This is an optimization exercise on Yosys and OpenROAD, whose aim is small area, a short achievable clock period and few clock cycles, not a production implementation. At most, simulation tests tie the RTL to the original design; equivalence was not proved. Not every run is shown, and edits may drop behaviour that the tests do not exercise. No functional check of the RTL was part of runs 5 and 6.

$ cat flow/design.v
module divider
	# (parameter SIZE = 32)
   (input clk,
	input start,
	input reset,
	input [SIZE - 1:0] divisor, dividend,
	output reg error, done,
	output [SIZE - 1:0] quotient, remainder
	);
localparam [3-1:0] 
	WAIT_FOR_START = 0,
	CHECK_DIVIDE_BY_ZERO = 1,
	ERROR = 2,
	SHIFT_LEFT = 3,
	SHIFT_RIGHT = 4,
	NO_ERROR = 5;
wire cnt_is_0, divisor_is_0, dvsr_less_than_dvnd, shifted_divisor_MSB;
reg init, left, right, sub;
reg [SIZE-1:0] q, r;
reg [SIZE-1:0] shifted_divisor;
reg [$clog2(SIZE):0] cnt;
assign	shifted_divisor_MSB = shifted_divisor[SIZE-1];
assign	divisor_is_0 = (shifted_divisor == 0) ? 1'b1 : 1'b0;
assign	dvsr_less_than_dvnd = (shifted_divisor <= r) ? 1'b1 : 1'b0;
assign	cnt_is_0 = (cnt == 0) ? 1'b1 : 1'b0;
assign remainder = r;
assign quotient = q;
	always @( posedge clk )
		if ( init )
			shifted_divisor <= divisor;
		else if (left )
			shifted_divisor <= {shifted_divisor[SIZE-2:0], 1'b0};
		else if (right )
			shifted_divisor <= {1'b0, shifted_divisor[SIZE-1:1]};
		else
			shifted_divisor <= shifted_divisor;
	always @( posedge clk )
		if ( init == 1'b1 )
			cnt <= 1;
		else if (left == 1'b1)
			cnt <= (cnt + 1);
		else if (right == 1'b1)
			cnt <= (cnt - 1);
		else
			cnt <= cnt;
	always @( posedge clk )
		if ( init == 1'b1 )
			r <= dividend;
		else if (sub == 1'b1)
			r <= (r - shifted_divisor);
		else
			r <= r;
	always @( posedge clk )
		if ( init == 1'b1 )
			q <= 0;
		else if (right == 1)
			q <= {q[SIZE-2:0], sub};
	reg [3-1:0] state, next_state;
	always @( posedge clk )
		if ( reset == 1'b1 )
			state <= WAIT_FOR_START;
		else
			state <= next_state;
	always @(*)
	begin
		init = 1'b0;
		left = 1'b0;
		right = 1'b0;
		sub = 1'b0;
		error = 1'b0; 
		done = 1'b0;
		casex( state )
			WAIT_FOR_START: 
				if( start == 1'b1 )
				begin
					next_state = CHECK_DIVIDE_BY_ZERO;
					init = 1'b1;
				end
				else
					next_state = WAIT_FOR_START;
			CHECK_DIVIDE_BY_ZERO:
				if( divisor_is_0 == 1'b0 )
					next_state = SHIFT_LEFT;
				else
					next_state = ERROR; 
			ERROR:
			begin
				next_state = WAIT_FOR_START;
				error = 1'b1;
				done = 1'b1;
			end
			SHIFT_LEFT:
				if( shifted_divisor_MSB == 1'b1 )
					next_state = SHIFT_RIGHT;
				else
				begin
					next_state = SHIFT_LEFT;
					left = 1'b1;
				end
			SHIFT_RIGHT:
				if( cnt_is_0 == 1'b1 )
						next_state = NO_ERROR;
				else if( dvsr_less_than_dvnd == 1'b1 )
				begin
					next_state = SHIFT_RIGHT;
					sub = 1'b1;
					right = 1'b1;
				end
				else
				begin
					next_state = SHIFT_RIGHT;
					right = 1'b1;
				end
			NO_ERROR:
			begin
				next_state = WAIT_FOR_START; 
				done = 1'b1;
			end
			default: next_state = {3{1'bx}};
		endcase
	end
endmodule
$ cat flow/run.sh
#!/bin/bash
# synth_recipe.tcl (not shown) runs the flow's synth.tcl, then flattens the netlist and writes it again
# the make line also repeats each setting of config.mk as NAME=value (left out here)
make -C /OpenROAD-flow-scripts/flow DESIGN_CONFIG=/design/flow/config.mk WORK_HOME=/design/flow/orfs CLKGATE_MAP_FILE= SYNTH_SCRIPT=/design/flow/synth_recipe.tcl finish
$ cat flow/config.mk
export PLATFORM = sky130hd
export DESIGN_NAME = divider
export DESIGN_NICKNAME = divider
export VERILOG_FILES = /design/flow/design.v
export SDC_FILE = /design/flow/constraint.sdc
export NUM_CORES = 4
export LEC_CHECK = 0
export CAP_MARGIN = 20
export CORE_MARGIN = 2
export CORE_UTILIZATION = 40
export PLACE_DENSITY = 0.6
export SLEW_MARGIN = 20
$ cat flow/constraint.sdc
create_clock -name core_clock -period 4.0 [get_ports {clk}]
set_input_delay 0.8000 -clock core_clock [delete_from_list [all_inputs] [get_ports {clk}]]
set_output_delay 0.8000 -clock core_clock [all_outputs]
set_load 0.01 [all_outputs]
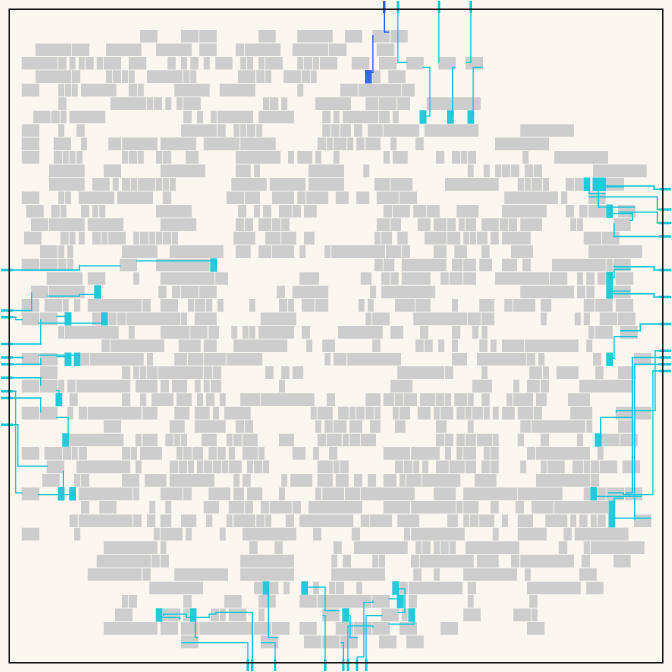
(run_1/port_nets.png)
cyan -> divisor  # bits 32, direction input, end cells 32, buffers 32, wire 701 um
blue -> error  # bits 1, direction output, end cells 1, buffers 1, wire 14.0 um

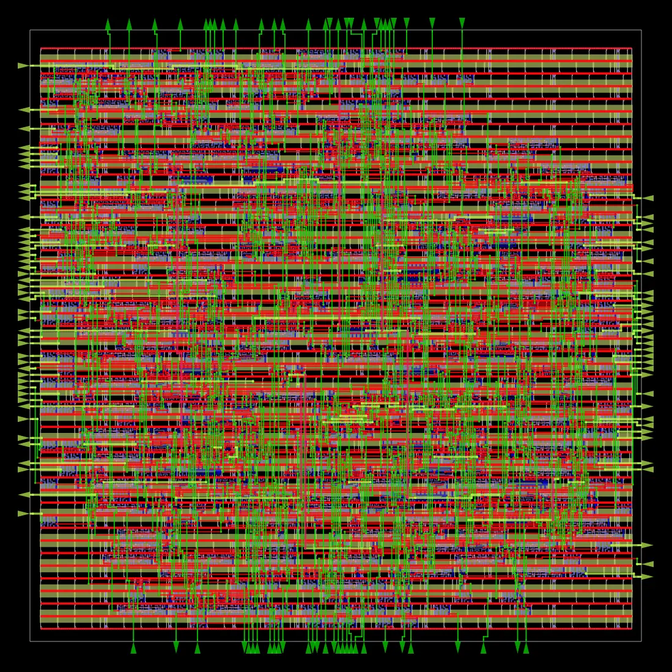
(run_1/final_routing.png)
Routed WL: 18.06 mm
GR Util All Layers: 21.04%

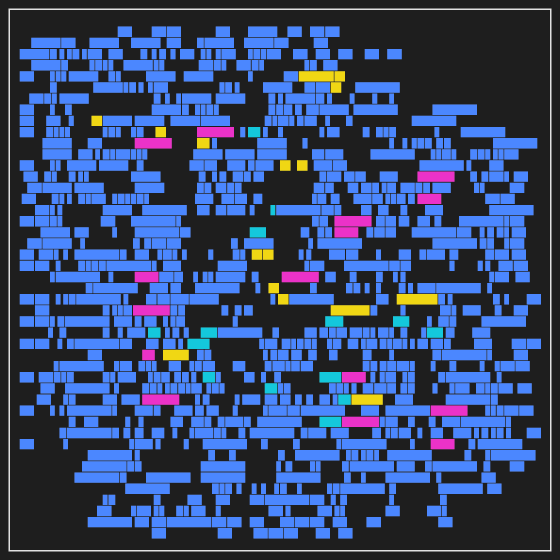
(run_1/drive_strength.png)
magenta -> drive 6 and up  # cells 15, share 1.7%
blue -> drive 1 or less  # cells 851, share 95%
yellow -> drive 3 to 4  # cells 16, share 1.8%
cyan -> drive 2  # cells 14, share 1.6%

==> summary.txt, run 1 <==
* Placer Congestion at 0.8714
* RSZ-0062 raised after global routing: no
* Critical path type: reg2reg
* Port Buf Inserts at 132
* Syn Inst Count at 780
* Multi-input combinational gate total at 590
* CP max stage delay at 0.41 ns
* M1 GR Usage at 27.37%
* Met2 Wirelength at 8.474 mm
* Clock-pin transition on the worst setup and hold timing paths at 0.09 ns
* Hpwl dp at 13.52 mm
* First-pass GRT wire length at 29.59 mm
* Crit. End Element: flop
* Slew headroom at 47.23%
* Largest regs: q: 32 flops, r: 32 flops, shifted_divisor: 32 flops
* Vias at 5,897
* Synth area leader: edfxtp_1
* Largest net degree at the start of global routing at 84
* Core area at 15,940 sq um
* Levels on crit path at 13
* H-Tree Depth at 3
* Final min period at 3.444 ns
* Post-DR wirelength/cell at 16.24 um
* Worst Tran Pin Value at 0.7916 ns
* Synth top area share at 29.42%
* RR Endpoint: r[21]
* R2R depth at 13
* Vias in the first global route at 5,826
* Largest cell class: multi-input combinational cells
* Met2 Use GR at 35.02%
* Worst-path fanout max at 27
* Clock Network Area Fraction at 3.870%
* Hold slack final at 0.4658 ns
* Status: no timing/DRC/antenna violations
* Crit path required time at 4.08 ns
* Net count after synthesis at 885
* # rows at 46
* Worst Setup SP: r[0]
* Final hold vios at 0
* Post-Synth XOR/XNOR Area at 3.888%
* Via density at 5.303
* Area delta synth->final at 28.17%
* DRC violations left at 0
* Clock root buffer: clkbuf_16
* Fill count at 1,498
* Met1 WL at 8.307 mm
* Syn avg cell area at 8.375 sq um
* R2R setup slack at 0.56 ns
* Multi-input combinational area share at 41.54%
* CP top delay family: compound AO/OA/AOI/OAI gates
* Commonest non-fill, non-tap cells in the layout: nand2_1, clkdlybuf4s50_1, a21oi_1, nor2_1, edfxtp_1
* FF+latch count, synth at 105
* Max_cap viols at 0
* Seq Cell Count at 105
* Final setup violation count at 0
* Reg2reg start: r[0]
* Initial Util at 40.97%
* Synth Warn # at 1
* Cell area after layout at 8373 sq um
* Final Skew at 0.01018 ns
* Post-CTS Setup Inserts at 0
* Crit path to: r[21]
* Initial antenna violation count at 0
* Full die area at 17,370 sq um
* Die W at 131.8 um
* Most common cell after layout, fill and taps aside: nand2_1
* Synth Cell Area at 6533 sq um
* Footprint of the multi-input gates at 3478 sq um
* Post-synth ARST share at 0%
* Met3 WL at 1.024 mm
* CTS tree: built
* N_taps at 216
* Gr ovfl total at 0
* CP Cell Sequence: inv_1 > ha_1 > inv_1 > fa_1 > a21oi_1 > o221ai_2 > a21oi_1 > nor2_1 > a2111oi_0 > o21ai_0 > nand2_1 > nand2_1 > buf_4
* Final setup TNS at 0 ns
* Sequential Area at 2743 sq um
* Die height at 131.8 um
* Placed cells at 1,096
* Maximum clock frequency at 290.3 MHz
* Top FF cell, synth: edfxtp_1
* Simple-Gate Fraction of Synth Area at 18.00%
* Non-clk buf share at 16.68%
* Hold path startpoint: q[31]
* Final nets at 996
* Hold Crit Class: reg2reg
* Clock sink total at 105
* Antenna diode count at 0
* CP max-delay cell: fa_1
* Seq area share at 32.76%
* Synth Area in Adders at 7.508%
* CTS max path bufs at 2
* Largest family of logic cells by synthesized area: compound AO/OA/AOI/OAI gates
* Non-clk invs at 43
* Met3 Use GR at 4.960%
* Finished Core Util at 52.52%
* Bufs w/o clock at 142
* Post-CTS resize count at 0
* Area contributors post-synth: edfxtp_1, dfxtp_1, a21oi_1, nand2_1, ha_1
* Complex-gate fraction of the synthesized area at 22.56%
* Number of flops mapped to enable cells by yosys at 64
* Clkbuf count at 9
* Top layer reached by signal wires: met4
* # hold bufs at CTS at 0
* GRT busiest layer: met2
* Layout cells sized above 1 at 5.022%
* WHS Endpoint: q[31]
* Post-DRT Antenna Nets at 0
* Setup ws final at 0.5558 ns
* Arr. time, crit path at 3.52 ns
* Clock Latency Late Sink at 0.37 ns
* Cts bufs inserted at 9
* # IOs at 133
* Dpl ws at 0.5821 ns
* CP startpoint kind: flop
* Fin. max-slew vios at 0
* Mux cell area share after synthesis at 1.092%
* CP bufs+invs at 3
* Iteration-0 DRC Markers at 331
* Most common cell in the synthesized netlist: nand2_1
Testbench counts for the RTL of run 1, summed over its fixed seeds: cycles 59,532.
==> run_1/final_all.png <==
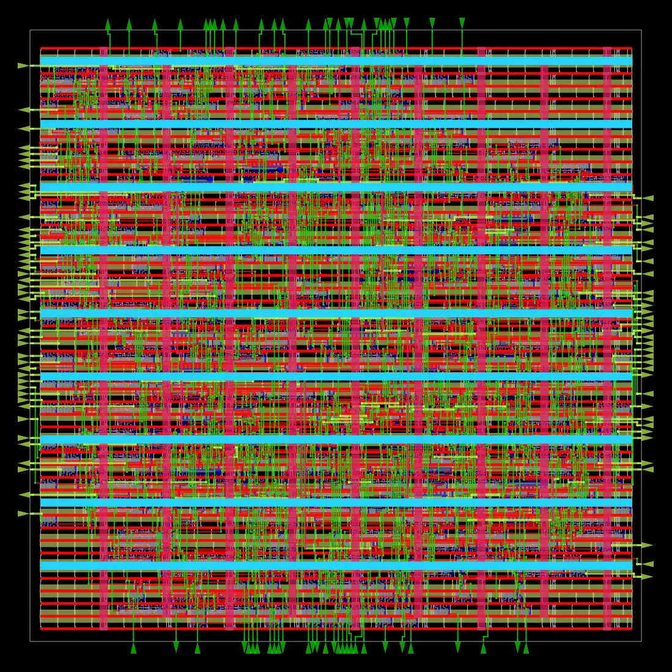

--- run 2 (diff from run 1) ---
==> flow/design.v (replaced) <==
module divider
	# (parameter SIZE = 32)
   (input clk,
	input start,
	input reset,
	input [SIZE - 1:0] divisor, dividend,
	output reg error, done,
	output [SIZE - 1:0] quotient, remainder
	);
localparam [1:0] IDLE = 2'd0, NORM = 2'd1, ITER = 2'd2, FIN = 2'd3;
reg [1:0] state;
reg [SIZE-1:0] r, q, d;
reg [4:0] cnt;
reg err;
function [5:0] lzc;
	input [SIZE-1:0] x;
	integer i;
	begin
		lzc = 6'd32;
		for (i = 0; i < SIZE; i = i + 1)
			if (x[i]) lzc = SIZE - 1 - i;
	end
endfunction
wire [5:0] lz_d = lzc(d);
wire [5:0] lz_r = lzc(r);
wire       d_zero = (d == 0);
wire [6:0] n = {1'b0, lz_d} - {1'b0, lz_r};
wire       q_zero = n[6];             
wire [SIZE:0] diff = {1'b0, r} - {1'b0, d};
wire          ge = ~diff[SIZE];
assign quotient  = q;
assign remainder = r;
always @(*) begin
	done  = 1'b0;
	error = 1'b0;
	case (state)
		NORM: begin
			done  = d_zero | q_zero;
			error = d_zero;
		end
		FIN: done = 1'b1;
		default: ;
	endcase
end
always @(posedge clk) begin
	if (reset) begin
		state <= IDLE;
	end else begin
		case (state)
			IDLE:
				if (start) state <= NORM;
			NORM:
				if (d_zero | q_zero) state <= IDLE;
				else state <= ITER;
			ITER:
				if (cnt == 0) state <= FIN;
			FIN:
				state <= IDLE;
		endcase
	end
end
always @(posedge clk) begin
	case (state)
		IDLE: begin
			r <= dividend;
			d <= divisor;
			q <= 0;
		end
		NORM: begin
			d   <= d << n[4:0];
			cnt <= n[4:0];
		end
		ITER: begin
			if (ge) r <= diff[SIZE-1:0];
			q   <= {q[SIZE-2:0], ge};
			d   <= d >> 1;
			cnt <= cnt - 1'b1;
		end
		default: ;
	endcase
end
endmodule
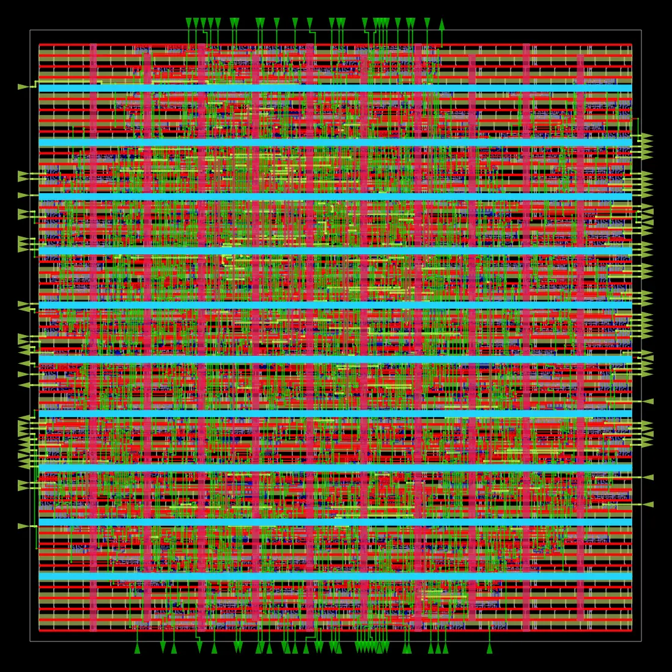
(run_2/final_all.png)
cell area after layout: 12,820 sq um
Finished Core Util: 58.73%
Routed WL: 29.54 mm

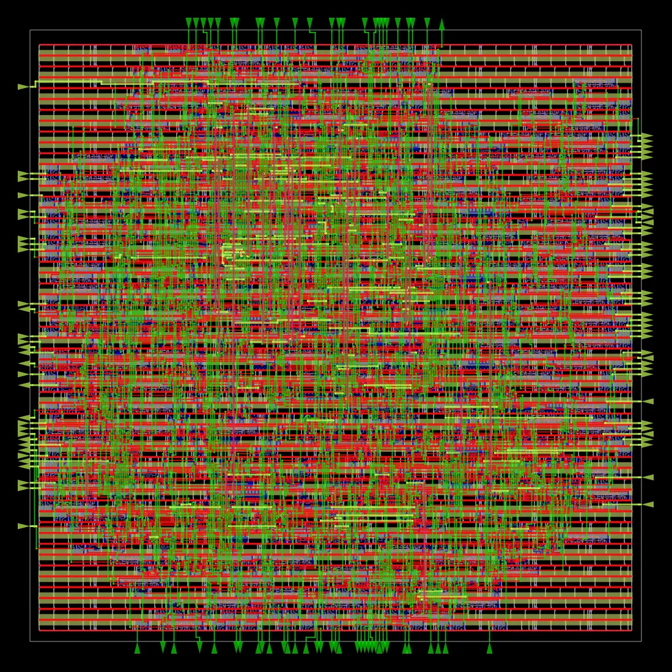
(run_2/final_routing.png)
Met2 Wirelength: 14.22 mm
met1 WL: 13.14 mm

==> summary.txt, run 2 <==
* Area contributors post-synth: edfxtp_1, ha_1, mux4_2, a21oi_1, nor2_1
* Die W at 153.3 um
* CP startpoint kind: flop
* Vias at 8,754
* Syn Inst Count at 959
* RR Endpoint: d[28]
* Synth Area in Adders at 6.763%
* Die height at 153.3 um
* Bufs w/o clock at 345
* Post-synth ARST share at 0%
* Post-Synth XOR/XNOR Area at 3.031%
* Seq Cell Count at 103
* CP Cell Sequence: buf_6 > nor2_4 > o311ai_4 > a311oi_2 > o31ai_1 > a211oi_1 > nor3_2 > o311ai_2 > a31oi_2 > fa_2 > a21o_1 > a21oi_2 > nor2b_1 > o21a_1 > o21bai_1 > buf_4 > a21o_1 > buf_2
* WHS Endpoint: q[6]
* Antenna diode count at 0
* Synth top area share at 34.01%
* Dpl ws at -0.7162 ns
* Met2 Use GR at 40.84%
* Reg2reg start: d[0]
* Hold Crit Class: reg2reg
* H-Tree Depth at 3
* CP max stage delay at 0.43 ns
* Most common cell in the synthesized netlist: edfxtp_1
* Slew headroom at 41.98%
* Layout cells sized above 1 at 29.55%
* Core area at 21,820 sq um
* Largest family of logic cells by synthesized area: compound AO/OA/AOI/OAI gates
* Commonest non-fill, non-tap cells in the layout: buf_4, clkdlybuf4s50_1, edfxtp_1, nor2_1, nand2_1
* Final min period at 4.589 ns
* Clock Network Area Fraction at 2.450%
* # rows at 54
* Non-clk buf share at 24.06%
* Final setup violation count at 33
* Initial Util at 40.86%
* R2R setup slack at -0.57 ns
* Post-CTS resize count at 70
* Worst-path fanout max at 3
* Top FF cell, synth: edfxtp_1
* Multi-input combinational gate total at 741
* Hpwl dp at 22.49 mm
* Clock Latency Late Sink at 0.37 ns
* Top layer reached by signal wires: met4
* Fill count at 1,938
* Syn avg cell area at 9.299 sq um
* Vias in the first global route at 8,345
* Synth Cell Area at 8917 sq um
* Mux cell area share after synthesis at 12.35%
* Multi-input combinational area share at 44.90%
* Fin. max-slew vios at 0
* Area delta synth->final at 43.74%
* Clkbuf count at 9
* Largest cell class: multi-input combinational cells
* Final Skew at 0.01300 ns
* Post-DRT Antenna Nets at 0
* Iteration-0 DRC Markers at 768
* RSZ-0062 raised after global routing: yes
* Violated checks: negative setup slack
* Final hold vios at 0
* Worst Tran Pin Value at 0.8703 ns
* CTS max path bufs at 2
* Cts bufs inserted at 9
* Clock root buffer: clkbuf_16
* Met3 Use GR at 2.353%
* R2R depth at 19
* Complex-gate fraction of the synthesized area at 19.41%
* Initial antenna violation count at 0
* Number of flops mapped to enable cells by yosys at 101
* CP max-delay cell: edfxtp_1
* Sequential Area at 3073 sq um
* N_taps at 280
* # hold bufs at CTS at 0
* Clock sink total at 103
* Setup ws final at -0.5892 ns
* Largest net degree at the start of global routing at 69
* Status: failed layout checks
* Seq area share at 23.98%
* Arr. time, crit path at 3.79 ns
* Net count after synthesis at 1,073
* Post-CTS Setup Inserts at 17
* GRT busiest layer: met2
* Crit. End Element: output pin
* M1 GR Usage at 32.79%
* Synth Warn # at 1
* Hold slack final at 0.5651 ns
* DRC violations left at 0
Testbench counts for the RTL of run 2, summed over its fixed seeds: cycles 13,020.
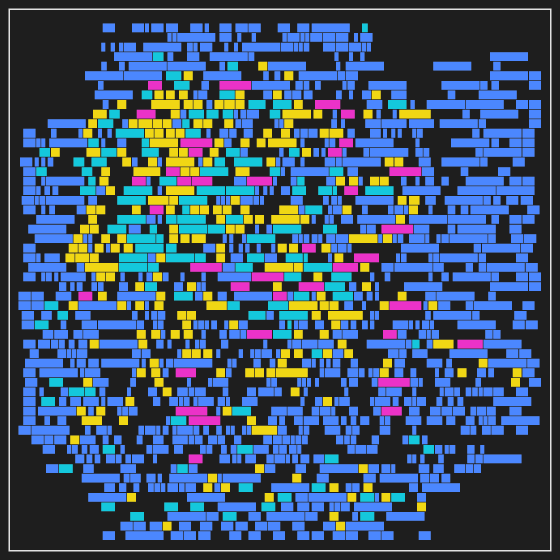
(run_2/drive_strength.png)
cyan -> drive 2  # cells 118, share 9.3%
yellow -> drive 3 to 4  # cells 220, share 17%
blue -> drive 1 or less  # cells 894, share 70%
magenta -> drive 6 and up  # cells 37, share 2.9%

==> run_2/port_nets.png <==
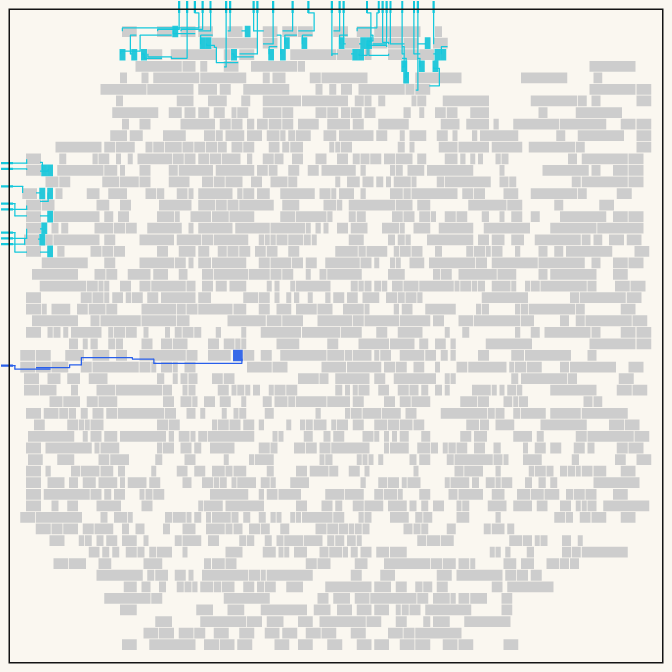

--- run 3 (diff from run 2) ---
==> flow/design.v (replaced) <==
module divider
	# (parameter SIZE = 32)
   (input clk,
	input start,
	input reset,
	input [SIZE - 1:0] divisor, dividend,
	output reg error, done,
	output [SIZE - 1:0] quotient, remainder
	);
localparam [1:0] IDLE = 2'd0, NORM = 2'd1, ITER = 2'd2;
reg [1:0] state;
reg [SIZE-1:0] r, q, d;
reg [4:0] cnt;
function [5:0] lzc;
	input [SIZE-1:0] x;
	integer i;
	begin
		lzc = 6'd32;
		for (i = 0; i < SIZE; i = i + 1)
			if (x[i]) lzc = SIZE - 1 - i;
	end
endfunction
function [SIZE-1:0] smear;
	input [SIZE-1:0] x;
	integer i;
	begin
		smear = x;
		for (i = 1; i < SIZE; i = i * 2)
			smear = smear | (smear >> i);
	end
endfunction
wire [5:0] n_in = lzc(divisor) - lzc(dividend);
wire       dvsr_zero = (divisor == 0);
wire       q_zero = dvsr_zero | (|(divisor & ~smear(dividend)));
wire [SIZE:0] diff = {1'b0, r} - {1'b0, d};
wire          ge = ~diff[SIZE];
assign quotient  = q;
assign remainder = r;
always @(posedge clk) begin
	if (reset) begin
		state <= IDLE;
		done  <= 1'b0;
		error <= 1'b0;
	end else begin
		done  <= 1'b0;
		error <= 1'b0;
		case (state)
			IDLE:
				if (start) begin
					done  <= q_zero;
					error <= dvsr_zero;
					if (!q_zero) state <= NORM;
				end
			NORM:
				state <= ITER;
			ITER:
				if (cnt == 0) begin
					state <= IDLE;
					done  <= 1'b1;
				end
			default:
				state <= IDLE;
		endcase
	end
end
always @(posedge clk) begin
	case (state)
		IDLE: begin
			r   <= dividend;
			d   <= divisor;
			q   <= 0;
			cnt <= n_in[4:0];
		end
		NORM: begin
			d <= d << cnt;
		end
		default: begin
			if (ge) r <= diff[SIZE-1:0];
			q   <= {q[SIZE-2:0], ge};
			d   <= d >> 1;
			cnt <= cnt - 1'b1;
		end
	endcase
end
endmodule
==> flow/flow/run.sh (new file) <==
#!/bin/bash
set -euo pipefail
export BUFFER_PORTS_ARGS="-buffer_cell sky130_fd_sc_hd__buf_1"
bash standard.sh > standard.log 2>&1
==> flow/standard.sh (new file) <==
#!/bin/bash
# synth_recipe.tcl (not shown) runs the flow's synth.tcl, then flattens the netlist and writes it again
# the make line also repeats each setting of config.mk as NAME=value (left out here)
make -C /OpenROAD-flow-scripts/flow DESIGN_CONFIG=/design/flow/config.mk WORK_HOME=/design/flow/orfs CLKGATE_MAP_FILE= SYNTH_SCRIPT=/design/flow/synth_recipe.tcl "${@:-finish}"
removed: flow/run.sh
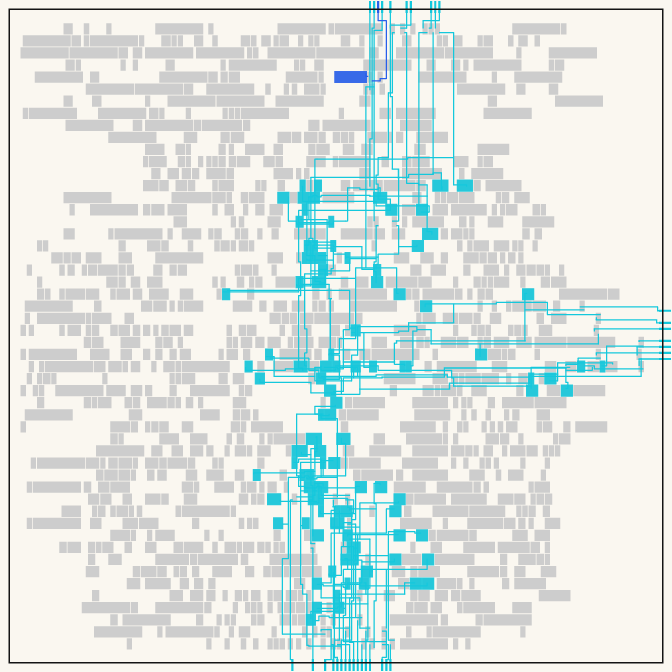
(run_3/port_nets.png)
cyan -> divisor  # bits 32, direction input, end cells 102, buffers 35, wire 2,900 um
blue -> error  # bits 1, direction output, end cells 1, buffers 1, wire 21.9 um

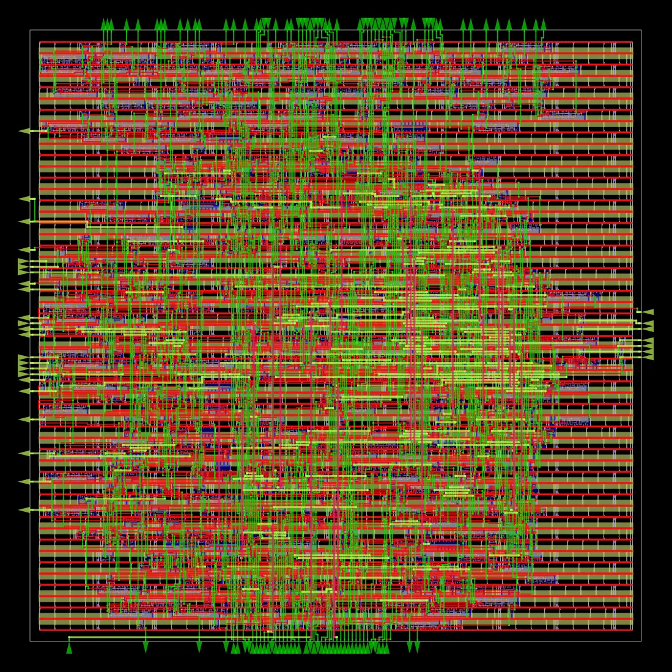
(run_3/final_routing.png)
Vias: 7,967
post-DR wirelength/cell: 20.65 um
met1 WL: 12.48 mm

==> summary.txt, run 3 <==
* Cts bufs inserted at 9
* Multi-input combinational area share at 53.67%
* Max_cap viols at 0
* Non-clk invs at 63
* Most common cell in the synthesized netlist: nand2_1
* CP Cell Sequence: inv_1 > ha_1 > fa_1 > nor2b_4 > o31a_1 > o31ai_4 > a211o_2 > a211oi_2 > o211a_1 > o21ai_0 > a211oi_4 > buf_12
* FF+latch count, synth at 105
* Status: no timing/DRC/antenna violations
* Core area at 20,170 sq um
* Die height at 147.1 um
* Full die area at 21,620 sq um
* Via density at 5.867
* Post-synth ARST share at 0%
* Iteration-0 DRC Markers at 820
* Sequential Area at 2793 sq um
* Largest family of logic cells by synthesized area: compound AO/OA/AOI/OAI gates
* GRT busiest layer: met2
* Initial Util at 40.58%
* Met2 Wirelength at 12.33 mm
* Final setup TNS at 0 ns
* Finished Core Util at 46.22%
* Reg2reg start: r[0]
* Number of flops mapped to enable cells by yosys at 69
* CP max-delay cell: fa_1
* Crit. End Element: flop
* Multi-input combinational gate total at 751
* Routed WL at 28.05 mm
* Worst Tran Pin Value at 0.9784 ns
* Largest net degree at the start of global routing at 41
* Seq area share at 29.96%
* Setup ws final at 0.4710 ns
* Worst-path fanout max at 28
* CP startpoint kind: flop
* Final min period at 3.529 ns
* Vias in the first global route at 7,452
* GR Util All Layers at 25.65%
* Dpl ws at 0.2834 ns
* Clock root buffer: clkbuf_16
* Synth top area share at 25.31%
* First-pass GRT wire length at 42.77 mm
* CP max stage delay at 0.45 ns
* Seq Cell Count at 105
* Die W at 147.1 um
* Clkbuf count at 9
* Worst Setup SP: r[0]
* RSZ-0062 raised after global routing: no
* Synth Warn # at 1
* Layout cells sized above 1 at 6.801%
* H-Tree Depth at 3
* Port Buf Inserts at 132
* # IOs at 133
* Footprint of the multi-input gates at 5004 sq um
* Post-CTS Setup Inserts at 0
* Most common cell after layout, fill and taps aside: buf_1
* RR Endpoint: r[4]
* Crit path required time at 4.06 ns
* Non-clk buf share at 7.140%
* Arr. time, crit path at 3.59 ns
* R2R depth at 12
* DRC violations left at 0
* Final nets at 1,189
* # rows at 52
* # hold bufs at CTS at 0
* Clock Network Area Fraction at 3.073%
* Gr ovfl total at 0
* Levels on crit path at 12
* Area delta synth->final at 13.89%
* Fin. max-slew vios at 0
* Final Skew at 0.008914 ns
* Synth Area in Adders at 6.145%
* Synth area leader: edfxtp_1
* Synth Cell Area at 8185 sq um
* Bufs w/o clock at 153
* Simple-Gate Fraction of Synth Area at 18.82%
* Met3 Use GR at 4.224%
* Top layer reached by signal wires: met4
* Syn avg cell area at 8.509 sq um
* Antenna diode count at 0
* CP bufs+invs at 2
* Largest regs: d: 32 flops, q: 32 flops, r: 32 flops
* CP top delay family: compound AO/OA/AOI/OAI gates
* Hold slack final at 0.5498 ns
* Largest cell class: multi-input combinational cells
* Area contributors post-synth: edfxtp_1, dfxtp_1, ha_1, a21oi_1, nand2_1
* N_taps at 270
* M1 GR Usage at 36.83%
* Hold Crit Class: reg2reg
* Crit path to: r[4]
* Complex-gate fraction of the synthesized area at 25.48%
* Hold path startpoint: q[9]
* WHS Endpoint: q[10]
* Met2 Use GR at 38.74%
* Clock-pin transition on the worst setup and hold timing paths at 0.08 ns
* Cell area after layout at 9323 sq um
* CTS tree: built
* Syn Inst Count at 962
* Clock Latency Late Sink at 0.37 ns
Testbench counts for the RTL of run 3, summed over its fixed seeds: cycles 13,020.
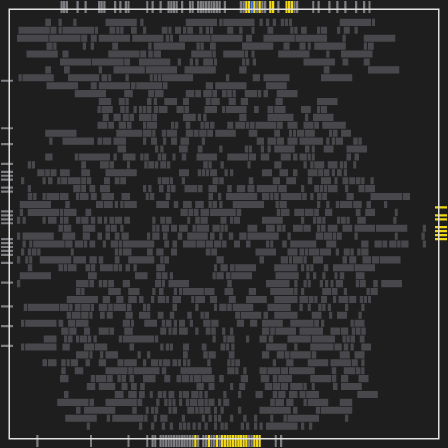
(run_3/pins.png)
Pins as bars across the die edge, other pins in gray.
blue -> error  # pins 1, direction output, edge top
yellow -> divisor  # pins 32, direction input, edge 16 bottom, 9 top, 7 right
all pins by edge = 58 top, 45 bottom, 23 left, 7 right

==> run_3/drive_strength.png <==
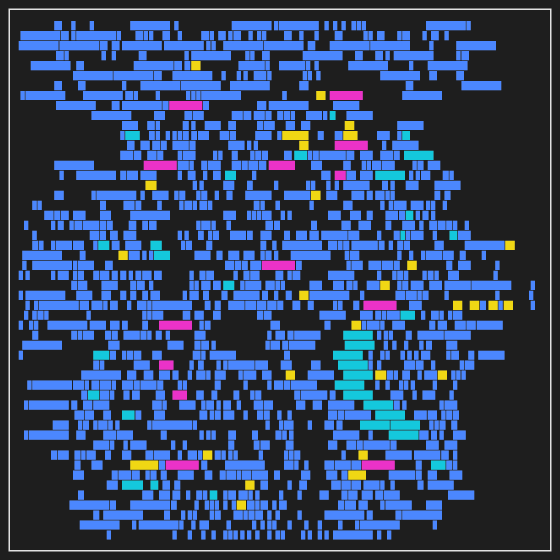

--- run 4 (diff from run 3) ---
==> flow/run.sh (new file) <==
#!/bin/bash
# synth_recipe.tcl (not shown) runs the flow's synth.tcl, then flattens the netlist and writes it again
# the make line also repeats each setting of config.mk as NAME=value (left out here)
make -C /OpenROAD-flow-scripts/flow DESIGN_CONFIG=/design/flow/config.mk WORK_HOME=/design/flow/orfs CLKGATE_MAP_FILE= SYNTH_SCRIPT=/design/flow/synth_recipe.tcl finish
removed: flow/flow/run.sh
removed: flow/standard.sh
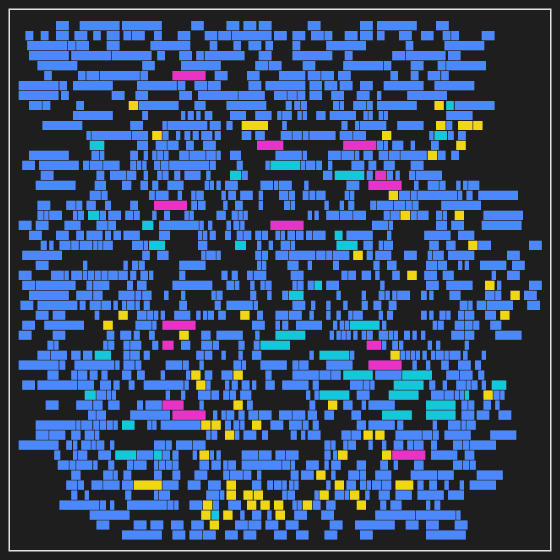
(run_4/drive_strength.png)
magenta -> drive 6 and up  # cells 14, share 1.2%
blue -> drive 1 or less  # cells 1,014, share 90%
yellow -> drive 3 to 4  # cells 59, share 5.3%
cyan -> drive 2  # cells 34, share 3.0%

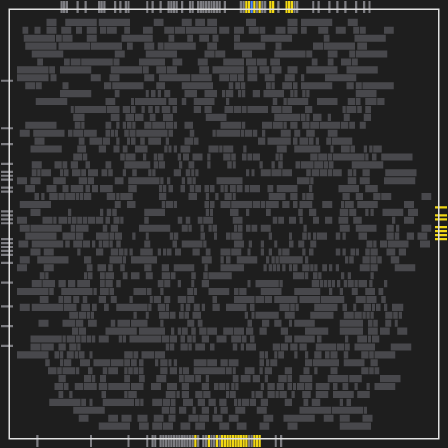
(run_4/pins.png)
Pins as bars across the die edge, other pins in gray.
blue -> error  # pins 1, direction output, edge top
yellow -> divisor  # pins 32, direction input, edge 16 bottom, 9 top, 7 right
all pins by edge = 58 top, 45 bottom, 23 left, 7 right

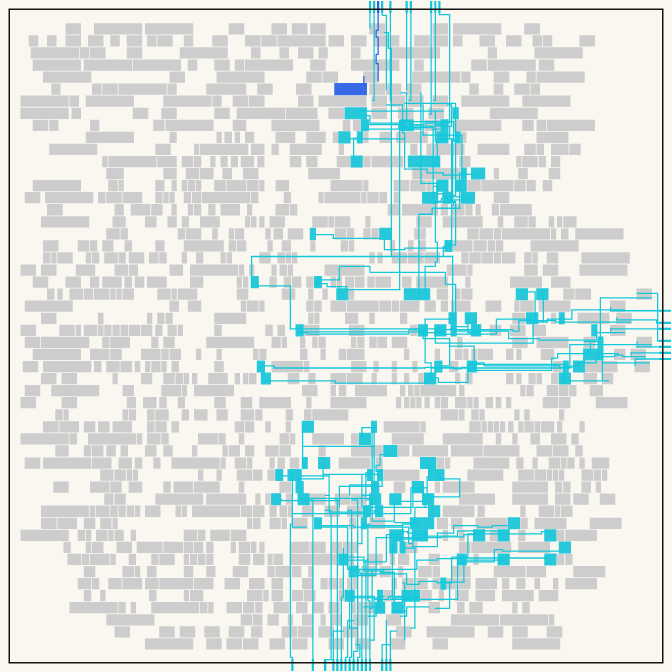
(run_4/port_nets.png)
cyan -> divisor  # bits 32, direction input, end cells 102, buffers 42, wire 2,850 um
blue -> error  # bits 1, direction output, end cells 1, buffers 1, wire 20.1 um

==> summary.txt, run 4 <==
* DR pass1 iterations at 8
* Mux cell area share after synthesis at 7.551%
* CP bufs+invs at 2
* Seq Cell Count at 105
* Synth area leader: edfxtp_1
* Fin crit share at 92.20%
* Clock Network Area Fraction at 2.777%
* Hold path startpoint: q[8]
* Distinct cells, synth at 71
* # hold bufs at CTS at 0
* Post-DRT Antenna Nets at 0
* RR Endpoint: r[9]
* Cts bufs inserted at 9
* Worst-path fanout max at 4
* Most common cell after layout, fill and taps aside: clkdlybuf4s50_1
* Area post-placement at 10,110 sq um
* Post-synth ARST share at 0%
* CP max stage delay at 0.53 ns
* Multi-input combinational area share at 48.15%
* R2R setup slack at 0.46 ns
* Slew headroom at 33.63%
* Largest net degree at the start of global routing at 43
* Routed WL at 29.73 mm
* Worst Setup SP: divisor[1]
* Sequential area share after synthesis at 34.12%
* Net count after synthesis at 1,068
* M1 GR Usage at 39.21%
* Final min period at 3.688 ns
* Largest regs: d: 32 flops, q: 32 flops, r: 32 flops
* Area delta synth->final at 27.13%
* Finished Core Util at 51.59%
* # IOs at 133
* Full die area at 21,620 sq um
* Die W at 147.1 um
* Synth Area in Adders at 6.145%
* R2R depth at 12
* RSZ-0062 raised after global routing: no
* Multi-input combinational gate total at 751
* Clock Latency Late Sink at 0.37 ns
* Post-synth top cells: nand2_1, a21oi_1, nor2_1
* CTS tree: built
* Iteration-0 DRC Markers at 809
* Syn Inst Count at 962
* Critical path type: in2reg
* WHS Endpoint: q[9]
* Met1 WL at 13.56 mm
* Worst hold path depth at 1
* Most common cell in the synthesized netlist: nand2_1
* Top layer reached by signal wires: met4
* CP Cell Sequence: clkdlybuf4s50_1 > nor2_1 > o31ai_1 > a211oi_1 > o31ai_1 > a211oi_1 > nor3_1 > o31ai_1 > a21o_1 > fa_1 > inv_1 > a21o_1 > a21oi_1 > xor2_1 > xnor2_1 > o21ai_0
* Port Buf Inserts at 132
* Met2 Wirelength at 13.09 mm
* CTS max path bufs at 2
* Post-CTS resize count at 0
* Syn avg cell area at 8.509 sq um
* First-pass GRT wire length at 44.95 mm
* Arr. time, crit path at 3.79 ns
* GRT busiest layer: met2
* Core area at 20,170 sq um
* Clock sink total at 105
* Levels on crit path at 16
* Commonest non-fill, non-tap cells in the layout: clkdlybuf4s50_1, nand2_1, a21oi_1, nor2_1, o21ai_0
* H-Tree Depth at 3
* CP startpoint kind: input port
* CP top delay family: compound AO/OA/AOI/OAI gates
* Status: no timing/DRC/antenna violations
* Simple-Gate Fraction of Synth Area at 18.82%
* Final nets at 1,222
* Initial antenna violation count at 0
* Dpl ws at -0.08770 ns
* N_taps at 270
* Reg2reg start: r[0]
* Layout cells sized above 1 at 9.545%
* Hold slack final at 0.5529 ns
* Top FF cell, synth: edfxtp_1
* Non-clk buf share at 16.71%
* Number of flops mapped to enable cells by yosys at 69
* Final hold vios at 0
* Final Skew at 0.008769 ns
* Placer Congestion at 1.022
* Post-Synth XOR/XNOR Area at 2.889%
* Crit. End Element: flop
* # rows at 52
* Fill count at 2,009
* GR Util All Layers at 27.15%
* Antenna diode count at 0
* Setup ws final at 0.3120 ns
* Largest family of logic cells by synthesized area: compound AO/OA/AOI/OAI gates
* Die height at 147.1 um
* Post-CTS Setup Inserts at 0
* DRC violations left at 0
* Footprint of the multi-input gates at 5011 sq um
* Initial Util at 40.58%
* Bufs w/o clock at 186
* Crit path to: cnt[4]
* Hold Crit Class: reg2reg
* Synth Cell Area at 8185 sq um
* Gr ovfl total at 0
* Final setup TNS at 0 ns
* Clock root buffer: clkbuf_16
* Most frequent CP cell: o31ai_1
* Fin cells at 1,391
* Largest cell class: multi-input combinational cells
* Via density at 5.868
* Sequential Area at 2793 sq um
* Max_cap viols at 0
* Vias in the first global route at 7,814
* Complex-gate fraction of the synthesized area at 25.48%
* Seq area share at 26.84%
* Crit path required time at 4.10 ns
* Non-clk invs at 63
* Synth Warn # at 1
* FF+latch count, synth at 105
* Hpwl dp at 23.24 mm
* Worst Tran Pin Value at 0.9956 ns
* CP max-delay cell: clkdlybuf4s50_1
* Met3 WL at 2.216 mm
* Maximum clock frequency at 271.1 MHz
* Post-DR wirelength/cell at 21.37 um
* Clkbuf count at 10
* Met2 Use GR at 40.79%
* Area contributors post-synth: edfxtp_1, dfxtp_1, ha_1, a21oi_1, nand2_1
* Placed cells at 1,375
* Vias at 8,162
* Synth top area share at 25.31%
* Final setup violation count at 0
* Met3 Use GR at 4.503%
* Cell area after layout at 10,410 sq um
* Clock-pin transition on the worst setup and hold timing paths at 0.08 ns
* Fin. max-slew vios at 0
==> run_4/final_all.png <==
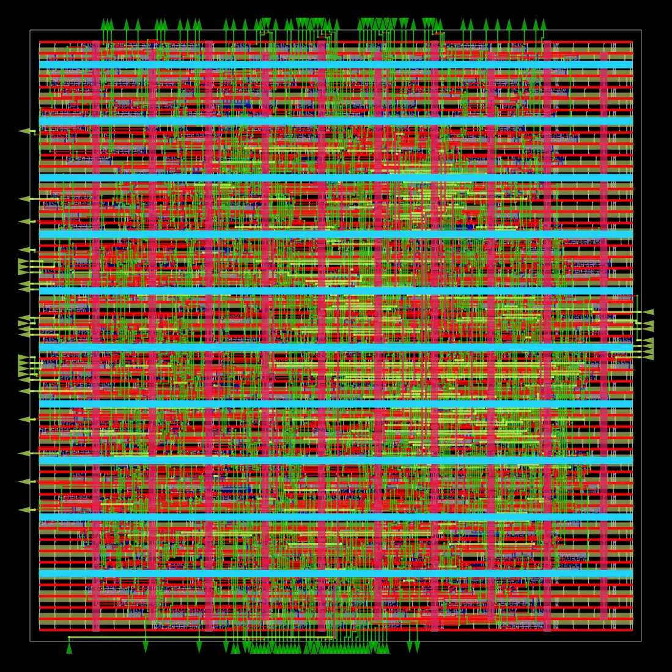

--- run 5 (diff from run 4) ---
--- a/flow/design.v
+++ b/flow/design.v
@@ -32,8 +32,24 @@
 wire [5:0] n_in = lzc(divisor) - lzc(dividend);
 wire       dvsr_zero = (divisor == 0);
 wire       q_zero = dvsr_zero | (|(divisor & ~smear(dividend)));
-wire [SIZE:0] diff = {1'b0, r} - {1'b0, d};
-wire          ge = ~diff[SIZE];
+function [SIZE:0] sub_ks;      
+	input [SIZE-1:0] a, b;
+	reg [SIZE:0] g, p;
+	integer k, s;
+	begin
+		g = {a & ~b, 1'b1};        
+		p = {~(a ^ b), 1'b0};
+		for (s = 1; s <= SIZE; s = s * 2)
+			for (k = SIZE; k >= s; k = k - 1) begin
+				g[k] = g[k] | (p[k] & g[k-s]);
+				p[k] = p[k] & p[k-s];
+			end
+		sub_ks = {g[SIZE], ~(a ^ b) ^ g[SIZE-1:0]};
+	end
+endfunction
+wire [SIZE:0] sres = sub_ks(r, d);
+wire [SIZE-1:0] diff = sres[SIZE-1:0];
+wire          ge = sres[SIZE];
 assign quotient  = q;
 assign remainder = r;
 always @(posedge clk) begin
@@ -75,7 +91,7 @@
 			d <= d << cnt;
 		end
 		default: begin
-			if (ge) r <= diff[SIZE-1:0];
+			if (ge) r <= diff;
 			q   <= {q[SIZE-2:0], ge};
 			d   <= d >> 1;
 			cnt <= cnt - 1'b1;
==> flow/flow/run.sh (new file) <==
#!/bin/bash
set -euo pipefail
export BUFFER_PORTS_ARGS="-buffer_cell sky130_fd_sc_hd__buf_1"
bash standard.sh > standard.log 2>&1
==> flow/standard.sh (new file) <==
#!/bin/bash
# synth_recipe.tcl (not shown) runs the flow's synth.tcl, then flattens the netlist and writes it again
# the make line also repeats each setting of config.mk as NAME=value (left out here)
make -C /OpenROAD-flow-scripts/flow DESIGN_CONFIG=/design/flow/config.mk WORK_HOME=/design/flow/orfs CLKGATE_MAP_FILE= SYNTH_SCRIPT=/design/flow/synth_recipe.tcl "${@:-finish}"
--- a/flow/config.mk
+++ b/flow/config.mk
@@ -9,4 +9,5 @@
 export CORE_MARGIN = 2
 export CORE_UTILIZATION = 40
 export PLACE_DENSITY = 0.6
+export SETUP_SLACK_MARGIN = 1.5
 export SLEW_MARGIN = 20
removed: flow/run.sh
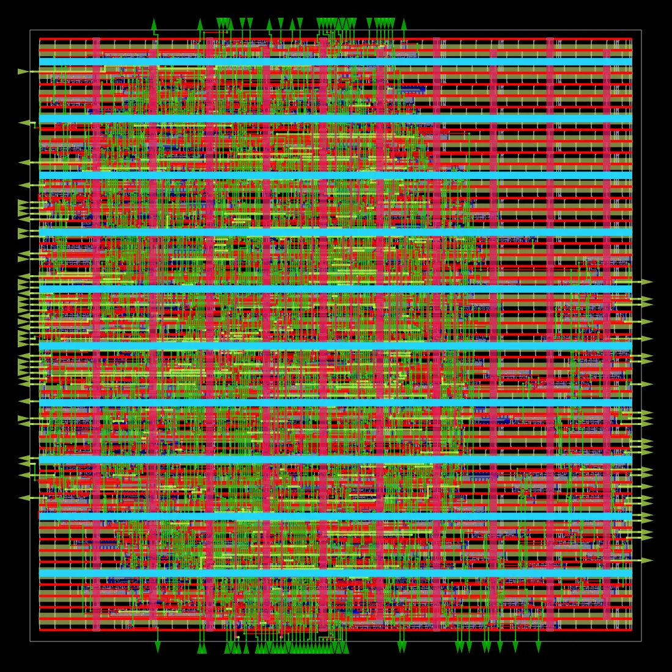
(run_5/final_all.png)
# IOs: 133
die height: 146.3 um
Routed WL: 28.81 mm
Die W: 146.3 um

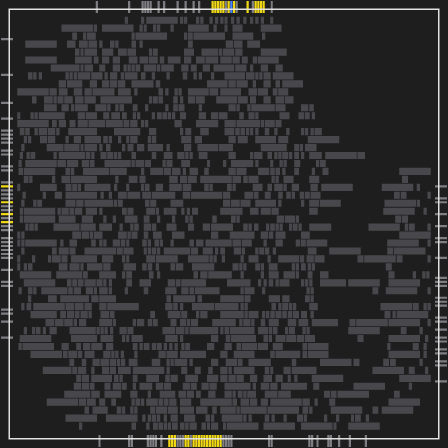
(run_5/pins.png)
Pins as bars across the die edge, other pins in gray.
yellow -> divisor  # pins 32, direction input, edge 16 bottom, 12 top, 4 left
blue -> error  # pins 1, direction output, edge top
all pins by edge = 42 bottom, 38 left, 29 top, 24 right

==> summary.txt, run 5 <==
* Max_cap viols at 0
* CP bufs+invs at 4
* Critical path type: in2reg
* Final min period at 3.249 ns
* Commonest non-fill, non-tap cells in the layout: buf_1, nand2_1, nor2_1, edfxtp_1, a21oi_1
* Seq area share at 26.86%
* Multi-input combinational area share at 52.45%
* N_taps at 270
* Simple-Gate Fraction of Synth Area at 19.17%
* Clock Network Area Fraction at 2.932%
* Syn avg cell area at 8.375 sq um
* Met3 Use GR at 4.313%
* Most common cell after layout, fill and taps aside: buf_1
* Placed cells at 1,340
* Met1 WL at 12.23 mm
* Core area at 20,040 sq um
* DRC violations left at 0
* Gr ovfl total at 0
* R2R setup slack at 1.02 ns
* Clock root buffer: clkbuf_16
* Final Skew at 0.01427 ns
* Reg2reg start: d[24]
* Largest family of logic cells by synthesized area: compound AO/OA/AOI/OAI gates
* Worst Setup SP: dividend[0]
* CP max-delay cell: fa_2
* Top FF cell, synth: edfxtp_1
* CP startpoint kind: input port
* Clock-pin transition on the worst setup and hold timing paths at 0.09 ns
* GR Util All Layers at 26.80%
* Worst Tran Pin Value at 0.8938 ns
* CP top delay family: compound AO/OA/AOI/OAI gates
* Dpl ws at 0.2921 ns
* Post-CTS Setup Inserts at 38
* Finished Core Util at 52.60%
* Most common cell in the synthesized netlist: nand2_1
* Hold path startpoint: q[30]
* Port Buf Inserts at 132
* # rows at 52
* Hold slack final at 0.5488 ns
* Synth area leader: edfxtp_1
* Number of flops mapped to enable cells by yosys at 69
* Clock sink total at 105
* Initial Util at 40.42%
* Crit path to: cnt[2]
* R2R depth at 12
* Final nets at 1,247
* RR Endpoint: r[24]
* Placer Congestion at 0.9559
* Seq Cell Count at 105
* H-Tree Depth at 3
* M1 GR Usage at 36.54%
* Iteration-0 DRC Markers at 691
* Clkbuf count at 9
* DR pass1 iterations at 6
* Post-DRT Antenna Nets at 0
* WHS Endpoint: q[31]
* Final setup violation count at 0
* Crit. End Element: flop
* Post-DR wirelength/cell at 20.35 um
* Post-synth ARST share at 0%
* FF+latch count, synth at 105
* Levels on crit path at 16
* # hold bufs at CTS at 0
* Multi-input combinational gate total at 748
* First-pass GRT wire length at 44.71 mm
* Status: no timing/DRC/antenna violations
* Footprint of the multi-input gates at 5528 sq um
* Largest cell class: multi-input combinational cells
* CP max stage delay at 0.38 ns
* Maximum clock frequency at 307.8 MHz
* Hpwl dp at 20.55 mm
* Post-CTS resize count at 118
* Synth Warn # at 1
* Slew headroom at 40.41%
* Largest regs: d: 32 flops, q: 32 flops, r: 32 flops
* Fin. max-slew vios at 0
* Non-clk buf share at 12.07%
* Antenna diode count at 0
* RSZ-0062 raised after global routing: yes
* Layout cells sized above 1 at 21.20%
* Distinct cells, synth at 72
* CTS max path bufs at 2
* Cts bufs inserted at 9
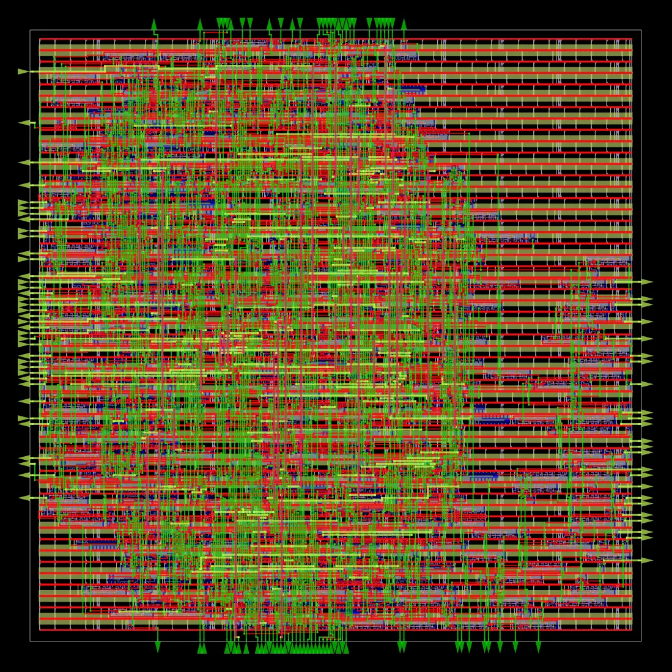
(run_5/final_routing.png)
top layer reached by signal wires: met4
Vias: 8,301
Met2 Wirelength: 13.46 mm

==> run_5/wire_density.png <==
29 x 29 tiles, from black (low) to pale yellow (high), scaled to the fullest tile. Values are wire area over tile area, all layers added.
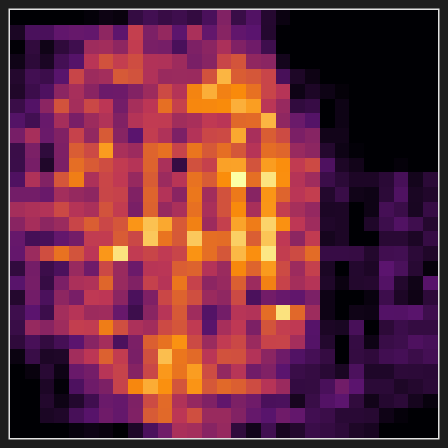

--- run 6 (diff from run 5) ---
--- a/flow/config.mk
+++ b/flow/config.mk
@@ -9,5 +9,4 @@
 export CORE_MARGIN = 2
 export CORE_UTILIZATION = 40
 export PLACE_DENSITY = 0.6
-export SETUP_SLACK_MARGIN = 1.5
 export SLEW_MARGIN = 20
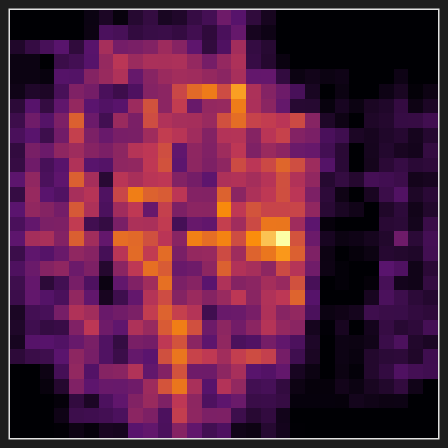
(run_6/wire_density.png)
29 x 29 tiles, from black (low) to pale yellow (high), scaled to the fullest tile. Values are wire area over tile area, all layers added.
emptiest ninth of the die = upper right
fullest tile = 0.82
tiles over half the peak = 12%
nearly empty tiles = 16%

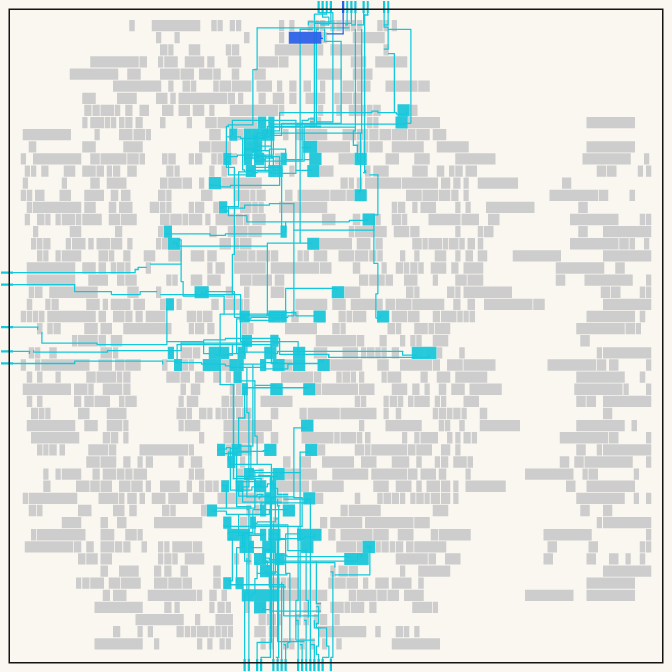
(run_6/port_nets.png)
blue -> error  # bits 1, direction output, end cells 1, buffers 1, wire 9.80 um
cyan -> divisor  # bits 32, direction input, end cells 101, buffers 32, wire 2,850 um

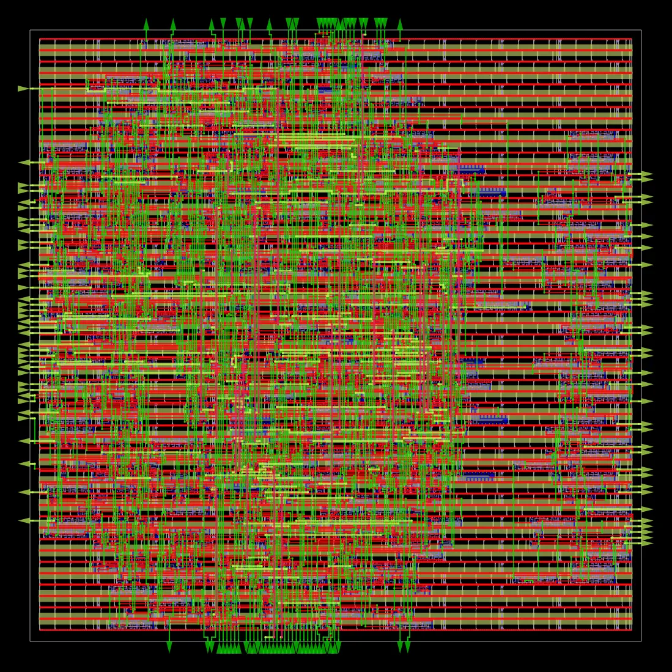
(run_6/final_routing.png)
Met2 Wirelength: 11.89 mm
GR Util All Layers: 24.35%
post-DR wirelength/cell: 19.36 um

==> summary.txt, run 6 <==
* Routed WL at 26.33 mm
* Reg2reg start: d[3]
* FF+latch count, synth at 105
* CP max-delay cell: o31ai_1
* WHS Endpoint: q[30]
* Vias at 7,833
* Synth Cell Area at 8099 sq um
* Sequential Area at 2793 sq um
* Complex-gate fraction of the synthesized area at 24.10%
* Antenna diode count at 0
* Synth Warn # at 1
* Largest family of logic cells by synthesized area: compound AO/OA/AOI/OAI gates
* Final setup TNS at 0 ns
* M1 GR Usage at 33.27%
* Clkbuf count at 12
* Core area at 20,040 sq um
* Multi-input combinational gate total at 748
* Met3 WL at 1.898 mm
* Clock-pin transition on the worst setup and hold timing paths at 0.07 ns
* RSZ-0062 raised after global routing: no
* Simple-Gate Fraction of Synth Area at 19.17%
* Met1 WL at 11.66 mm
* Sequential area share after synthesis at 34.48%
* Vias in the first global route at 7,399
* Clock Network Area Fraction at 3.075%
* Hold path startpoint: q[29]
* Post-CTS resize count at 0
* Fin crit share at 89.36%
* Largest net degree at the start of global routing at 41
* Port Buf Inserts at 132
* Cts bufs inserted at 9
* Largest cell class: multi-input combinational cells
* Syn Inst Count at 967
* Full die area at 21,400 sq um
* R2R depth at 11
* Worst hold path depth at 1
* Hpwl dp at 20.12 mm
* DRC violations left at 0
* H-Tree Depth at 3
* Synth area leader: edfxtp_1
* CP top delay family: compound AO/OA/AOI/OAI gates
* First-pass GRT wire length at 40.83 mm
* Post-CTS Setup Inserts at 0
* GRT busiest layer: met2
* Levels on crit path at 11
* Non-clk buf share at 7.261%
* Placed cells at 1,344
* Seq area share at 30.24%
* Finished Core Util at 46.09%
* CP bufs+invs at 2
* Crit. End Element: flop
* Fill count at 2,044
* Hold Crit Class: reg2reg
* Dpl ws at 0.2347 ns
* Worst Setup SP: d[3]
* Post-synth ARST share at 0%
* Footprint of the multi-input gates at 4892 sq um
* Gr ovfl total at 0
* Slew headroom at 42.62%
* Clock root buffer: clkbuf_16
* Most common cell in the synthesized netlist: nand2_1
* Synth Area in Adders at 6.118%
* Die W at 146.3 um
* Multi-input combinational area share at 52.97%
* Post-DRT Antenna Nets at 0
* Commonest non-fill, non-tap cells in the layout: buf_1, nand2_1, a21oi_1, nor2_1, edfxtp_1
* Hold slack final at 0.5504 ns
* Number of flops mapped to enable cells by yosys at 69
* Initial Util at 40.42%
* Synth top area share at 25.58%
* Initial antenna violation count at 0
* Net count after synthesis at 1,073
* CTS tree: built
* CP max stage delay at 0.48 ns
* # rows at 52
* Fin cells at 1,360
* Post-synth top cells: nand2_1, a21oi_1, nor2_1
* R2R setup slack at 0.43 ns
* RR Endpoint: r[11]
* Critical path type: reg2reg
* Most common cell after layout, fill and taps aside: buf_1
* Final min period at 3.574 ns
* # hold bufs at CTS at 0
* Maximum clock frequency at 279.8 MHz
* N_taps at 270
* Worst Tran Pin Value at 0.8607 ns
* Arr. time, crit path at 3.67 ns
* Bufs w/o clock at 152
* Worst-path fanout max at 32
* CTS max path bufs at 2
* Top layer reached by signal wires: met4
* DR pass1 iterations at 5
* Final setup violation count at 0
* Met2 Use GR at 38.92%
* Most frequent CP cell: o31ai_1
* Final hold vios at 0
* # IOs at 133
* Mux cell area share after synthesis at 7.215%
* Area delta synth->final at 14.04%
* Via density at 5.760
* Status: no timing/DRC/antenna violations
* Crit path required time at 4.10 ns
* Final Skew at 0.01727 ns
* Placer Congestion at 0.9743
* Die height at 146.3 um
* Iteration-0 DRC Markers at 761
* Syn avg cell area at 8.375 sq um
* Clock Latency Late Sink at 0.36 ns
* Final nets at 1,191
* Max_cap viols at 0
* Seq Cell Count at 105
* Crit path to: r[11]
* Met3 Use GR at 3.844%
* Clock sink total at 105
* Area contributors post-synth: edfxtp_1, dfxtp_1, ha_1, a21oi_1, nand2_1
* Cell area after layout at 9236 sq um
* Layout cells sized above 1 at 5.046%
* CP startpoint kind: flop
* Top FF cell, synth: edfxtp_1
* CP Cell Sequence: inv_1 > ha_1 > or3_1 > o22ai_1 > o21ai_1 > and4b_1 > o31ai_1 > o31ai_1 > a21oi_1 > a21oi_4 > buf_12
* Fin. max-slew vios at 0
* Setup ws final at 0.4257 ns
==> run_6/final_all.png <==
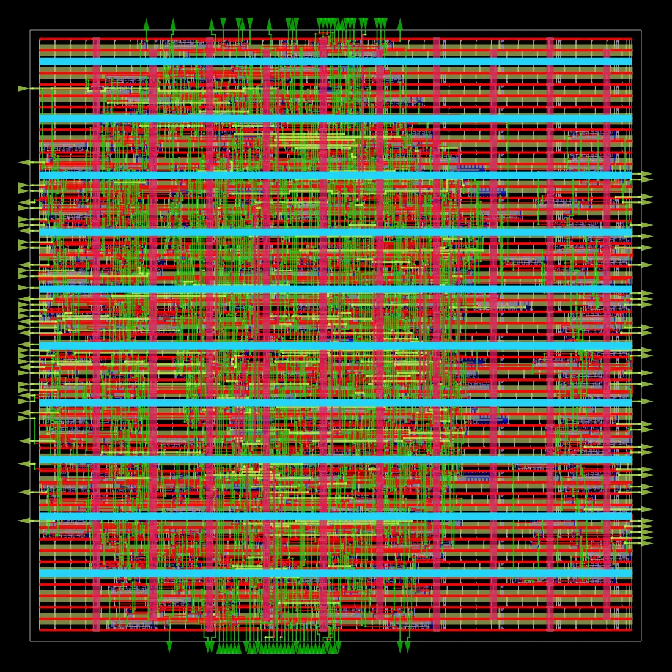

--- run 7 (diff from run 6) ---
--- a/flow/design.v
+++ b/flow/design.v
@@ -11,11 +11,12 @@
 reg [1:0] state;
 reg [SIZE-1:0] r, q, d;
 reg [4:0] cnt;
-function [5:0] lzc;
+reg [4:0] lz_d, lz_r;     
+function [4:0] lzc;      
 	input [SIZE-1:0] x;
 	integer i;
 	begin
-		lzc = 6'd32;
+		lzc = 5'd0;
 		for (i = 0; i < SIZE; i = i + 1)
 			if (x[i]) lzc = SIZE - 1 - i;
 	end
@@ -29,7 +30,7 @@
 			smear = smear | (smear >> i);
 	end
 endfunction
-wire [5:0] n_in = lzc(divisor) - lzc(dividend);
+wire [4:0] n = lz_d - lz_r;    
 wire       dvsr_zero = (divisor == 0);
 wire       q_zero = dvsr_zero | (|(divisor & ~smear(dividend)));
 function [SIZE:0] sub_ks;      
@@ -79,23 +80,22 @@
 		endcase
 	end
 end
+wire idle = (state == IDLE);
+wire take = ge & (state == ITER);
+always @(posedge clk)
+	r <= ({SIZE{idle}} & dividend) | ({SIZE{take}} & diff) | ({SIZE{~idle & ~take}} & r);
+always @(posedge clk) begin
+	lz_d <= lzc(divisor);
+	lz_r <= lzc(dividend);
+end
+always @(posedge clk)
+	q <= idle ? {SIZE{1'b0}} : {q[SIZE-2:0], take};
 always @(posedge clk) begin
 	case (state)
-		IDLE: begin
-			r   <= dividend;
-			d   <= divisor;
-			q   <= 0;
-			cnt <= n_in[4:0];
-		end
-		NORM: begin
-			d <= d << cnt;
-		end
-		default: begin
-			if (ge) r <= diff;
-			q   <= {q[SIZE-2:0], ge};
-			d   <= d >> 1;
-			cnt <= cnt - 1'b1;
-		end
+		IDLE: d <= divisor;
+		NORM: d <= d << n;
+		default: d <= d >> 1;
 	endcase
+	cnt <= (state == NORM) ? n : cnt - 1'b1;
 end
 endmodule
--- a/flow/config.mk
+++ b/flow/config.mk
@@ -7,6 +7,6 @@
 export LEC_CHECK = 0
 export CAP_MARGIN = 20
 export CORE_MARGIN = 2
-export CORE_UTILIZATION = 40
-export PLACE_DENSITY = 0.6
+export CORE_UTILIZATION = 65
+export PLACE_DENSITY = 0.8
 export SLEW_MARGIN = 20
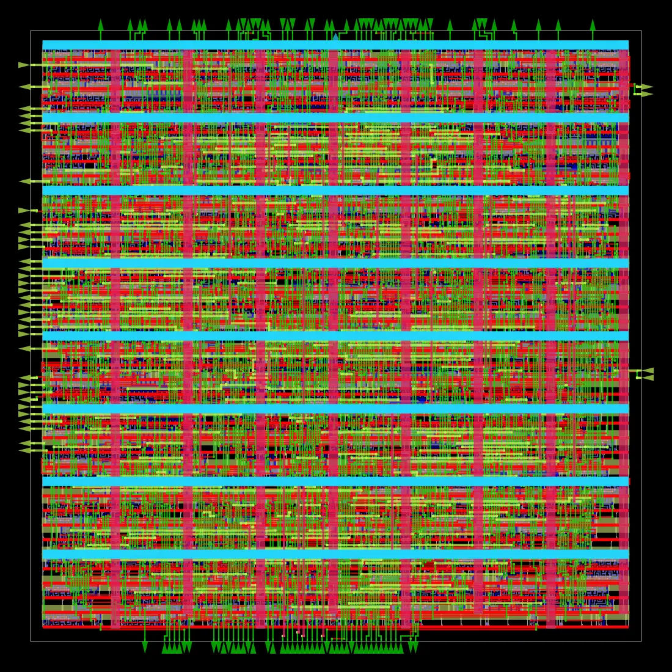
(run_7/final_all.png)
Routed WL: 25.69 mm
Finished Core Util: 77.05%

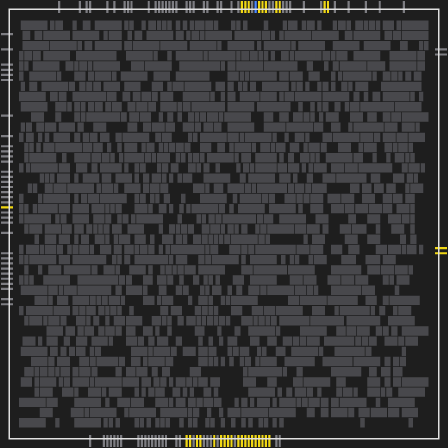
(run_7/pins.png)
Pins as bars across the die edge, other pins in gray.
yellow -> divisor  # pins 32, direction input, edge 19 bottom, 10 top, 2 right, 1 left
blue -> error  # pins 1, direction output, edge top
all pins by edge = 50 top, 45 bottom, 34 left, 4 right

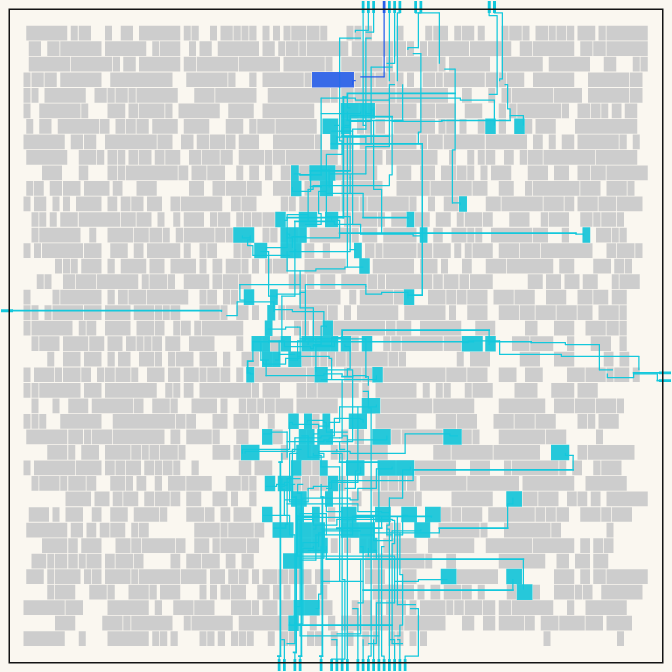
(run_7/port_nets.png)
blue -> error  # bits 1, direction output, end cells 1, buffers 1, wire 16.7 um
cyan -> divisor  # bits 32, direction input, end cells 103, buffers 32, wire 2,600 um

==> summary.txt, run 7 <==
* Post-CTS resize count at 0
* Met3 Use GR at 10.59%
* Simple-Gate Fraction of Synth Area at 17.07%
* Antenna diode count at 0
* Clock sink total at 115
* Post-Synth XOR/XNOR Area at 3.549%
* Fin crit share at 84.91%
* CP top delay family: adder cells
* Seq area share at 25.10%
* RR Endpoint: d[30]
* Met1 WL at 10.56 mm
* Non-clk buf share at 6.544%
* Largest net degree at the start of global routing at 53
* Full die area at 13,050 sq um
* Fin. max-slew vios at 0
* Met2 Wirelength at 11.49 mm
* Gr ovfl total at 0
* Post-DR wirelength/cell at 20.64 um
* Fin cells at 1,245
* Distinct cells, synth at 67
* Largest cell class: multi-input combinational cells
* Multi-input combinational area share at 55.99%
* Seq Cell Count at 115
* Worst Tran Pin Value at 0.8581 ns
* Most common cell in the synthesized netlist: dfxtp_1
* CTS tree: built
* Crit. End Element: flop
* FF+latch count, synth at 115
* # IOs at 133
* Top layer reached by signal wires: met4
* Sequential area share after synthesis at 29.16%
* Crit path to: d[30]
* Post-synth top cells: dfxtp_1, nor2_1, inv_1
* Non-clk invs at 76
* Final min period at 3.397 ns
* Mux cell area share after synthesis at 11.25%
* Critical path type: reg2reg
* Commonest non-fill, non-tap cells in the layout: buf_1, dfxtp_1, nor2_1, inv_1, o21ai_0
* Crit path required time at 4.36 ns
* Largest family of logic cells by synthesized area: compound AO/OA/AOI/OAI gates
* Clock-pin transition on the worst setup and hold timing paths at 0.05 ns
* Clock Network Area Fraction at 7.253%
* Number of flops mapped to enable cells by yosys at 0
* CP Cell Sequence: inv_1 > ha_2 > inv_1 > fa_2 > buf_4 > mux2_2 > o21ai_0 > nor2_1 > a311oi_1 > a21oi_1 > a211oi_1 > a21o_1
* Slew headroom at 42.80%
* Hold Crit Class: reg2reg
* Initial Util at 66.29%
* Sequential Area at 2303 sq um
* H-Tree Depth at 4
* Largest regs: d: 32 flops, q: 32 flops, r: 32 flops
* Fill count at 913
* Status: no timing/DRC/antenna violations
* Syn avg cell area at 8.166 sq um
* # hold bufs at CTS at 0
* Vias in the first global route at 7,427
* Levels on crit path at 12
* M1 GR Usage at 54.59%
* Layout cells sized above 1 at 7.832%
* Hold path startpoint: q[21]
* Final nets at 1,191
* Syn Inst Count at 967
* Most frequent CP cell: inv_1
* Clock root buffer: clkbuf_16
* Final setup violation count at 0
* Met3 WL at 2.968 mm
* R2R setup slack at 0.60 ns
* Top FF cell, synth: dfxtp_1
* Placed cells at 1,213
* Bufs w/o clock at 146
* Synth Warn # at 1
* DRC violations left at 0
* N_taps at 147
* First-pass GRT wire length at 39.63 mm
* R2R depth at 12
* Arr. time, crit path at 3.76 ns
* Area contributors post-synth: dfxtp_1, mux2i_1, ha_1, nor2_1, o21ai_0
* GR Util All Layers at 39.48%
* Worst Setup SP: lz_d[0]
* Post-DRT Antenna Nets at 0
* CP startpoint kind: flop
* CP max stage delay at 1.10 ns
* Synth Area in Adders at 6.275%
* Reg2reg start: lz_d[0]
* Worst hold path depth at 1
* Dpl ws at 0.6881 ns
* Synth top area share at 29.16%
* Area delta synth->final at 16.23%
* CTS max path bufs at 2
* Post-synth ARST share at 0%
Testbench counts for the RTL of run 7, summed over its fixed seeds: cycles 13,020.
==> run_7/wire_density.png <==
23 x 23 tiles, from black (low) to pale yellow (high), scaled to the fullest tile. Values are wire area over tile area, all layers added.
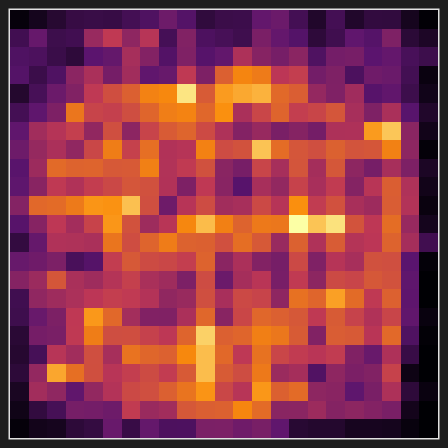

--- run 8 (diff from run 7) ---
--- a/flow/config.mk
+++ b/flow/config.mk
@@ -7,6 +7,7 @@
 export LEC_CHECK = 0
 export CAP_MARGIN = 20
 export CORE_MARGIN = 2
-export CORE_UTILIZATION = 65
-export PLACE_DENSITY = 0.8
+export CORE_UTILIZATION = 40
+export PLACE_DENSITY = 0.6
+export SETUP_SLACK_MARGIN = 0.5
 export SLEW_MARGIN = 20
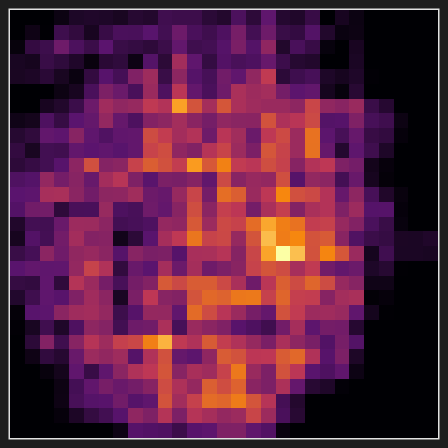
(run_8/wire_density.png)
29 x 29 tiles, from black (low) to pale yellow (high), scaled to the fullest tile. Values are wire area over tile area, all layers added.
mean over tiles = 0.21
fullest tile = 0.80
tiles over half the peak = 14%

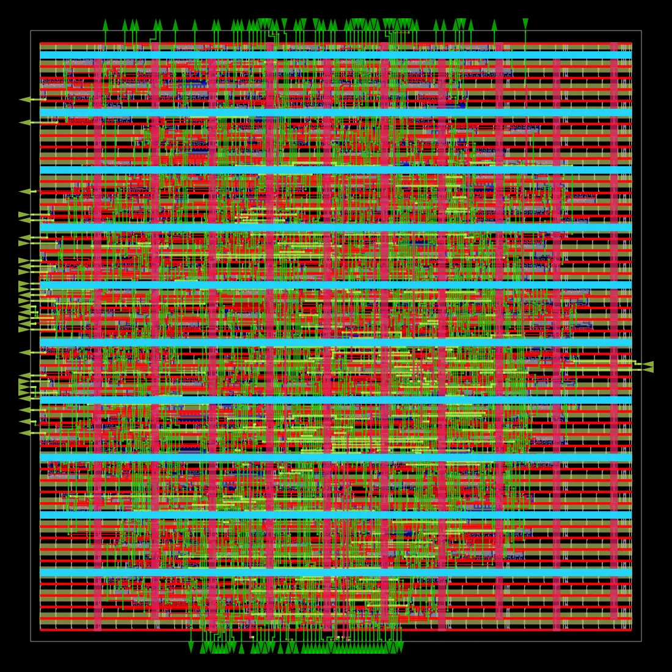
(run_8/final_all.png)
fin cells: 1,362
Routed WL: 27.10 mm
die height: 144.5 um

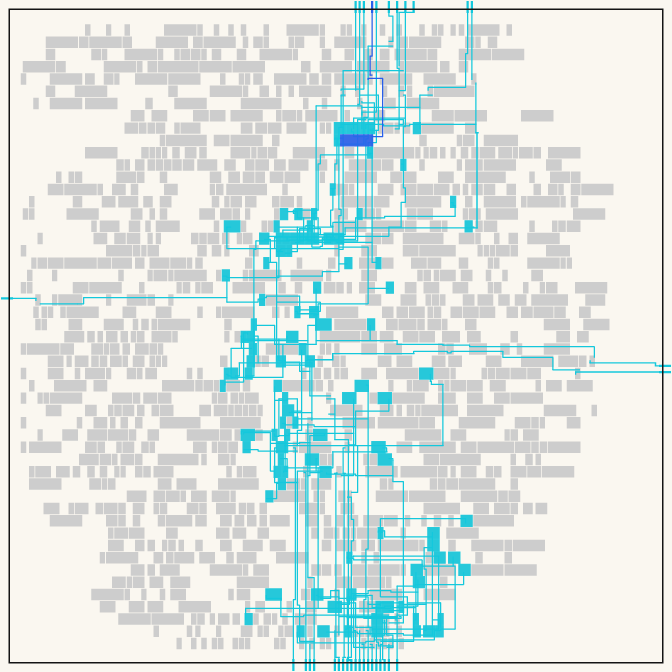
(run_8/port_nets.png)
cyan -> divisor  # bits 32, direction input, end cells 103, buffers 32, wire 3,090 um
blue -> error  # bits 1, direction output, end cells 1, buffers 1, wire 33.9 um

==> summary.txt, run 8 <==
* Worst Setup SP: d[5]
* Synth Warn # at 1
* # IOs at 133
* CP max-delay cell: dfxtp_1
* Fill count at 1,999
* Sequential area share after synthesis at 29.16%
* Non-clk buf share at 6.360%
* Worst-path fanout max at 27
* Clock Latency Late Sink at 0.43 ns
* Clock Network Area Fraction at 6.088%
* Fin crit share at 82.43%
* Multi-input combinational gate total at 729
* Area delta synth->final at 16.61%
* Synth top area share at 29.16%
* Crit path required time at 4.29 ns
* Arr. time, crit path at 3.59 ns
* CP Cell Sequence: inv_1 > ha_1 > a211o_1 > o21a_1 > o41ai_2 > o21ai_2 > o2111ai_2 > a21o_1 > a21o_1 > buf_4 > a221oi_1
* Mux cell area share after synthesis at 11.25%
* Met1 WL at 12.21 mm
* FF+latch count, synth at 115
* # hold bufs at CTS at 0
* Post-CTS resize count at 0
* Levels on crit path at 11
* Bufs w/o clock at 144
* Most common cell in the synthesized netlist: dfxtp_1
* M1 GR Usage at 36.73%
* Syn avg cell area at 8.166 sq um
* Synth Cell Area at 7896 sq um
* Iteration-0 DRC Markers at 1,031
* Final min period at 3.297 ns
* GRT busiest layer: met2
* Complex-gate fraction of the synthesized area at 26.46%
* Seq area share at 25.02%
* DRC violations left at 0
* Cell area after layout at 9208 sq um
* Number of flops mapped to enable cells by yosys at 0
* Post-DRT Antenna Nets at 0
* Via density at 5.841
* Initial Util at 40.71%
* Crit path to: r[0]
* Synth area leader: dfxtp_1
* CTS max path bufs at 2
* CTS tree: built
* Worst Tran Pin Value at 1.114 ns
* Clkbuf count at 18
* Setup ws final at 0.7029 ns
* CP startpoint kind: flop
* Top layer reached by signal wires: met4
* Clock root buffer: clkbuf_16
* Crit. End Element: flop
* Reg2reg start: d[5]
* Die W at 144.5 um
* Met2 Wirelength at 12.40 mm
* Simple-Gate Fraction of Synth Area at 17.07%
* Syn Inst Count at 967
* Vias in the first global route at 7,329
* Dpl ws at 0.6422 ns
* Final nets at 1,189
* Synth Area in Adders at 6.275%
* Largest family of logic cells by synthesized area: compound AO/OA/AOI/OAI gates
* Cts bufs inserted at 17
* Port Buf Inserts at 132
* Hold slack final at 0.4489 ns
* CP max stage delay at 0.43 ns
* Clock sink total at 115
* Largest cell class: multi-input combinational cells
* Full die area at 20,880 sq um
* Post-synth top cells: dfxtp_1, nor2_1, inv_1
* Area post-placement at 8645 sq um
* Fin. max-slew vios at 0
* GR Util All Layers at 26.25%
* Met3 Use GR at 5.331%
* WHS Endpoint: q[8]
* DR pass1 iterations at 7
* Sequential Area at 2303 sq um
* Area contributors post-synth: dfxtp_1, mux2i_1, ha_1, nor2_1, o21ai_0
* Post-synth ARST share at 0%
* Finished Core Util at 47.47%
* R2R setup slack at 0.70 ns
* Hpwl dp at 20.46 mm
* Largest net degree at the start of global routing at 56
* Most frequent CP cell: a21o_1
* CP bufs+invs at 2
* Final hold vios at 0
* Hold Crit Class: reg2reg
* Clock-pin transition on the worst setup and hold timing paths at 0.06 ns
* R2R depth at 11
* Antenna diode count at 1
* Core area at 19,400 sq um
* Final setup TNS at 0 ns
* Worst hold path depth at 1
* Post-CTS Setup Inserts at 0
* Placed cells at 1,329
* RSZ-0062 raised after global routing: no
* Slew headroom at 25.51%
* Seq Cell Count at 115
* Top FF cell, synth: dfxtp_1
* Max_cap viols at 0
* Gr ovfl total at 0
* Footprint of the multi-input gates at 5139 sq um
* Most common cell after layout, fill and taps aside: buf_1
* N_taps at 265
* CP top delay family: compound AO/OA/AOI/OAI gates
* Placer Congestion at 0.9547
* Initial antenna violation count at 2
* Post-Synth XOR/XNOR Area at 3.549%
* Met3 WL at 1.872 mm
* Post-DR wirelength/cell at 19.90 um
* Commonest non-fill, non-tap cells in the layout: buf_1, dfxtp_1, nor2_1, inv_1, o21ai_0
* RR Endpoint: r[0]
* H-Tree Depth at 4
* Largest regs: d: 32 flops, q: 32 flops, r: 32 flops
* Hold path startpoint: q[7]
* Critical path type: reg2reg
* Maximum clock frequency at 303.3 MHz
* # rows at 51
* Final Skew at 0.007311 ns
* Status: no timing/DRC/antenna violations
* Vias at 7,956
* Layout cells sized above 1 at 7.664%
* First-pass GRT wire length at 41.41 mm
* Non-clk invs at 76
* Multi-input combinational area share at 55.81%
* Met2 Use GR at 40.23%
* Net count after synthesis at 1,073
* Distinct cells, synth at 67
* Final setup violation count at 0
==> run_8/drive_strength.png <==
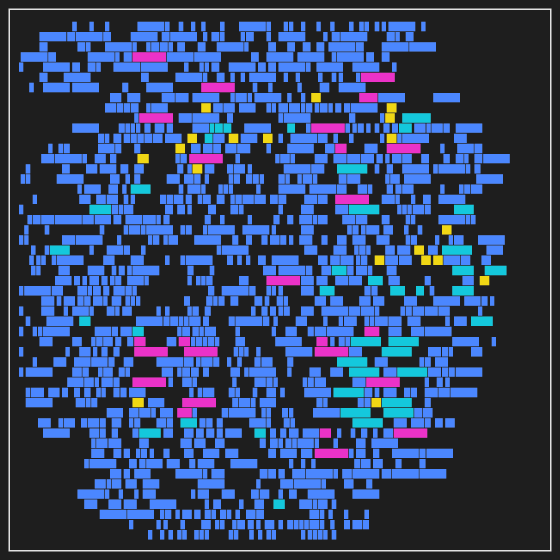

--- run 9 (diff from run 8) ---
--- a/flow/config.mk
+++ b/flow/config.mk
@@ -9,5 +9,5 @@
 export CORE_MARGIN = 2
 export CORE_UTILIZATION = 40
 export PLACE_DENSITY = 0.6
-export SETUP_SLACK_MARGIN = 0.5
+export SETUP_SLACK_MARGIN = 1.2
 export SLEW_MARGIN = 20
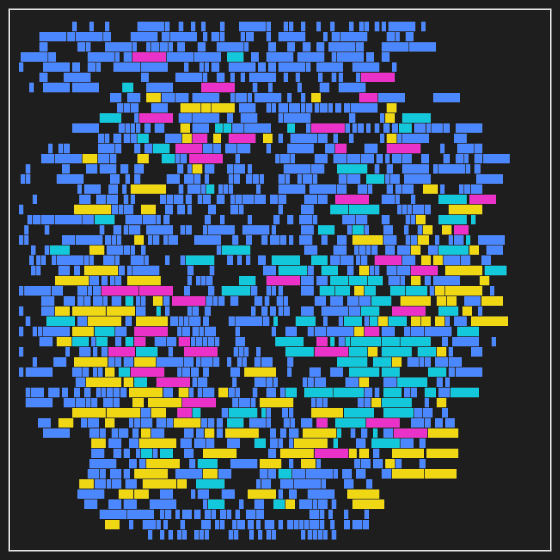
(run_9/drive_strength.png)
cyan -> drive 2  # cells 103, share 9.0%
yellow -> drive 3 to 4  # cells 117, share 10%
blue -> drive 1 or less  # cells 883, share 77%
magenta -> drive 6 and up  # cells 38, share 3.3%

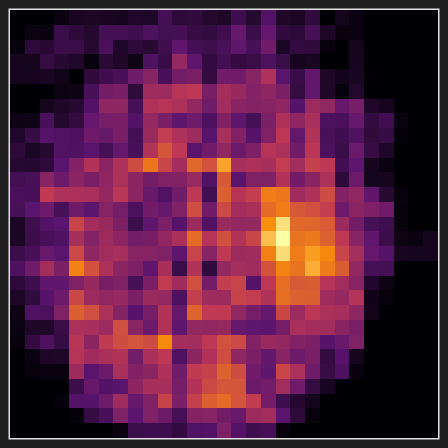
(run_9/wire_density.png)
29 x 29 tiles, from black (low) to pale yellow (high), scaled to the fullest tile. Values are wire area over tile area, all layers added.
tiles over half the peak = 12%
nearly empty tiles = 19%
emptiest ninth of the die = upper right

==> summary.txt, run 9 <==
* Clock Network Area Fraction at 5.299%
* Die W at 144.5 um
* Post-DRT Antenna Nets at 0
* # hold bufs at CTS at 0
* Clock-pin transition on the worst setup and hold timing paths at 0.06 ns
* CTS tree: built
* Placed cells at 1,329
* CP startpoint kind: flop
* CP Cell Sequence: inv_1 > ha_4 > nand2_1 > o21ai_1 > or4_1 > a32oi_2 > o21ai_4 > o2111ai_4 > a211o_4 > clkbuf_16 > a21oi_2 > a221o_1
* Port Buf Inserts at 132
* Clock Latency Late Sink at 0.43 ns
* Iteration-0 DRC Markers at 1,132
* Final setup TNS at 0 ns
* Crit path to: r[28]
* Hold slack final at 0.4503 ns
* Max_cap viols at 0
* Post-CTS resize count at 56
* Non-clk buf share at 10.29%
* Multi-input combinational gate total at 730
* Most common cell after layout, fill and taps aside: buf_1
* GR Util All Layers at 27.09%
* Seq Cell Count at 115
* Net count after synthesis at 1,073
* Crit path required time at 4.32 ns
* Fin crit share at 71.06%
* Fin cells at 1,407
* Clock root buffer: clkbuf_16
* First-pass GRT wire length at 42.64 mm
* Final Skew at 0.007313 ns
* Met3 Use GR at 5.199%
* Cts bufs inserted at 17
* Crit. End Element: flop
* Met3 WL at 2.443 mm
* Non-clk invs at 76
* Most common cell in the synthesized netlist: dfxtp_1
* Syn Inst Count at 967
* M1 GR Usage at 37.31%
* Synth area leader: dfxtp_1
* Met1 WL at 12.55 mm
* Final min period at 2.842 ns
* Complex-gate fraction of the synthesized area at 26.46%
* Via density at 6.062
* GRT busiest layer: met2
* WHS Endpoint: q[8]
* Post-Synth XOR/XNOR Area at 3.549%
* Fill count at 1,833
* Levels on crit path at 12
* Area delta synth->final at 33.96%
* Syn avg cell area at 8.166 sq um
* Setup ws final at 1.158 ns
* Post-synth ARST share at 0%
* Worst hold path depth at 1
* Initial antenna violation count at 2
* Post-synth top cells: dfxtp_1, nor2_1, inv_1
* Hold Crit Class: reg2reg
* Largest cell class: multi-input combinational cells
* Final hold vios at 0
* Top layer reached by signal wires: met4
* Clkbuf count at 18
* Commonest non-fill, non-tap cells in the layout: buf_1, dfxtp_1, nor2_1, inv_1, a21oi_1
* Finished Core Util at 54.53%
* Bufs w/o clock at 188
* DR pass1 iterations at 5
* Worst Setup SP: d[18]
* Slew headroom at 42.15%
* Status: no timing/DRC/antenna violations
* R2R depth at 12
* Dpl ws at 0.6422 ns
* CP top delay family: compound AO/OA/AOI/OAI gates
* Footprint of the multi-input gates at 5948 sq um
* # IOs at 133
* Multi-input combinational area share at 56.23%
* Clock sink total at 115
* Routed WL at 30.16 mm
* CP max stage delay at 0.44 ns
* Met2 Use GR at 42.03%
* Seq area share at 22.27%
* RR Endpoint: r[28]
* Synth Warn # at 1
* Maximum clock frequency at 351.8 MHz
* Synth Area in Adders at 6.275%
* Layout cells sized above 1 at 22.61%
* Die height at 144.5 um
* N_taps at 265
* Gr ovfl total at 0
* CP bufs+invs at 2
* Largest regs: d: 32 flops, q: 32 flops, r: 32 flops
* Area contributors post-synth: dfxtp_1, mux2i_1, ha_1, nor2_1, o21ai_0
* Core area at 19,400 sq um
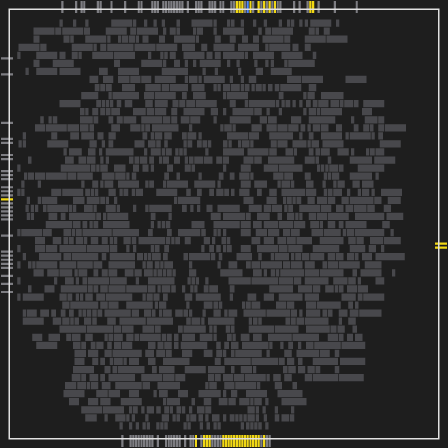
(run_9/pins.png)
Pins as bars across the die edge, other pins in gray.
yellow -> divisor  # pins 32, direction input, edge 19 bottom, 10 top, 2 right, 1 left
blue -> error  # pins 1, direction output, edge top
all pins by edge = 56 top, 47 bottom, 28 left, 2 right

==> run_9/port_nets.png <==
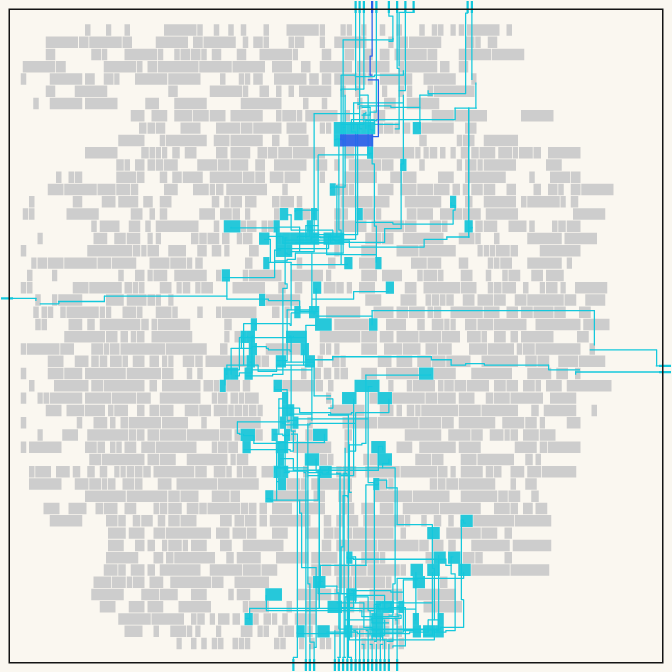

--- run 10 (diff from run 9) ---
--- a/flow/config.mk
+++ b/flow/config.mk
@@ -11,3 +11,4 @@
 export PLACE_DENSITY = 0.6
 export SETUP_SLACK_MARGIN = 1.2
 export SLEW_MARGIN = 20
+export TNS_END_PERCENT = 0
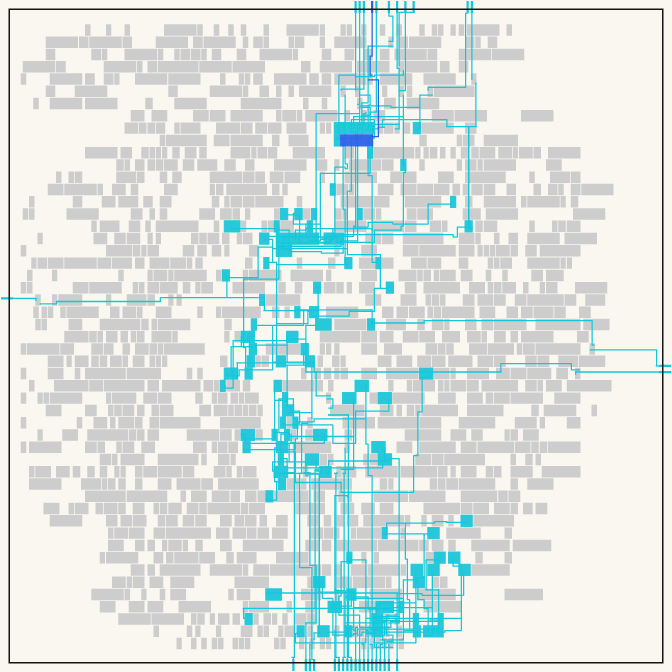
(run_10/port_nets.png)
blue -> error  # bits 1, direction output, end cells 1, buffers 1, wire 31.4 um
cyan -> divisor  # bits 32, direction input, end cells 103, buffers 32, wire 3,070 um

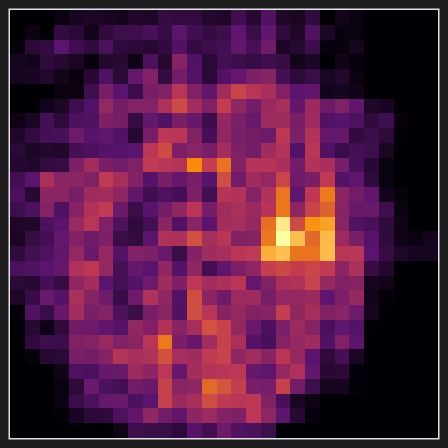
(run_10/wire_density.png)
29 x 29 tiles, from black (low) to pale yellow (high), scaled to the fullest tile. Values are wire area over tile area, all layers added.
fullest tile = 0.96
densest ninth of the die = center
mean over tiles = 0.23
tiles over half the peak = 7.3%

==> summary.txt, run 10 <==
* Largest cell class: multi-input combinational cells
* Clock Network Area Fraction at 5.569%
* N_taps at 265
* R2R setup slack at 1.15 ns
* H-Tree Depth at 4
* Complex-gate fraction of the synthesized area at 26.46%
* Final Skew at 0.007179 ns
* Final min period at 2.851 ns
* Multi-input combinational gate total at 730
* Sequential Area at 2351 sq um
* Largest regs: d: 32 flops, q: 32 flops, r: 32 flops
* Distinct cells, synth at 67
* Largest family of logic cells by synthesized area: compound AO/OA/AOI/OAI gates
* Setup ws final at 1.149 ns
* Via density at 5.981
* Placed cells at 1,329
* Synth area leader: dfxtp_1
* Number of flops mapped to enable cells by yosys at 0
* Routed WL at 28.58 mm
* CP max-delay cell: dfxtp_4
* FF+latch count, synth at 115
* DRC violations left at 0
* Final setup violation count at 0
* Slew headroom at 45.62%
* Most common cell after layout, fill and taps aside: buf_1
* Met3 Use GR at 5.397%
* R2R depth at 12
* Synth Area in Adders at 6.275%
* Post-synth top cells: dfxtp_1, nor2_1, inv_1
* Final hold vios at 0
* # hold bufs at CTS at 0
* First-pass GRT wire length at 41.85 mm
* Die W at 144.5 um
* Worst Tran Pin Value at 0.8146 ns
* Simple-Gate Fraction of Synth Area at 17.07%
* Seq Cell Count at 115
* Clock Latency Late Sink at 0.42 ns
* Final nets at 1,226
* Critical path type: reg2reg
* Area contributors post-synth: dfxtp_1, mux2i_1, ha_1, nor2_1, o21ai_0
* Non-clk buf share at 9.373%
* Initial antenna violation count at 2
* Clock-pin transition on the worst setup and hold timing paths at 0.06 ns
* Status: no timing/DRC/antenna violations
* Synth Warn # at 1
* Post-CTS resize count at 24
* Met2 Use GR at 41.01%
* Post-Synth XOR/XNOR Area at 3.549%
* Dpl ws at 0.6422 ns
* Met3 WL at 2.265 mm
* Most frequent CP cell: o21ai_2
* Clkbuf count at 18
* Most common cell in the synthesized netlist: dfxtp_1
* Hold Crit Class: reg2reg
* Commonest non-fill, non-tap cells in the layout: buf_1, nor2_1, dfxtp_1, inv_1, o21ai_0
* Mux cell area share after synthesis at 11.25%
* Placer Congestion at 0.9547
* M1 GR Usage at 36.86%
* Worst-path fanout max at 27
* GRT busiest layer: met2
* Arr. time, crit path at 3.17 ns
* Synth top area share at 29.16%
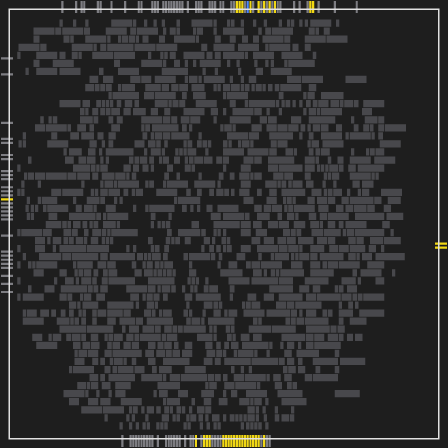
(run_10/pins.png)
Pins as bars across the die edge, other pins in gray.
blue -> error  # pins 1, direction output, edge top
yellow -> divisor  # pins 32, direction input, edge 19 bottom, 10 top, 2 right, 1 left
all pins by edge = 56 top, 47 bottom, 28 left, 2 right

==> run_10/final_routing.png <==
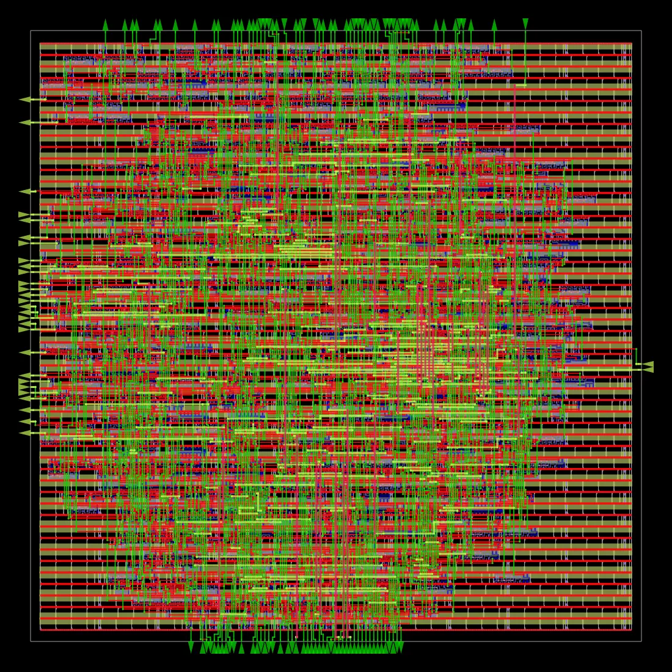

--- run 11 (diff from run 10) ---
--- a/flow/config.mk
+++ b/flow/config.mk
@@ -9,6 +9,4 @@
 export CORE_MARGIN = 2
 export CORE_UTILIZATION = 40
 export PLACE_DENSITY = 0.6
-export SETUP_SLACK_MARGIN = 1.2
 export SLEW_MARGIN = 20
-export TNS_END_PERCENT = 0
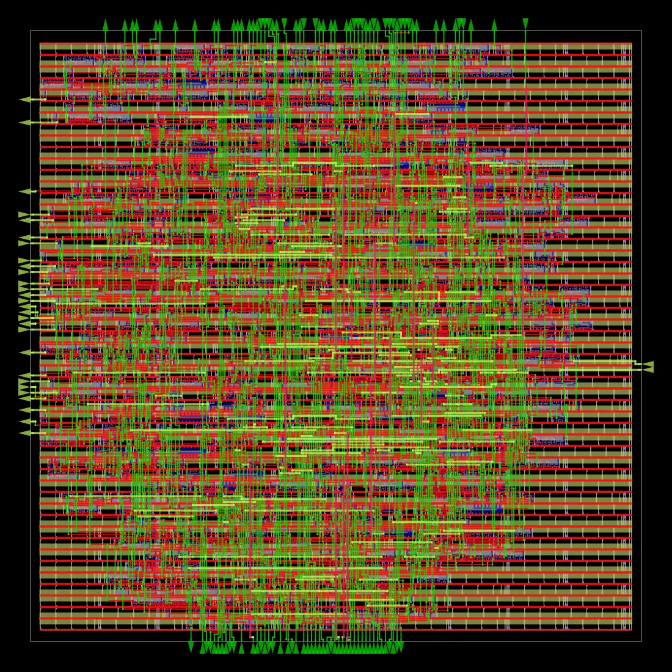
(run_11/final_routing.png)
post-DR wirelength/cell: 19.90 um
Met2 Wirelength: 12.40 mm

==> summary.txt, run 11 <==
* Area contributors post-synth: dfxtp_1, mux2i_1, ha_1, nor2_1, o21ai_0
* Hold Crit Class: reg2reg
* Synth top area share at 29.16%
* Sequential area share after synthesis at 29.16%
* Syn avg cell area at 8.166 sq um
* Synth Warn # at 1
* Worst hold path depth at 1
* Post-synth top cells: dfxtp_1, nor2_1, inv_1
* Placer Congestion at 0.9547
* M1 GR Usage at 36.73%
* CP top delay family: compound AO/OA/AOI/OAI gates
* Post-DRT Antenna Nets at 0
* Post-CTS Setup Inserts at 0
* Seq Cell Count at 115
* Largest net degree at the start of global routing at 56
* Layout cells sized above 1 at 7.664%
* Crit path to: r[0]
* Footprint of the multi-input gates at 5139 sq um
* Die height at 144.5 um
* Status: no timing/DRC/antenna violations
* Final setup TNS at 0 ns
* Maximum clock frequency at 303.3 MHz
* H-Tree Depth at 4
* R2R setup slack at 0.70 ns
* Largest regs: d: 32 flops, q: 32 flops, r: 32 flops
* Synth area leader: dfxtp_1
* Mux cell area share after synthesis at 11.25%
* Initial Util at 40.71%
* Slew headroom at 25.51%
* Clkbuf count at 18
* GRT busiest layer: met2
* First-pass GRT wire length at 41.41 mm
* Top layer reached by signal wires: met4
* Full die area at 20,880 sq um
* Dpl ws at 0.6422 ns
* Post-Synth XOR/XNOR Area at 3.549%
* Crit path required time at 4.29 ns
* # hold bufs at CTS at 0
* Hpwl dp at 20.46 mm
* Largest family of logic cells by synthesized area: compound AO/OA/AOI/OAI gates
* Clock root buffer: clkbuf_16
* Antenna diode count at 1
* CTS tree: built
* Worst-path fanout max at 27
* Final setup violation count at 0
* Most common cell in the synthesized netlist: dfxtp_1
* FF+latch count, synth at 115
* Clock Latency Late Sink at 0.43 ns
* CP bufs+invs at 2
* Met3 Use GR at 5.331%
* Final hold vios at 0
* Distinct cells, synth at 67
* Area delta synth->final at 16.61%
* DR pass1 iterations at 7
* Multi-input combinational gate total at 729
* Clock sink total at 115
* # rows at 51
* Multi-input combinational area share at 55.81%
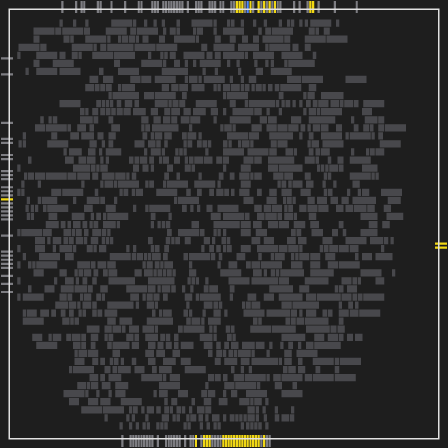
(run_11/pins.png)
Pins as bars across the die edge, other pins in gray.
yellow -> divisor  # pins 32, direction input, edge 19 bottom, 10 top, 2 right, 1 left
blue -> error  # pins 1, direction output, edge top
all pins by edge = 56 top, 47 bottom, 28 left, 2 right

--- run 12 (diff from run 11) ---
--- a/flow/config.mk
+++ b/flow/config.mk
@@ -8,5 +8,8 @@
 export CAP_MARGIN = 20
 export CORE_MARGIN = 2
 export CORE_UTILIZATION = 40
+export CTS_BUF_LIST = sky130_fd_sc_hd__clkbuf_8
+export CTS_CLUSTER_DIAMETER = 100
+export CTS_CLUSTER_SIZE = 40
 export PLACE_DENSITY = 0.6
 export SLEW_MARGIN = 20
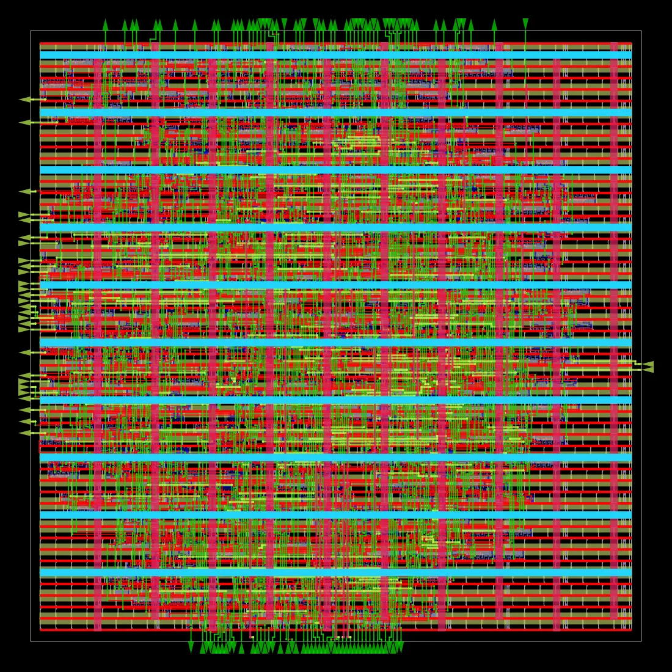
(run_12/final_all.png)
Die W: 144.5 um
full die area: 20,880 sq um

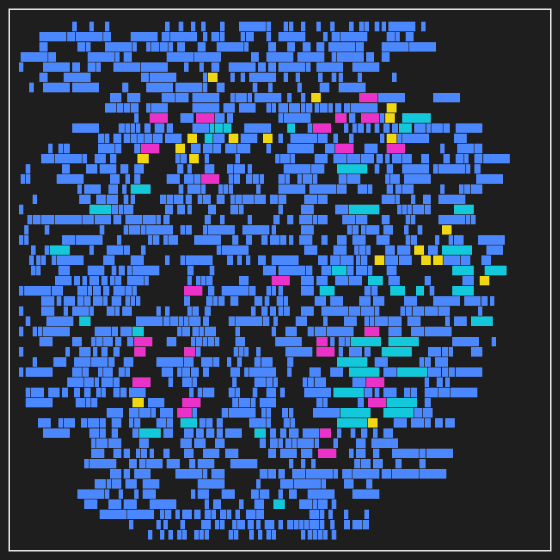
(run_12/drive_strength.png)
cyan -> drive 2  # cells 40, share 3.6%
yellow -> drive 3 to 4  # cells 19, share 1.7%
magenta -> drive 6 and up  # cells 25, share 2.3%
blue -> drive 1 or less  # cells 1,012, share 92%

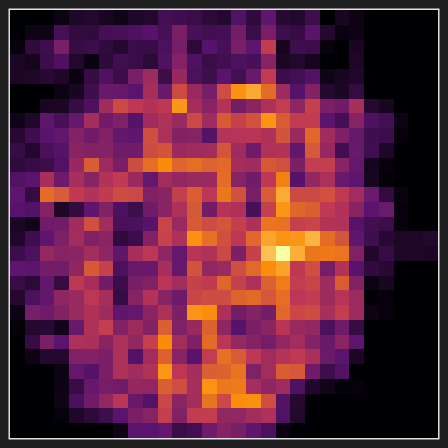
(run_12/wire_density.png)
29 x 29 tiles, from black (low) to pale yellow (high), scaled to the fullest tile. Values are wire area over tile area, all layers added.
tiles over half the peak = 18%
densest ninth of the die = center
fullest tile = 0.75
nearly empty tiles = 19%
mean over tiles = 0.21

==> summary.txt, run 12 <==
* Status: no timing/DRC/antenna violations
* CTS tree: built
* Levels on crit path at 11
* Hold slack final at 0.4562 ns
* Placed cells at 1,329
* Multi-input combinational gate total at 729
* Port Buf Inserts at 132
* Seq Cell Count at 115
* Synth top area share at 29.16%
* Post-DRT Antenna Nets at 0
* Hpwl dp at 20.46 mm
* Antenna diode count at 1
* Final Skew at 0.01417 ns
* Gr ovfl total at 0
* Via density at 5.823
* Multi-input combinational area share at 56.99%
* Fill count at 2,020
* Simple-Gate Fraction of Synth Area at 17.07%
* Final hold vios at 0
* Fin. max-slew vios at 0
* Footprint of the multi-input gates at 5139 sq um
* DR pass1 iterations at 5
* Maximum clock frequency at 304.8 MHz
* Clock Latency Late Sink at 0.45 ns
* Post-synth ARST share at 0%
* Met3 Use GR at 4.735%
* Arr. time, crit path at 3.60 ns
* CP max stage delay at 0.42 ns
* Largest family of logic cells by synthesized area: compound AO/OA/AOI/OAI gates
* Met3 WL at 2.179 mm
* Largest regs: d: 32 flops, q: 32 flops, r: 32 flops
* Mux cell area share after synthesis at 11.25%
* Post-CTS resize count at 0
* Layout cells sized above 1 at 7.664%
* Seq area share at 25.55%
* Area delta synth->final at 14.18%
* Largest cell class: multi-input combinational cells
* Worst Tran Pin Value at 1.079 ns
* Slew headroom at 27.83%
* Number of flops mapped to enable cells by yosys at 0
* CTS max path bufs at 2
* Hold Crit Class: reg2reg
* Distinct cells, synth at 67
* Top layer reached by signal wires: met4
* Worst-path fanout max at 27
* CP Cell Sequence: inv_1 > ha_1 > a211o_1 > o21a_1 > o41ai_2 > o21ai_2 > o2111ai_2 > a21o_1 > a21o_1 > buf_4 > a221oi_1
* Reg2reg start: d[5]
* Clock Network Area Fraction at 4.094%
* Initial Util at 40.71%
* GR Util All Layers at 26.16%
* Non-clk buf share at 6.495%
* FF+latch count, synth at 115
* Setup ws final at 0.7189 ns
* Post-DR wirelength/cell at 19.83 um
* # rows at 51
* RR Endpoint: r[0]
* # IOs at 133
* CP max-delay cell: dfxtp_1
* Commonest non-fill, non-tap cells in the layout: buf_1, dfxtp_1, nor2_1, inv_1, o21ai_0
* Most frequent CP cell: a21o_1
* Hold path startpoint: q[7]
* M1 GR Usage at 36.77%
* Max_cap viols at 0
* Non-clk invs at 76
* Worst Setup SP: d[5]
* Synth Cell Area at 7896 sq um
* Most common cell after layout, fill and taps aside: buf_1
* Syn Inst Count at 967
* Fin cells at 1,362
* Met2 Wirelength at 12.16 mm
* Synth Warn # at 1
* Area contributors post-synth: dfxtp_1, mux2i_1, ha_1, nor2_1, o21ai_0
* Clock root buffer: clkbuf_8
* Iteration-0 DRC Markers at 1,033
* Crit path required time at 4.32 ns
* # hold bufs at CTS at 0
* WHS Endpoint: q[8]
* Most common cell in the synthesized netlist: dfxtp_1
* Final setup TNS at 0 ns
* R2R depth at 11
* Dpl ws at 0.6422 ns
* Post-synth top cells: dfxtp_1, nor2_1, inv_1
* Bufs w/o clock at 144
* Synth area leader: dfxtp_1
* Finished Core Util at 46.48%
* Clock-pin transition on the worst setup and hold timing paths at 0.09 ns
* Placer Congestion at 0.9547
* GRT busiest layer: met2
* Synth Area in Adders at 6.275%
* CP startpoint kind: flop
* Fin crit share at 82.03%
* Initial antenna violation count at 2
* Largest net degree at the start of global routing at 56
* Met1 WL at 11.95 mm
* H-Tree Depth at 4
* Met2 Use GR at 40.28%
* Cell area after layout at 9016 sq um
* Vias at 7,931
* Critical path type: reg2reg
* Crit. End Element: flop
* Syn avg cell area at 8.166 sq um
* Final nets at 1,189
* Routed WL at 27.01 mm
* Sequential Area at 2303 sq um
* Vias in the first global route at 7,334
* DRC violations left at 0
* Sequential area share after synthesis at 29.16%
* Post-Synth XOR/XNOR Area at 3.549%
* Clock sink total at 115
* Post-CTS Setup Inserts at 0
* Final min period at 3.281 ns
* Top FF cell, synth: dfxtp_1
* R2R setup slack at 0.72 ns
* Clkbuf count at 18
* Crit path to: r[0]
* N_taps at 265
* First-pass GRT wire length at 41.45 mm
* Core area at 19,400 sq um
* Cts bufs inserted at 17
* Worst hold path depth at 1
* CP top delay family: compound AO/OA/AOI/OAI gates
* Complex-gate fraction of the synthesized area at 26.46%
* Net count after synthesis at 1,073
* CP bufs+invs at 2
* RSZ-0062 raised after global routing: no
* Area post-placement at 8645 sq um
* Final setup violation count at 0
==> run_12/final_routing.png <==
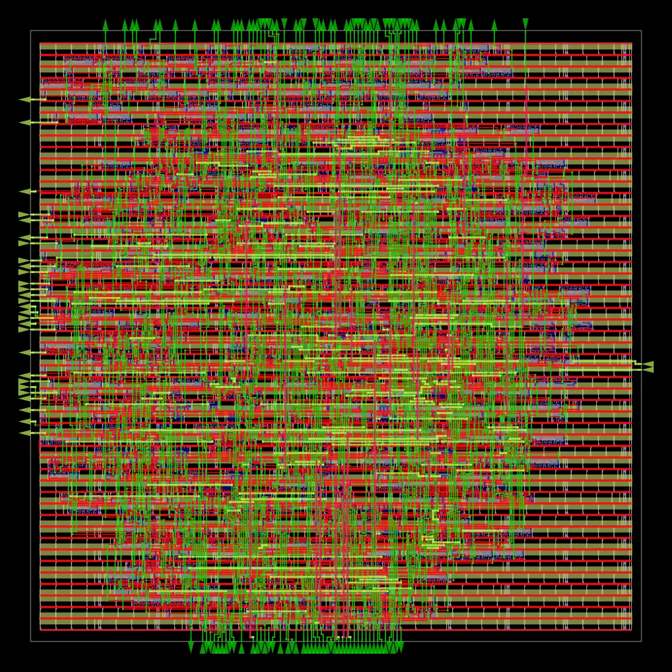

--- run 13 (diff from run 12) ---
--- a/flow/config.mk
+++ b/flow/config.mk
@@ -9,7 +9,7 @@
 export CORE_MARGIN = 2
 export CORE_UTILIZATION = 40
 export CTS_BUF_LIST = sky130_fd_sc_hd__clkbuf_8
-export CTS_CLUSTER_DIAMETER = 100
-export CTS_CLUSTER_SIZE = 40
 export PLACE_DENSITY = 0.6
+export SETUP_SLACK_MARGIN = 1.5
 export SLEW_MARGIN = 20
+export TNS_END_PERCENT = 0
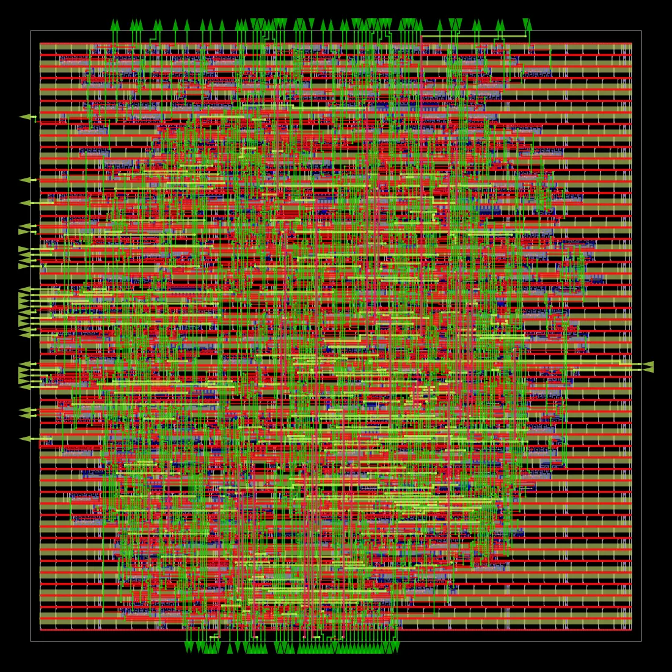
(run_13/final_routing.png)
Routed WL: 27.92 mm
met3 WL: 2.319 mm
Met2 Wirelength: 12.47 mm
post-DR wirelength/cell: 20.02 um

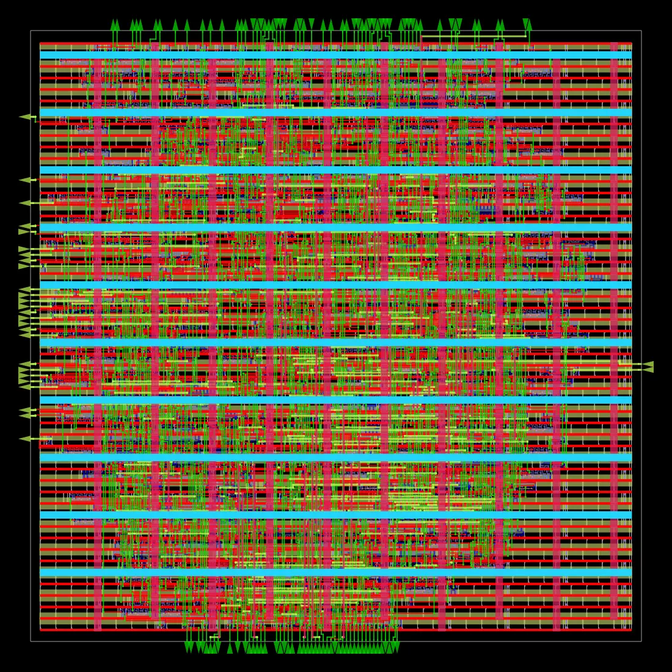
(run_13/final_all.png)
fin cells: 1,395
Finished Core Util: 51.63%
cell area after layout: 10,020 sq um
# rows: 51

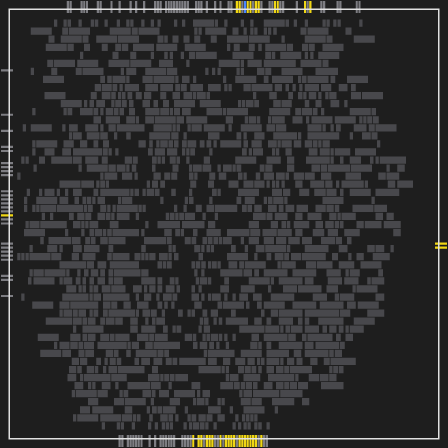
(run_13/pins.png)
Pins as bars across the die edge, other pins in gray.
yellow -> divisor  # pins 32, direction input, edge 19 bottom, 10 top, 2 right, 1 left
blue -> error  # pins 1, direction output, edge top
all pins by edge = 58 top, 47 bottom, 26 left, 2 right

==> summary.txt, run 13 <==
* Most common cell after layout, fill and taps aside: buf_1
* Vias at 8,200
* Via density at 5.878
* Placed cells at 1,334
* Status: no timing/DRC/antenna violations
* Non-clk invs at 76
* Synth Area in Adders at 6.275%
* CP max-delay cell: fa_2
* Hold path startpoint: q[24]
* GRT busiest layer: met2
* RSZ-0062 raised after global routing: yes
* Top FF cell, synth: dfxtp_1
* Crit path required time at 4.36 ns
* Seq Cell Count at 115
* Critical path type: reg2reg
* Full die area at 20,880 sq um
* Final min period at 2.833 ns
* Final nets at 1,221
* Largest regs: d: 32 flops, q: 32 flops, r: 32 flops
* Gr ovfl total at 0
* First-pass GRT wire length at 42.81 mm
* Arr. time, crit path at 3.19 ns
* R2R setup slack at 1.17 ns
* Synth Warn # at 1
* Met3 Use GR at 5.629%
* Worst Setup SP: lz_d[0]
* Distinct cells, synth at 67
* Clock-pin transition on the worst setup and hold timing paths at 0.08 ns
* Clock Network Area Fraction at 4.047%
* Final Skew at 0.01162 ns
* Bufs w/o clock at 176
* Hpwl dp at 20.51 mm
* Worst-path fanout max at 7
* Net count after synthesis at 1,073
* Area contributors post-synth: dfxtp_1, mux2i_1, ha_1, nor2_1, o21ai_0
* FF+latch count, synth at 115
* Largest cell class: multi-input combinational cells
* Levels on crit path at 11
* Synth Cell Area at 7896 sq um
* Worst hold path depth at 1
* GR Util All Layers at 26.99%
* Top layer reached by signal wires: met4
* Clock root buffer: clkbuf_8
* Clkbuf count at 17
* # hold bufs at CTS at 0
* CTS max path bufs at 2
* CP startpoint kind: flop
* Syn Inst Count at 967
* Synth area leader: dfxtp_1
* Hold Crit Class: reg2reg
* CP max stage delay at 0.63 ns
* Initial antenna violation count at 1
* Final setup TNS at 0 ns
* Simple-Gate Fraction of Synth Area at 17.07%
* Most frequent CP cell: inv_2
* H-Tree Depth at 4
* # IOs at 133
* Post-synth ARST share at 0%
* Fin. max-slew vios at 0
* Final setup violation count at 0
* N_taps at 265
* Met1 WL at 12.13 mm
* Post-synth top cells: dfxtp_1, nor2_1, inv_1
* CP bufs+invs at 3

==> screenshots <==
Signal metal coverage by tile.
image #1
26 x 26 tiles, from black (low) to pale yellow (high), scaled to the fullest tile. Values are wire area over tile area, all layers added.
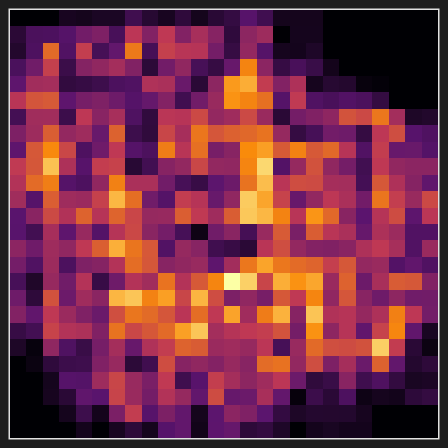
image #2
31 x 31 tiles, from black (low) to pale yellow (high), scaled to the fullest tile. Values are wire area over tile area, all layers added.
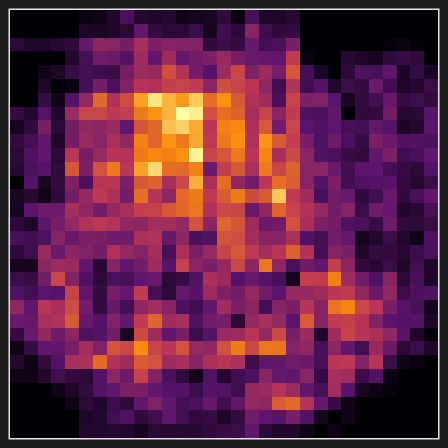
image #3
29 x 29 tiles, from black (low) to pale yellow (high), scaled to the fullest tile. Values are wire area over tile area, all layers added.
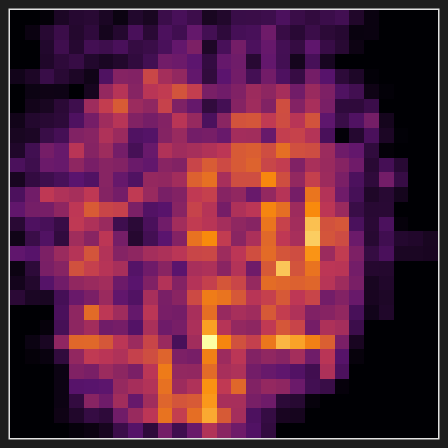
image #4
29 x 29 tiles, from black (low) to pale yellow (high), scaled to the fullest tile. Values are wire area over tile area, all layers added.
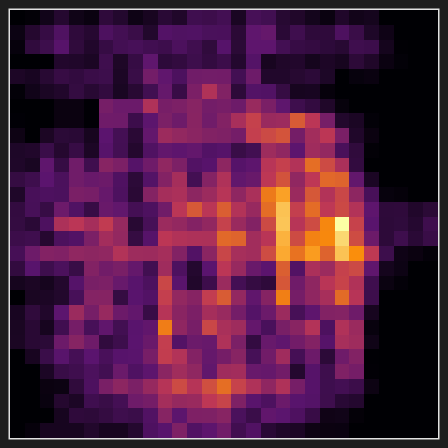
| from | picture |
|---|---|
| run 2 | image #2 |
| run 3 | image #4 |
| run 13 | image #3 |
| run 1 | image #1 |


==> notes/layouts.md <==
Pictures saved along the way, in no particular order.

Cell sizes after repair.
panel A
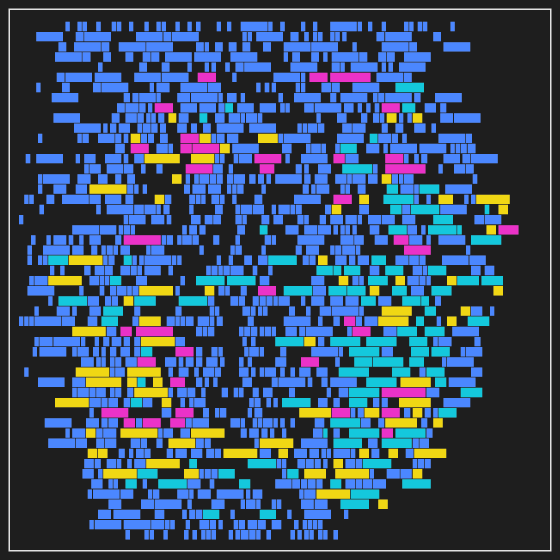
panel B
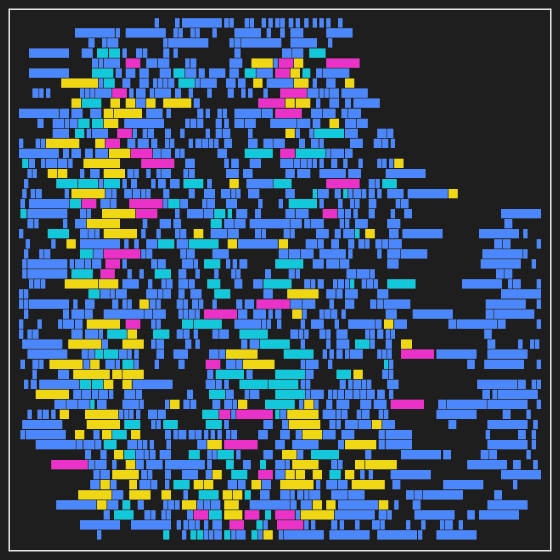
panel C
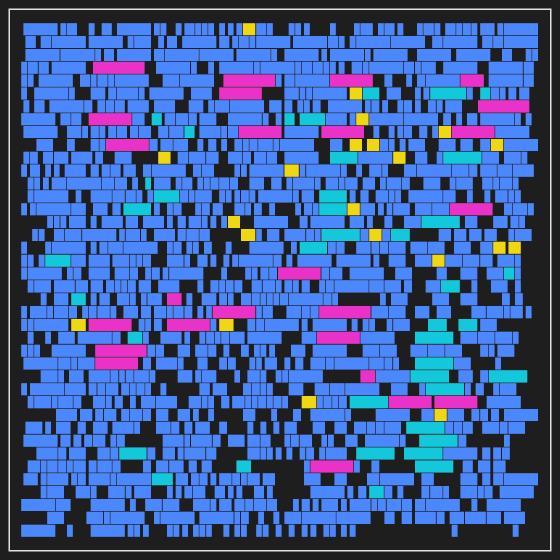
panel D
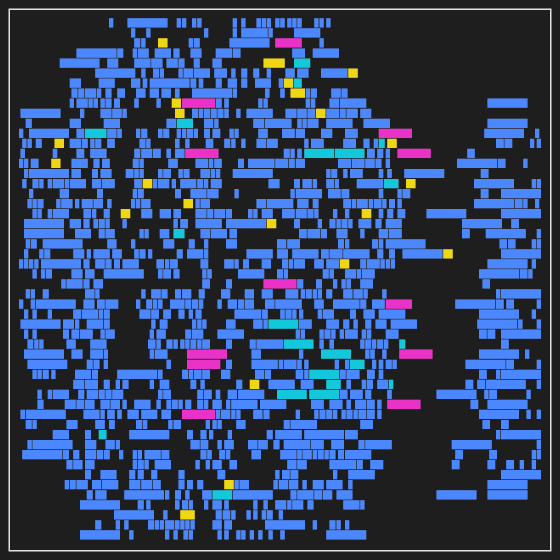
run 7: panel C
run 13: panel A
run 5: panel B
run 6: panel D

## afterwards: timing with drivers on the ports
The flow's constraints put no driver on any port. The routed layouts listed below were extracted and timed again, unchanged, in two steps. Step 1: set_driving_cell puts a clkbuf_16 on clk and a buf_2 on each other input, an assumption about the parent block. Step 2 moves the port delays by t, midway between the first and last clock arrival at a register: inputs arrive t later, outputs are due t later. That takes back most of the time a late clock gives input paths. Slacks: ideal ports / drivers / drivers and shift; pairs: ideal ports / drivers.
run | shift t [ns] | slack for setup (ns) | hold WS [ns] | clock arrival spread, ns | pins driven straight from the clock port
run 1 | 0.407 | 0.556 / 0.556 / 0.556 | 0.466 / 0.466 / 0.466 | 0.012 / 0.012 | 1
run 2 | 0.408 | -0.589 / -0.635 / -0.575 | 0.565 / 0.565 / 0.565 | 0.013 / 0.013 | 1
run 3 | 0.411 | 0.471 / 0.471 / 0.295 | 0.550 / 0.550 / 0.550 | 0.009 / 0.009 | 1
run 4 | 0.413 | 0.312 / 0.332 / -0.082 | 0.553 / 0.553 / 0.553 | 0.009 / 0.009 | 1
run 5 | 0.422 | 0.751 / 0.757 / 0.334 | 0.549 / 0.549 / 0.549 | 0.015 / 0.015 | 1
run 6 | 0.402 | 0.426 / 0.426 / 0.159 | 0.550 / 0.550 / 0.550 | 0.017 / 0.017 | 1
run 7 | 0.460 | 0.603 / 0.603 / 0.603 | 0.451 / 0.451 / 0.451 | 0.009 / 0.009 | 1
run 8 | 0.468 | 0.703 / 0.703 / 0.619 | 0.449 / 0.449 / 0.449 | 0.008 / 0.008 | 1
run 9 | 0.471 | 1.158 / 1.158 / 0.949 | 0.450 / 0.450 / 0.450 | 0.008 / 0.007 | 1
run 10 | 0.467 | 1.149 / 1.149 / 0.876 | 0.449 / 0.449 / 0.449 | 0.008 / 0.007 | 1
run 11 | 0.468 | 0.703 / 0.703 / 0.619 | 0.449 / 0.449 / 0.449 | 0.008 / 0.008 | 1
run 12 | 0.485 | 0.719 / 0.719 / 0.690 | 0.456 / 0.456 / 0.456 | 0.014 / 0.015 | 1
run 13 | 0.491 | 1.167 / 1.167 / 0.822 | 0.449 / 0.449 / 0.449 | 0.012 / 0.012 | 1
Met with ideal ports but missed after step 2: setup timing in run 4. For run 5, which loses most, drivers alone change the setup slack by +0.006 ns; drivers and shift together by -0.417 ns.
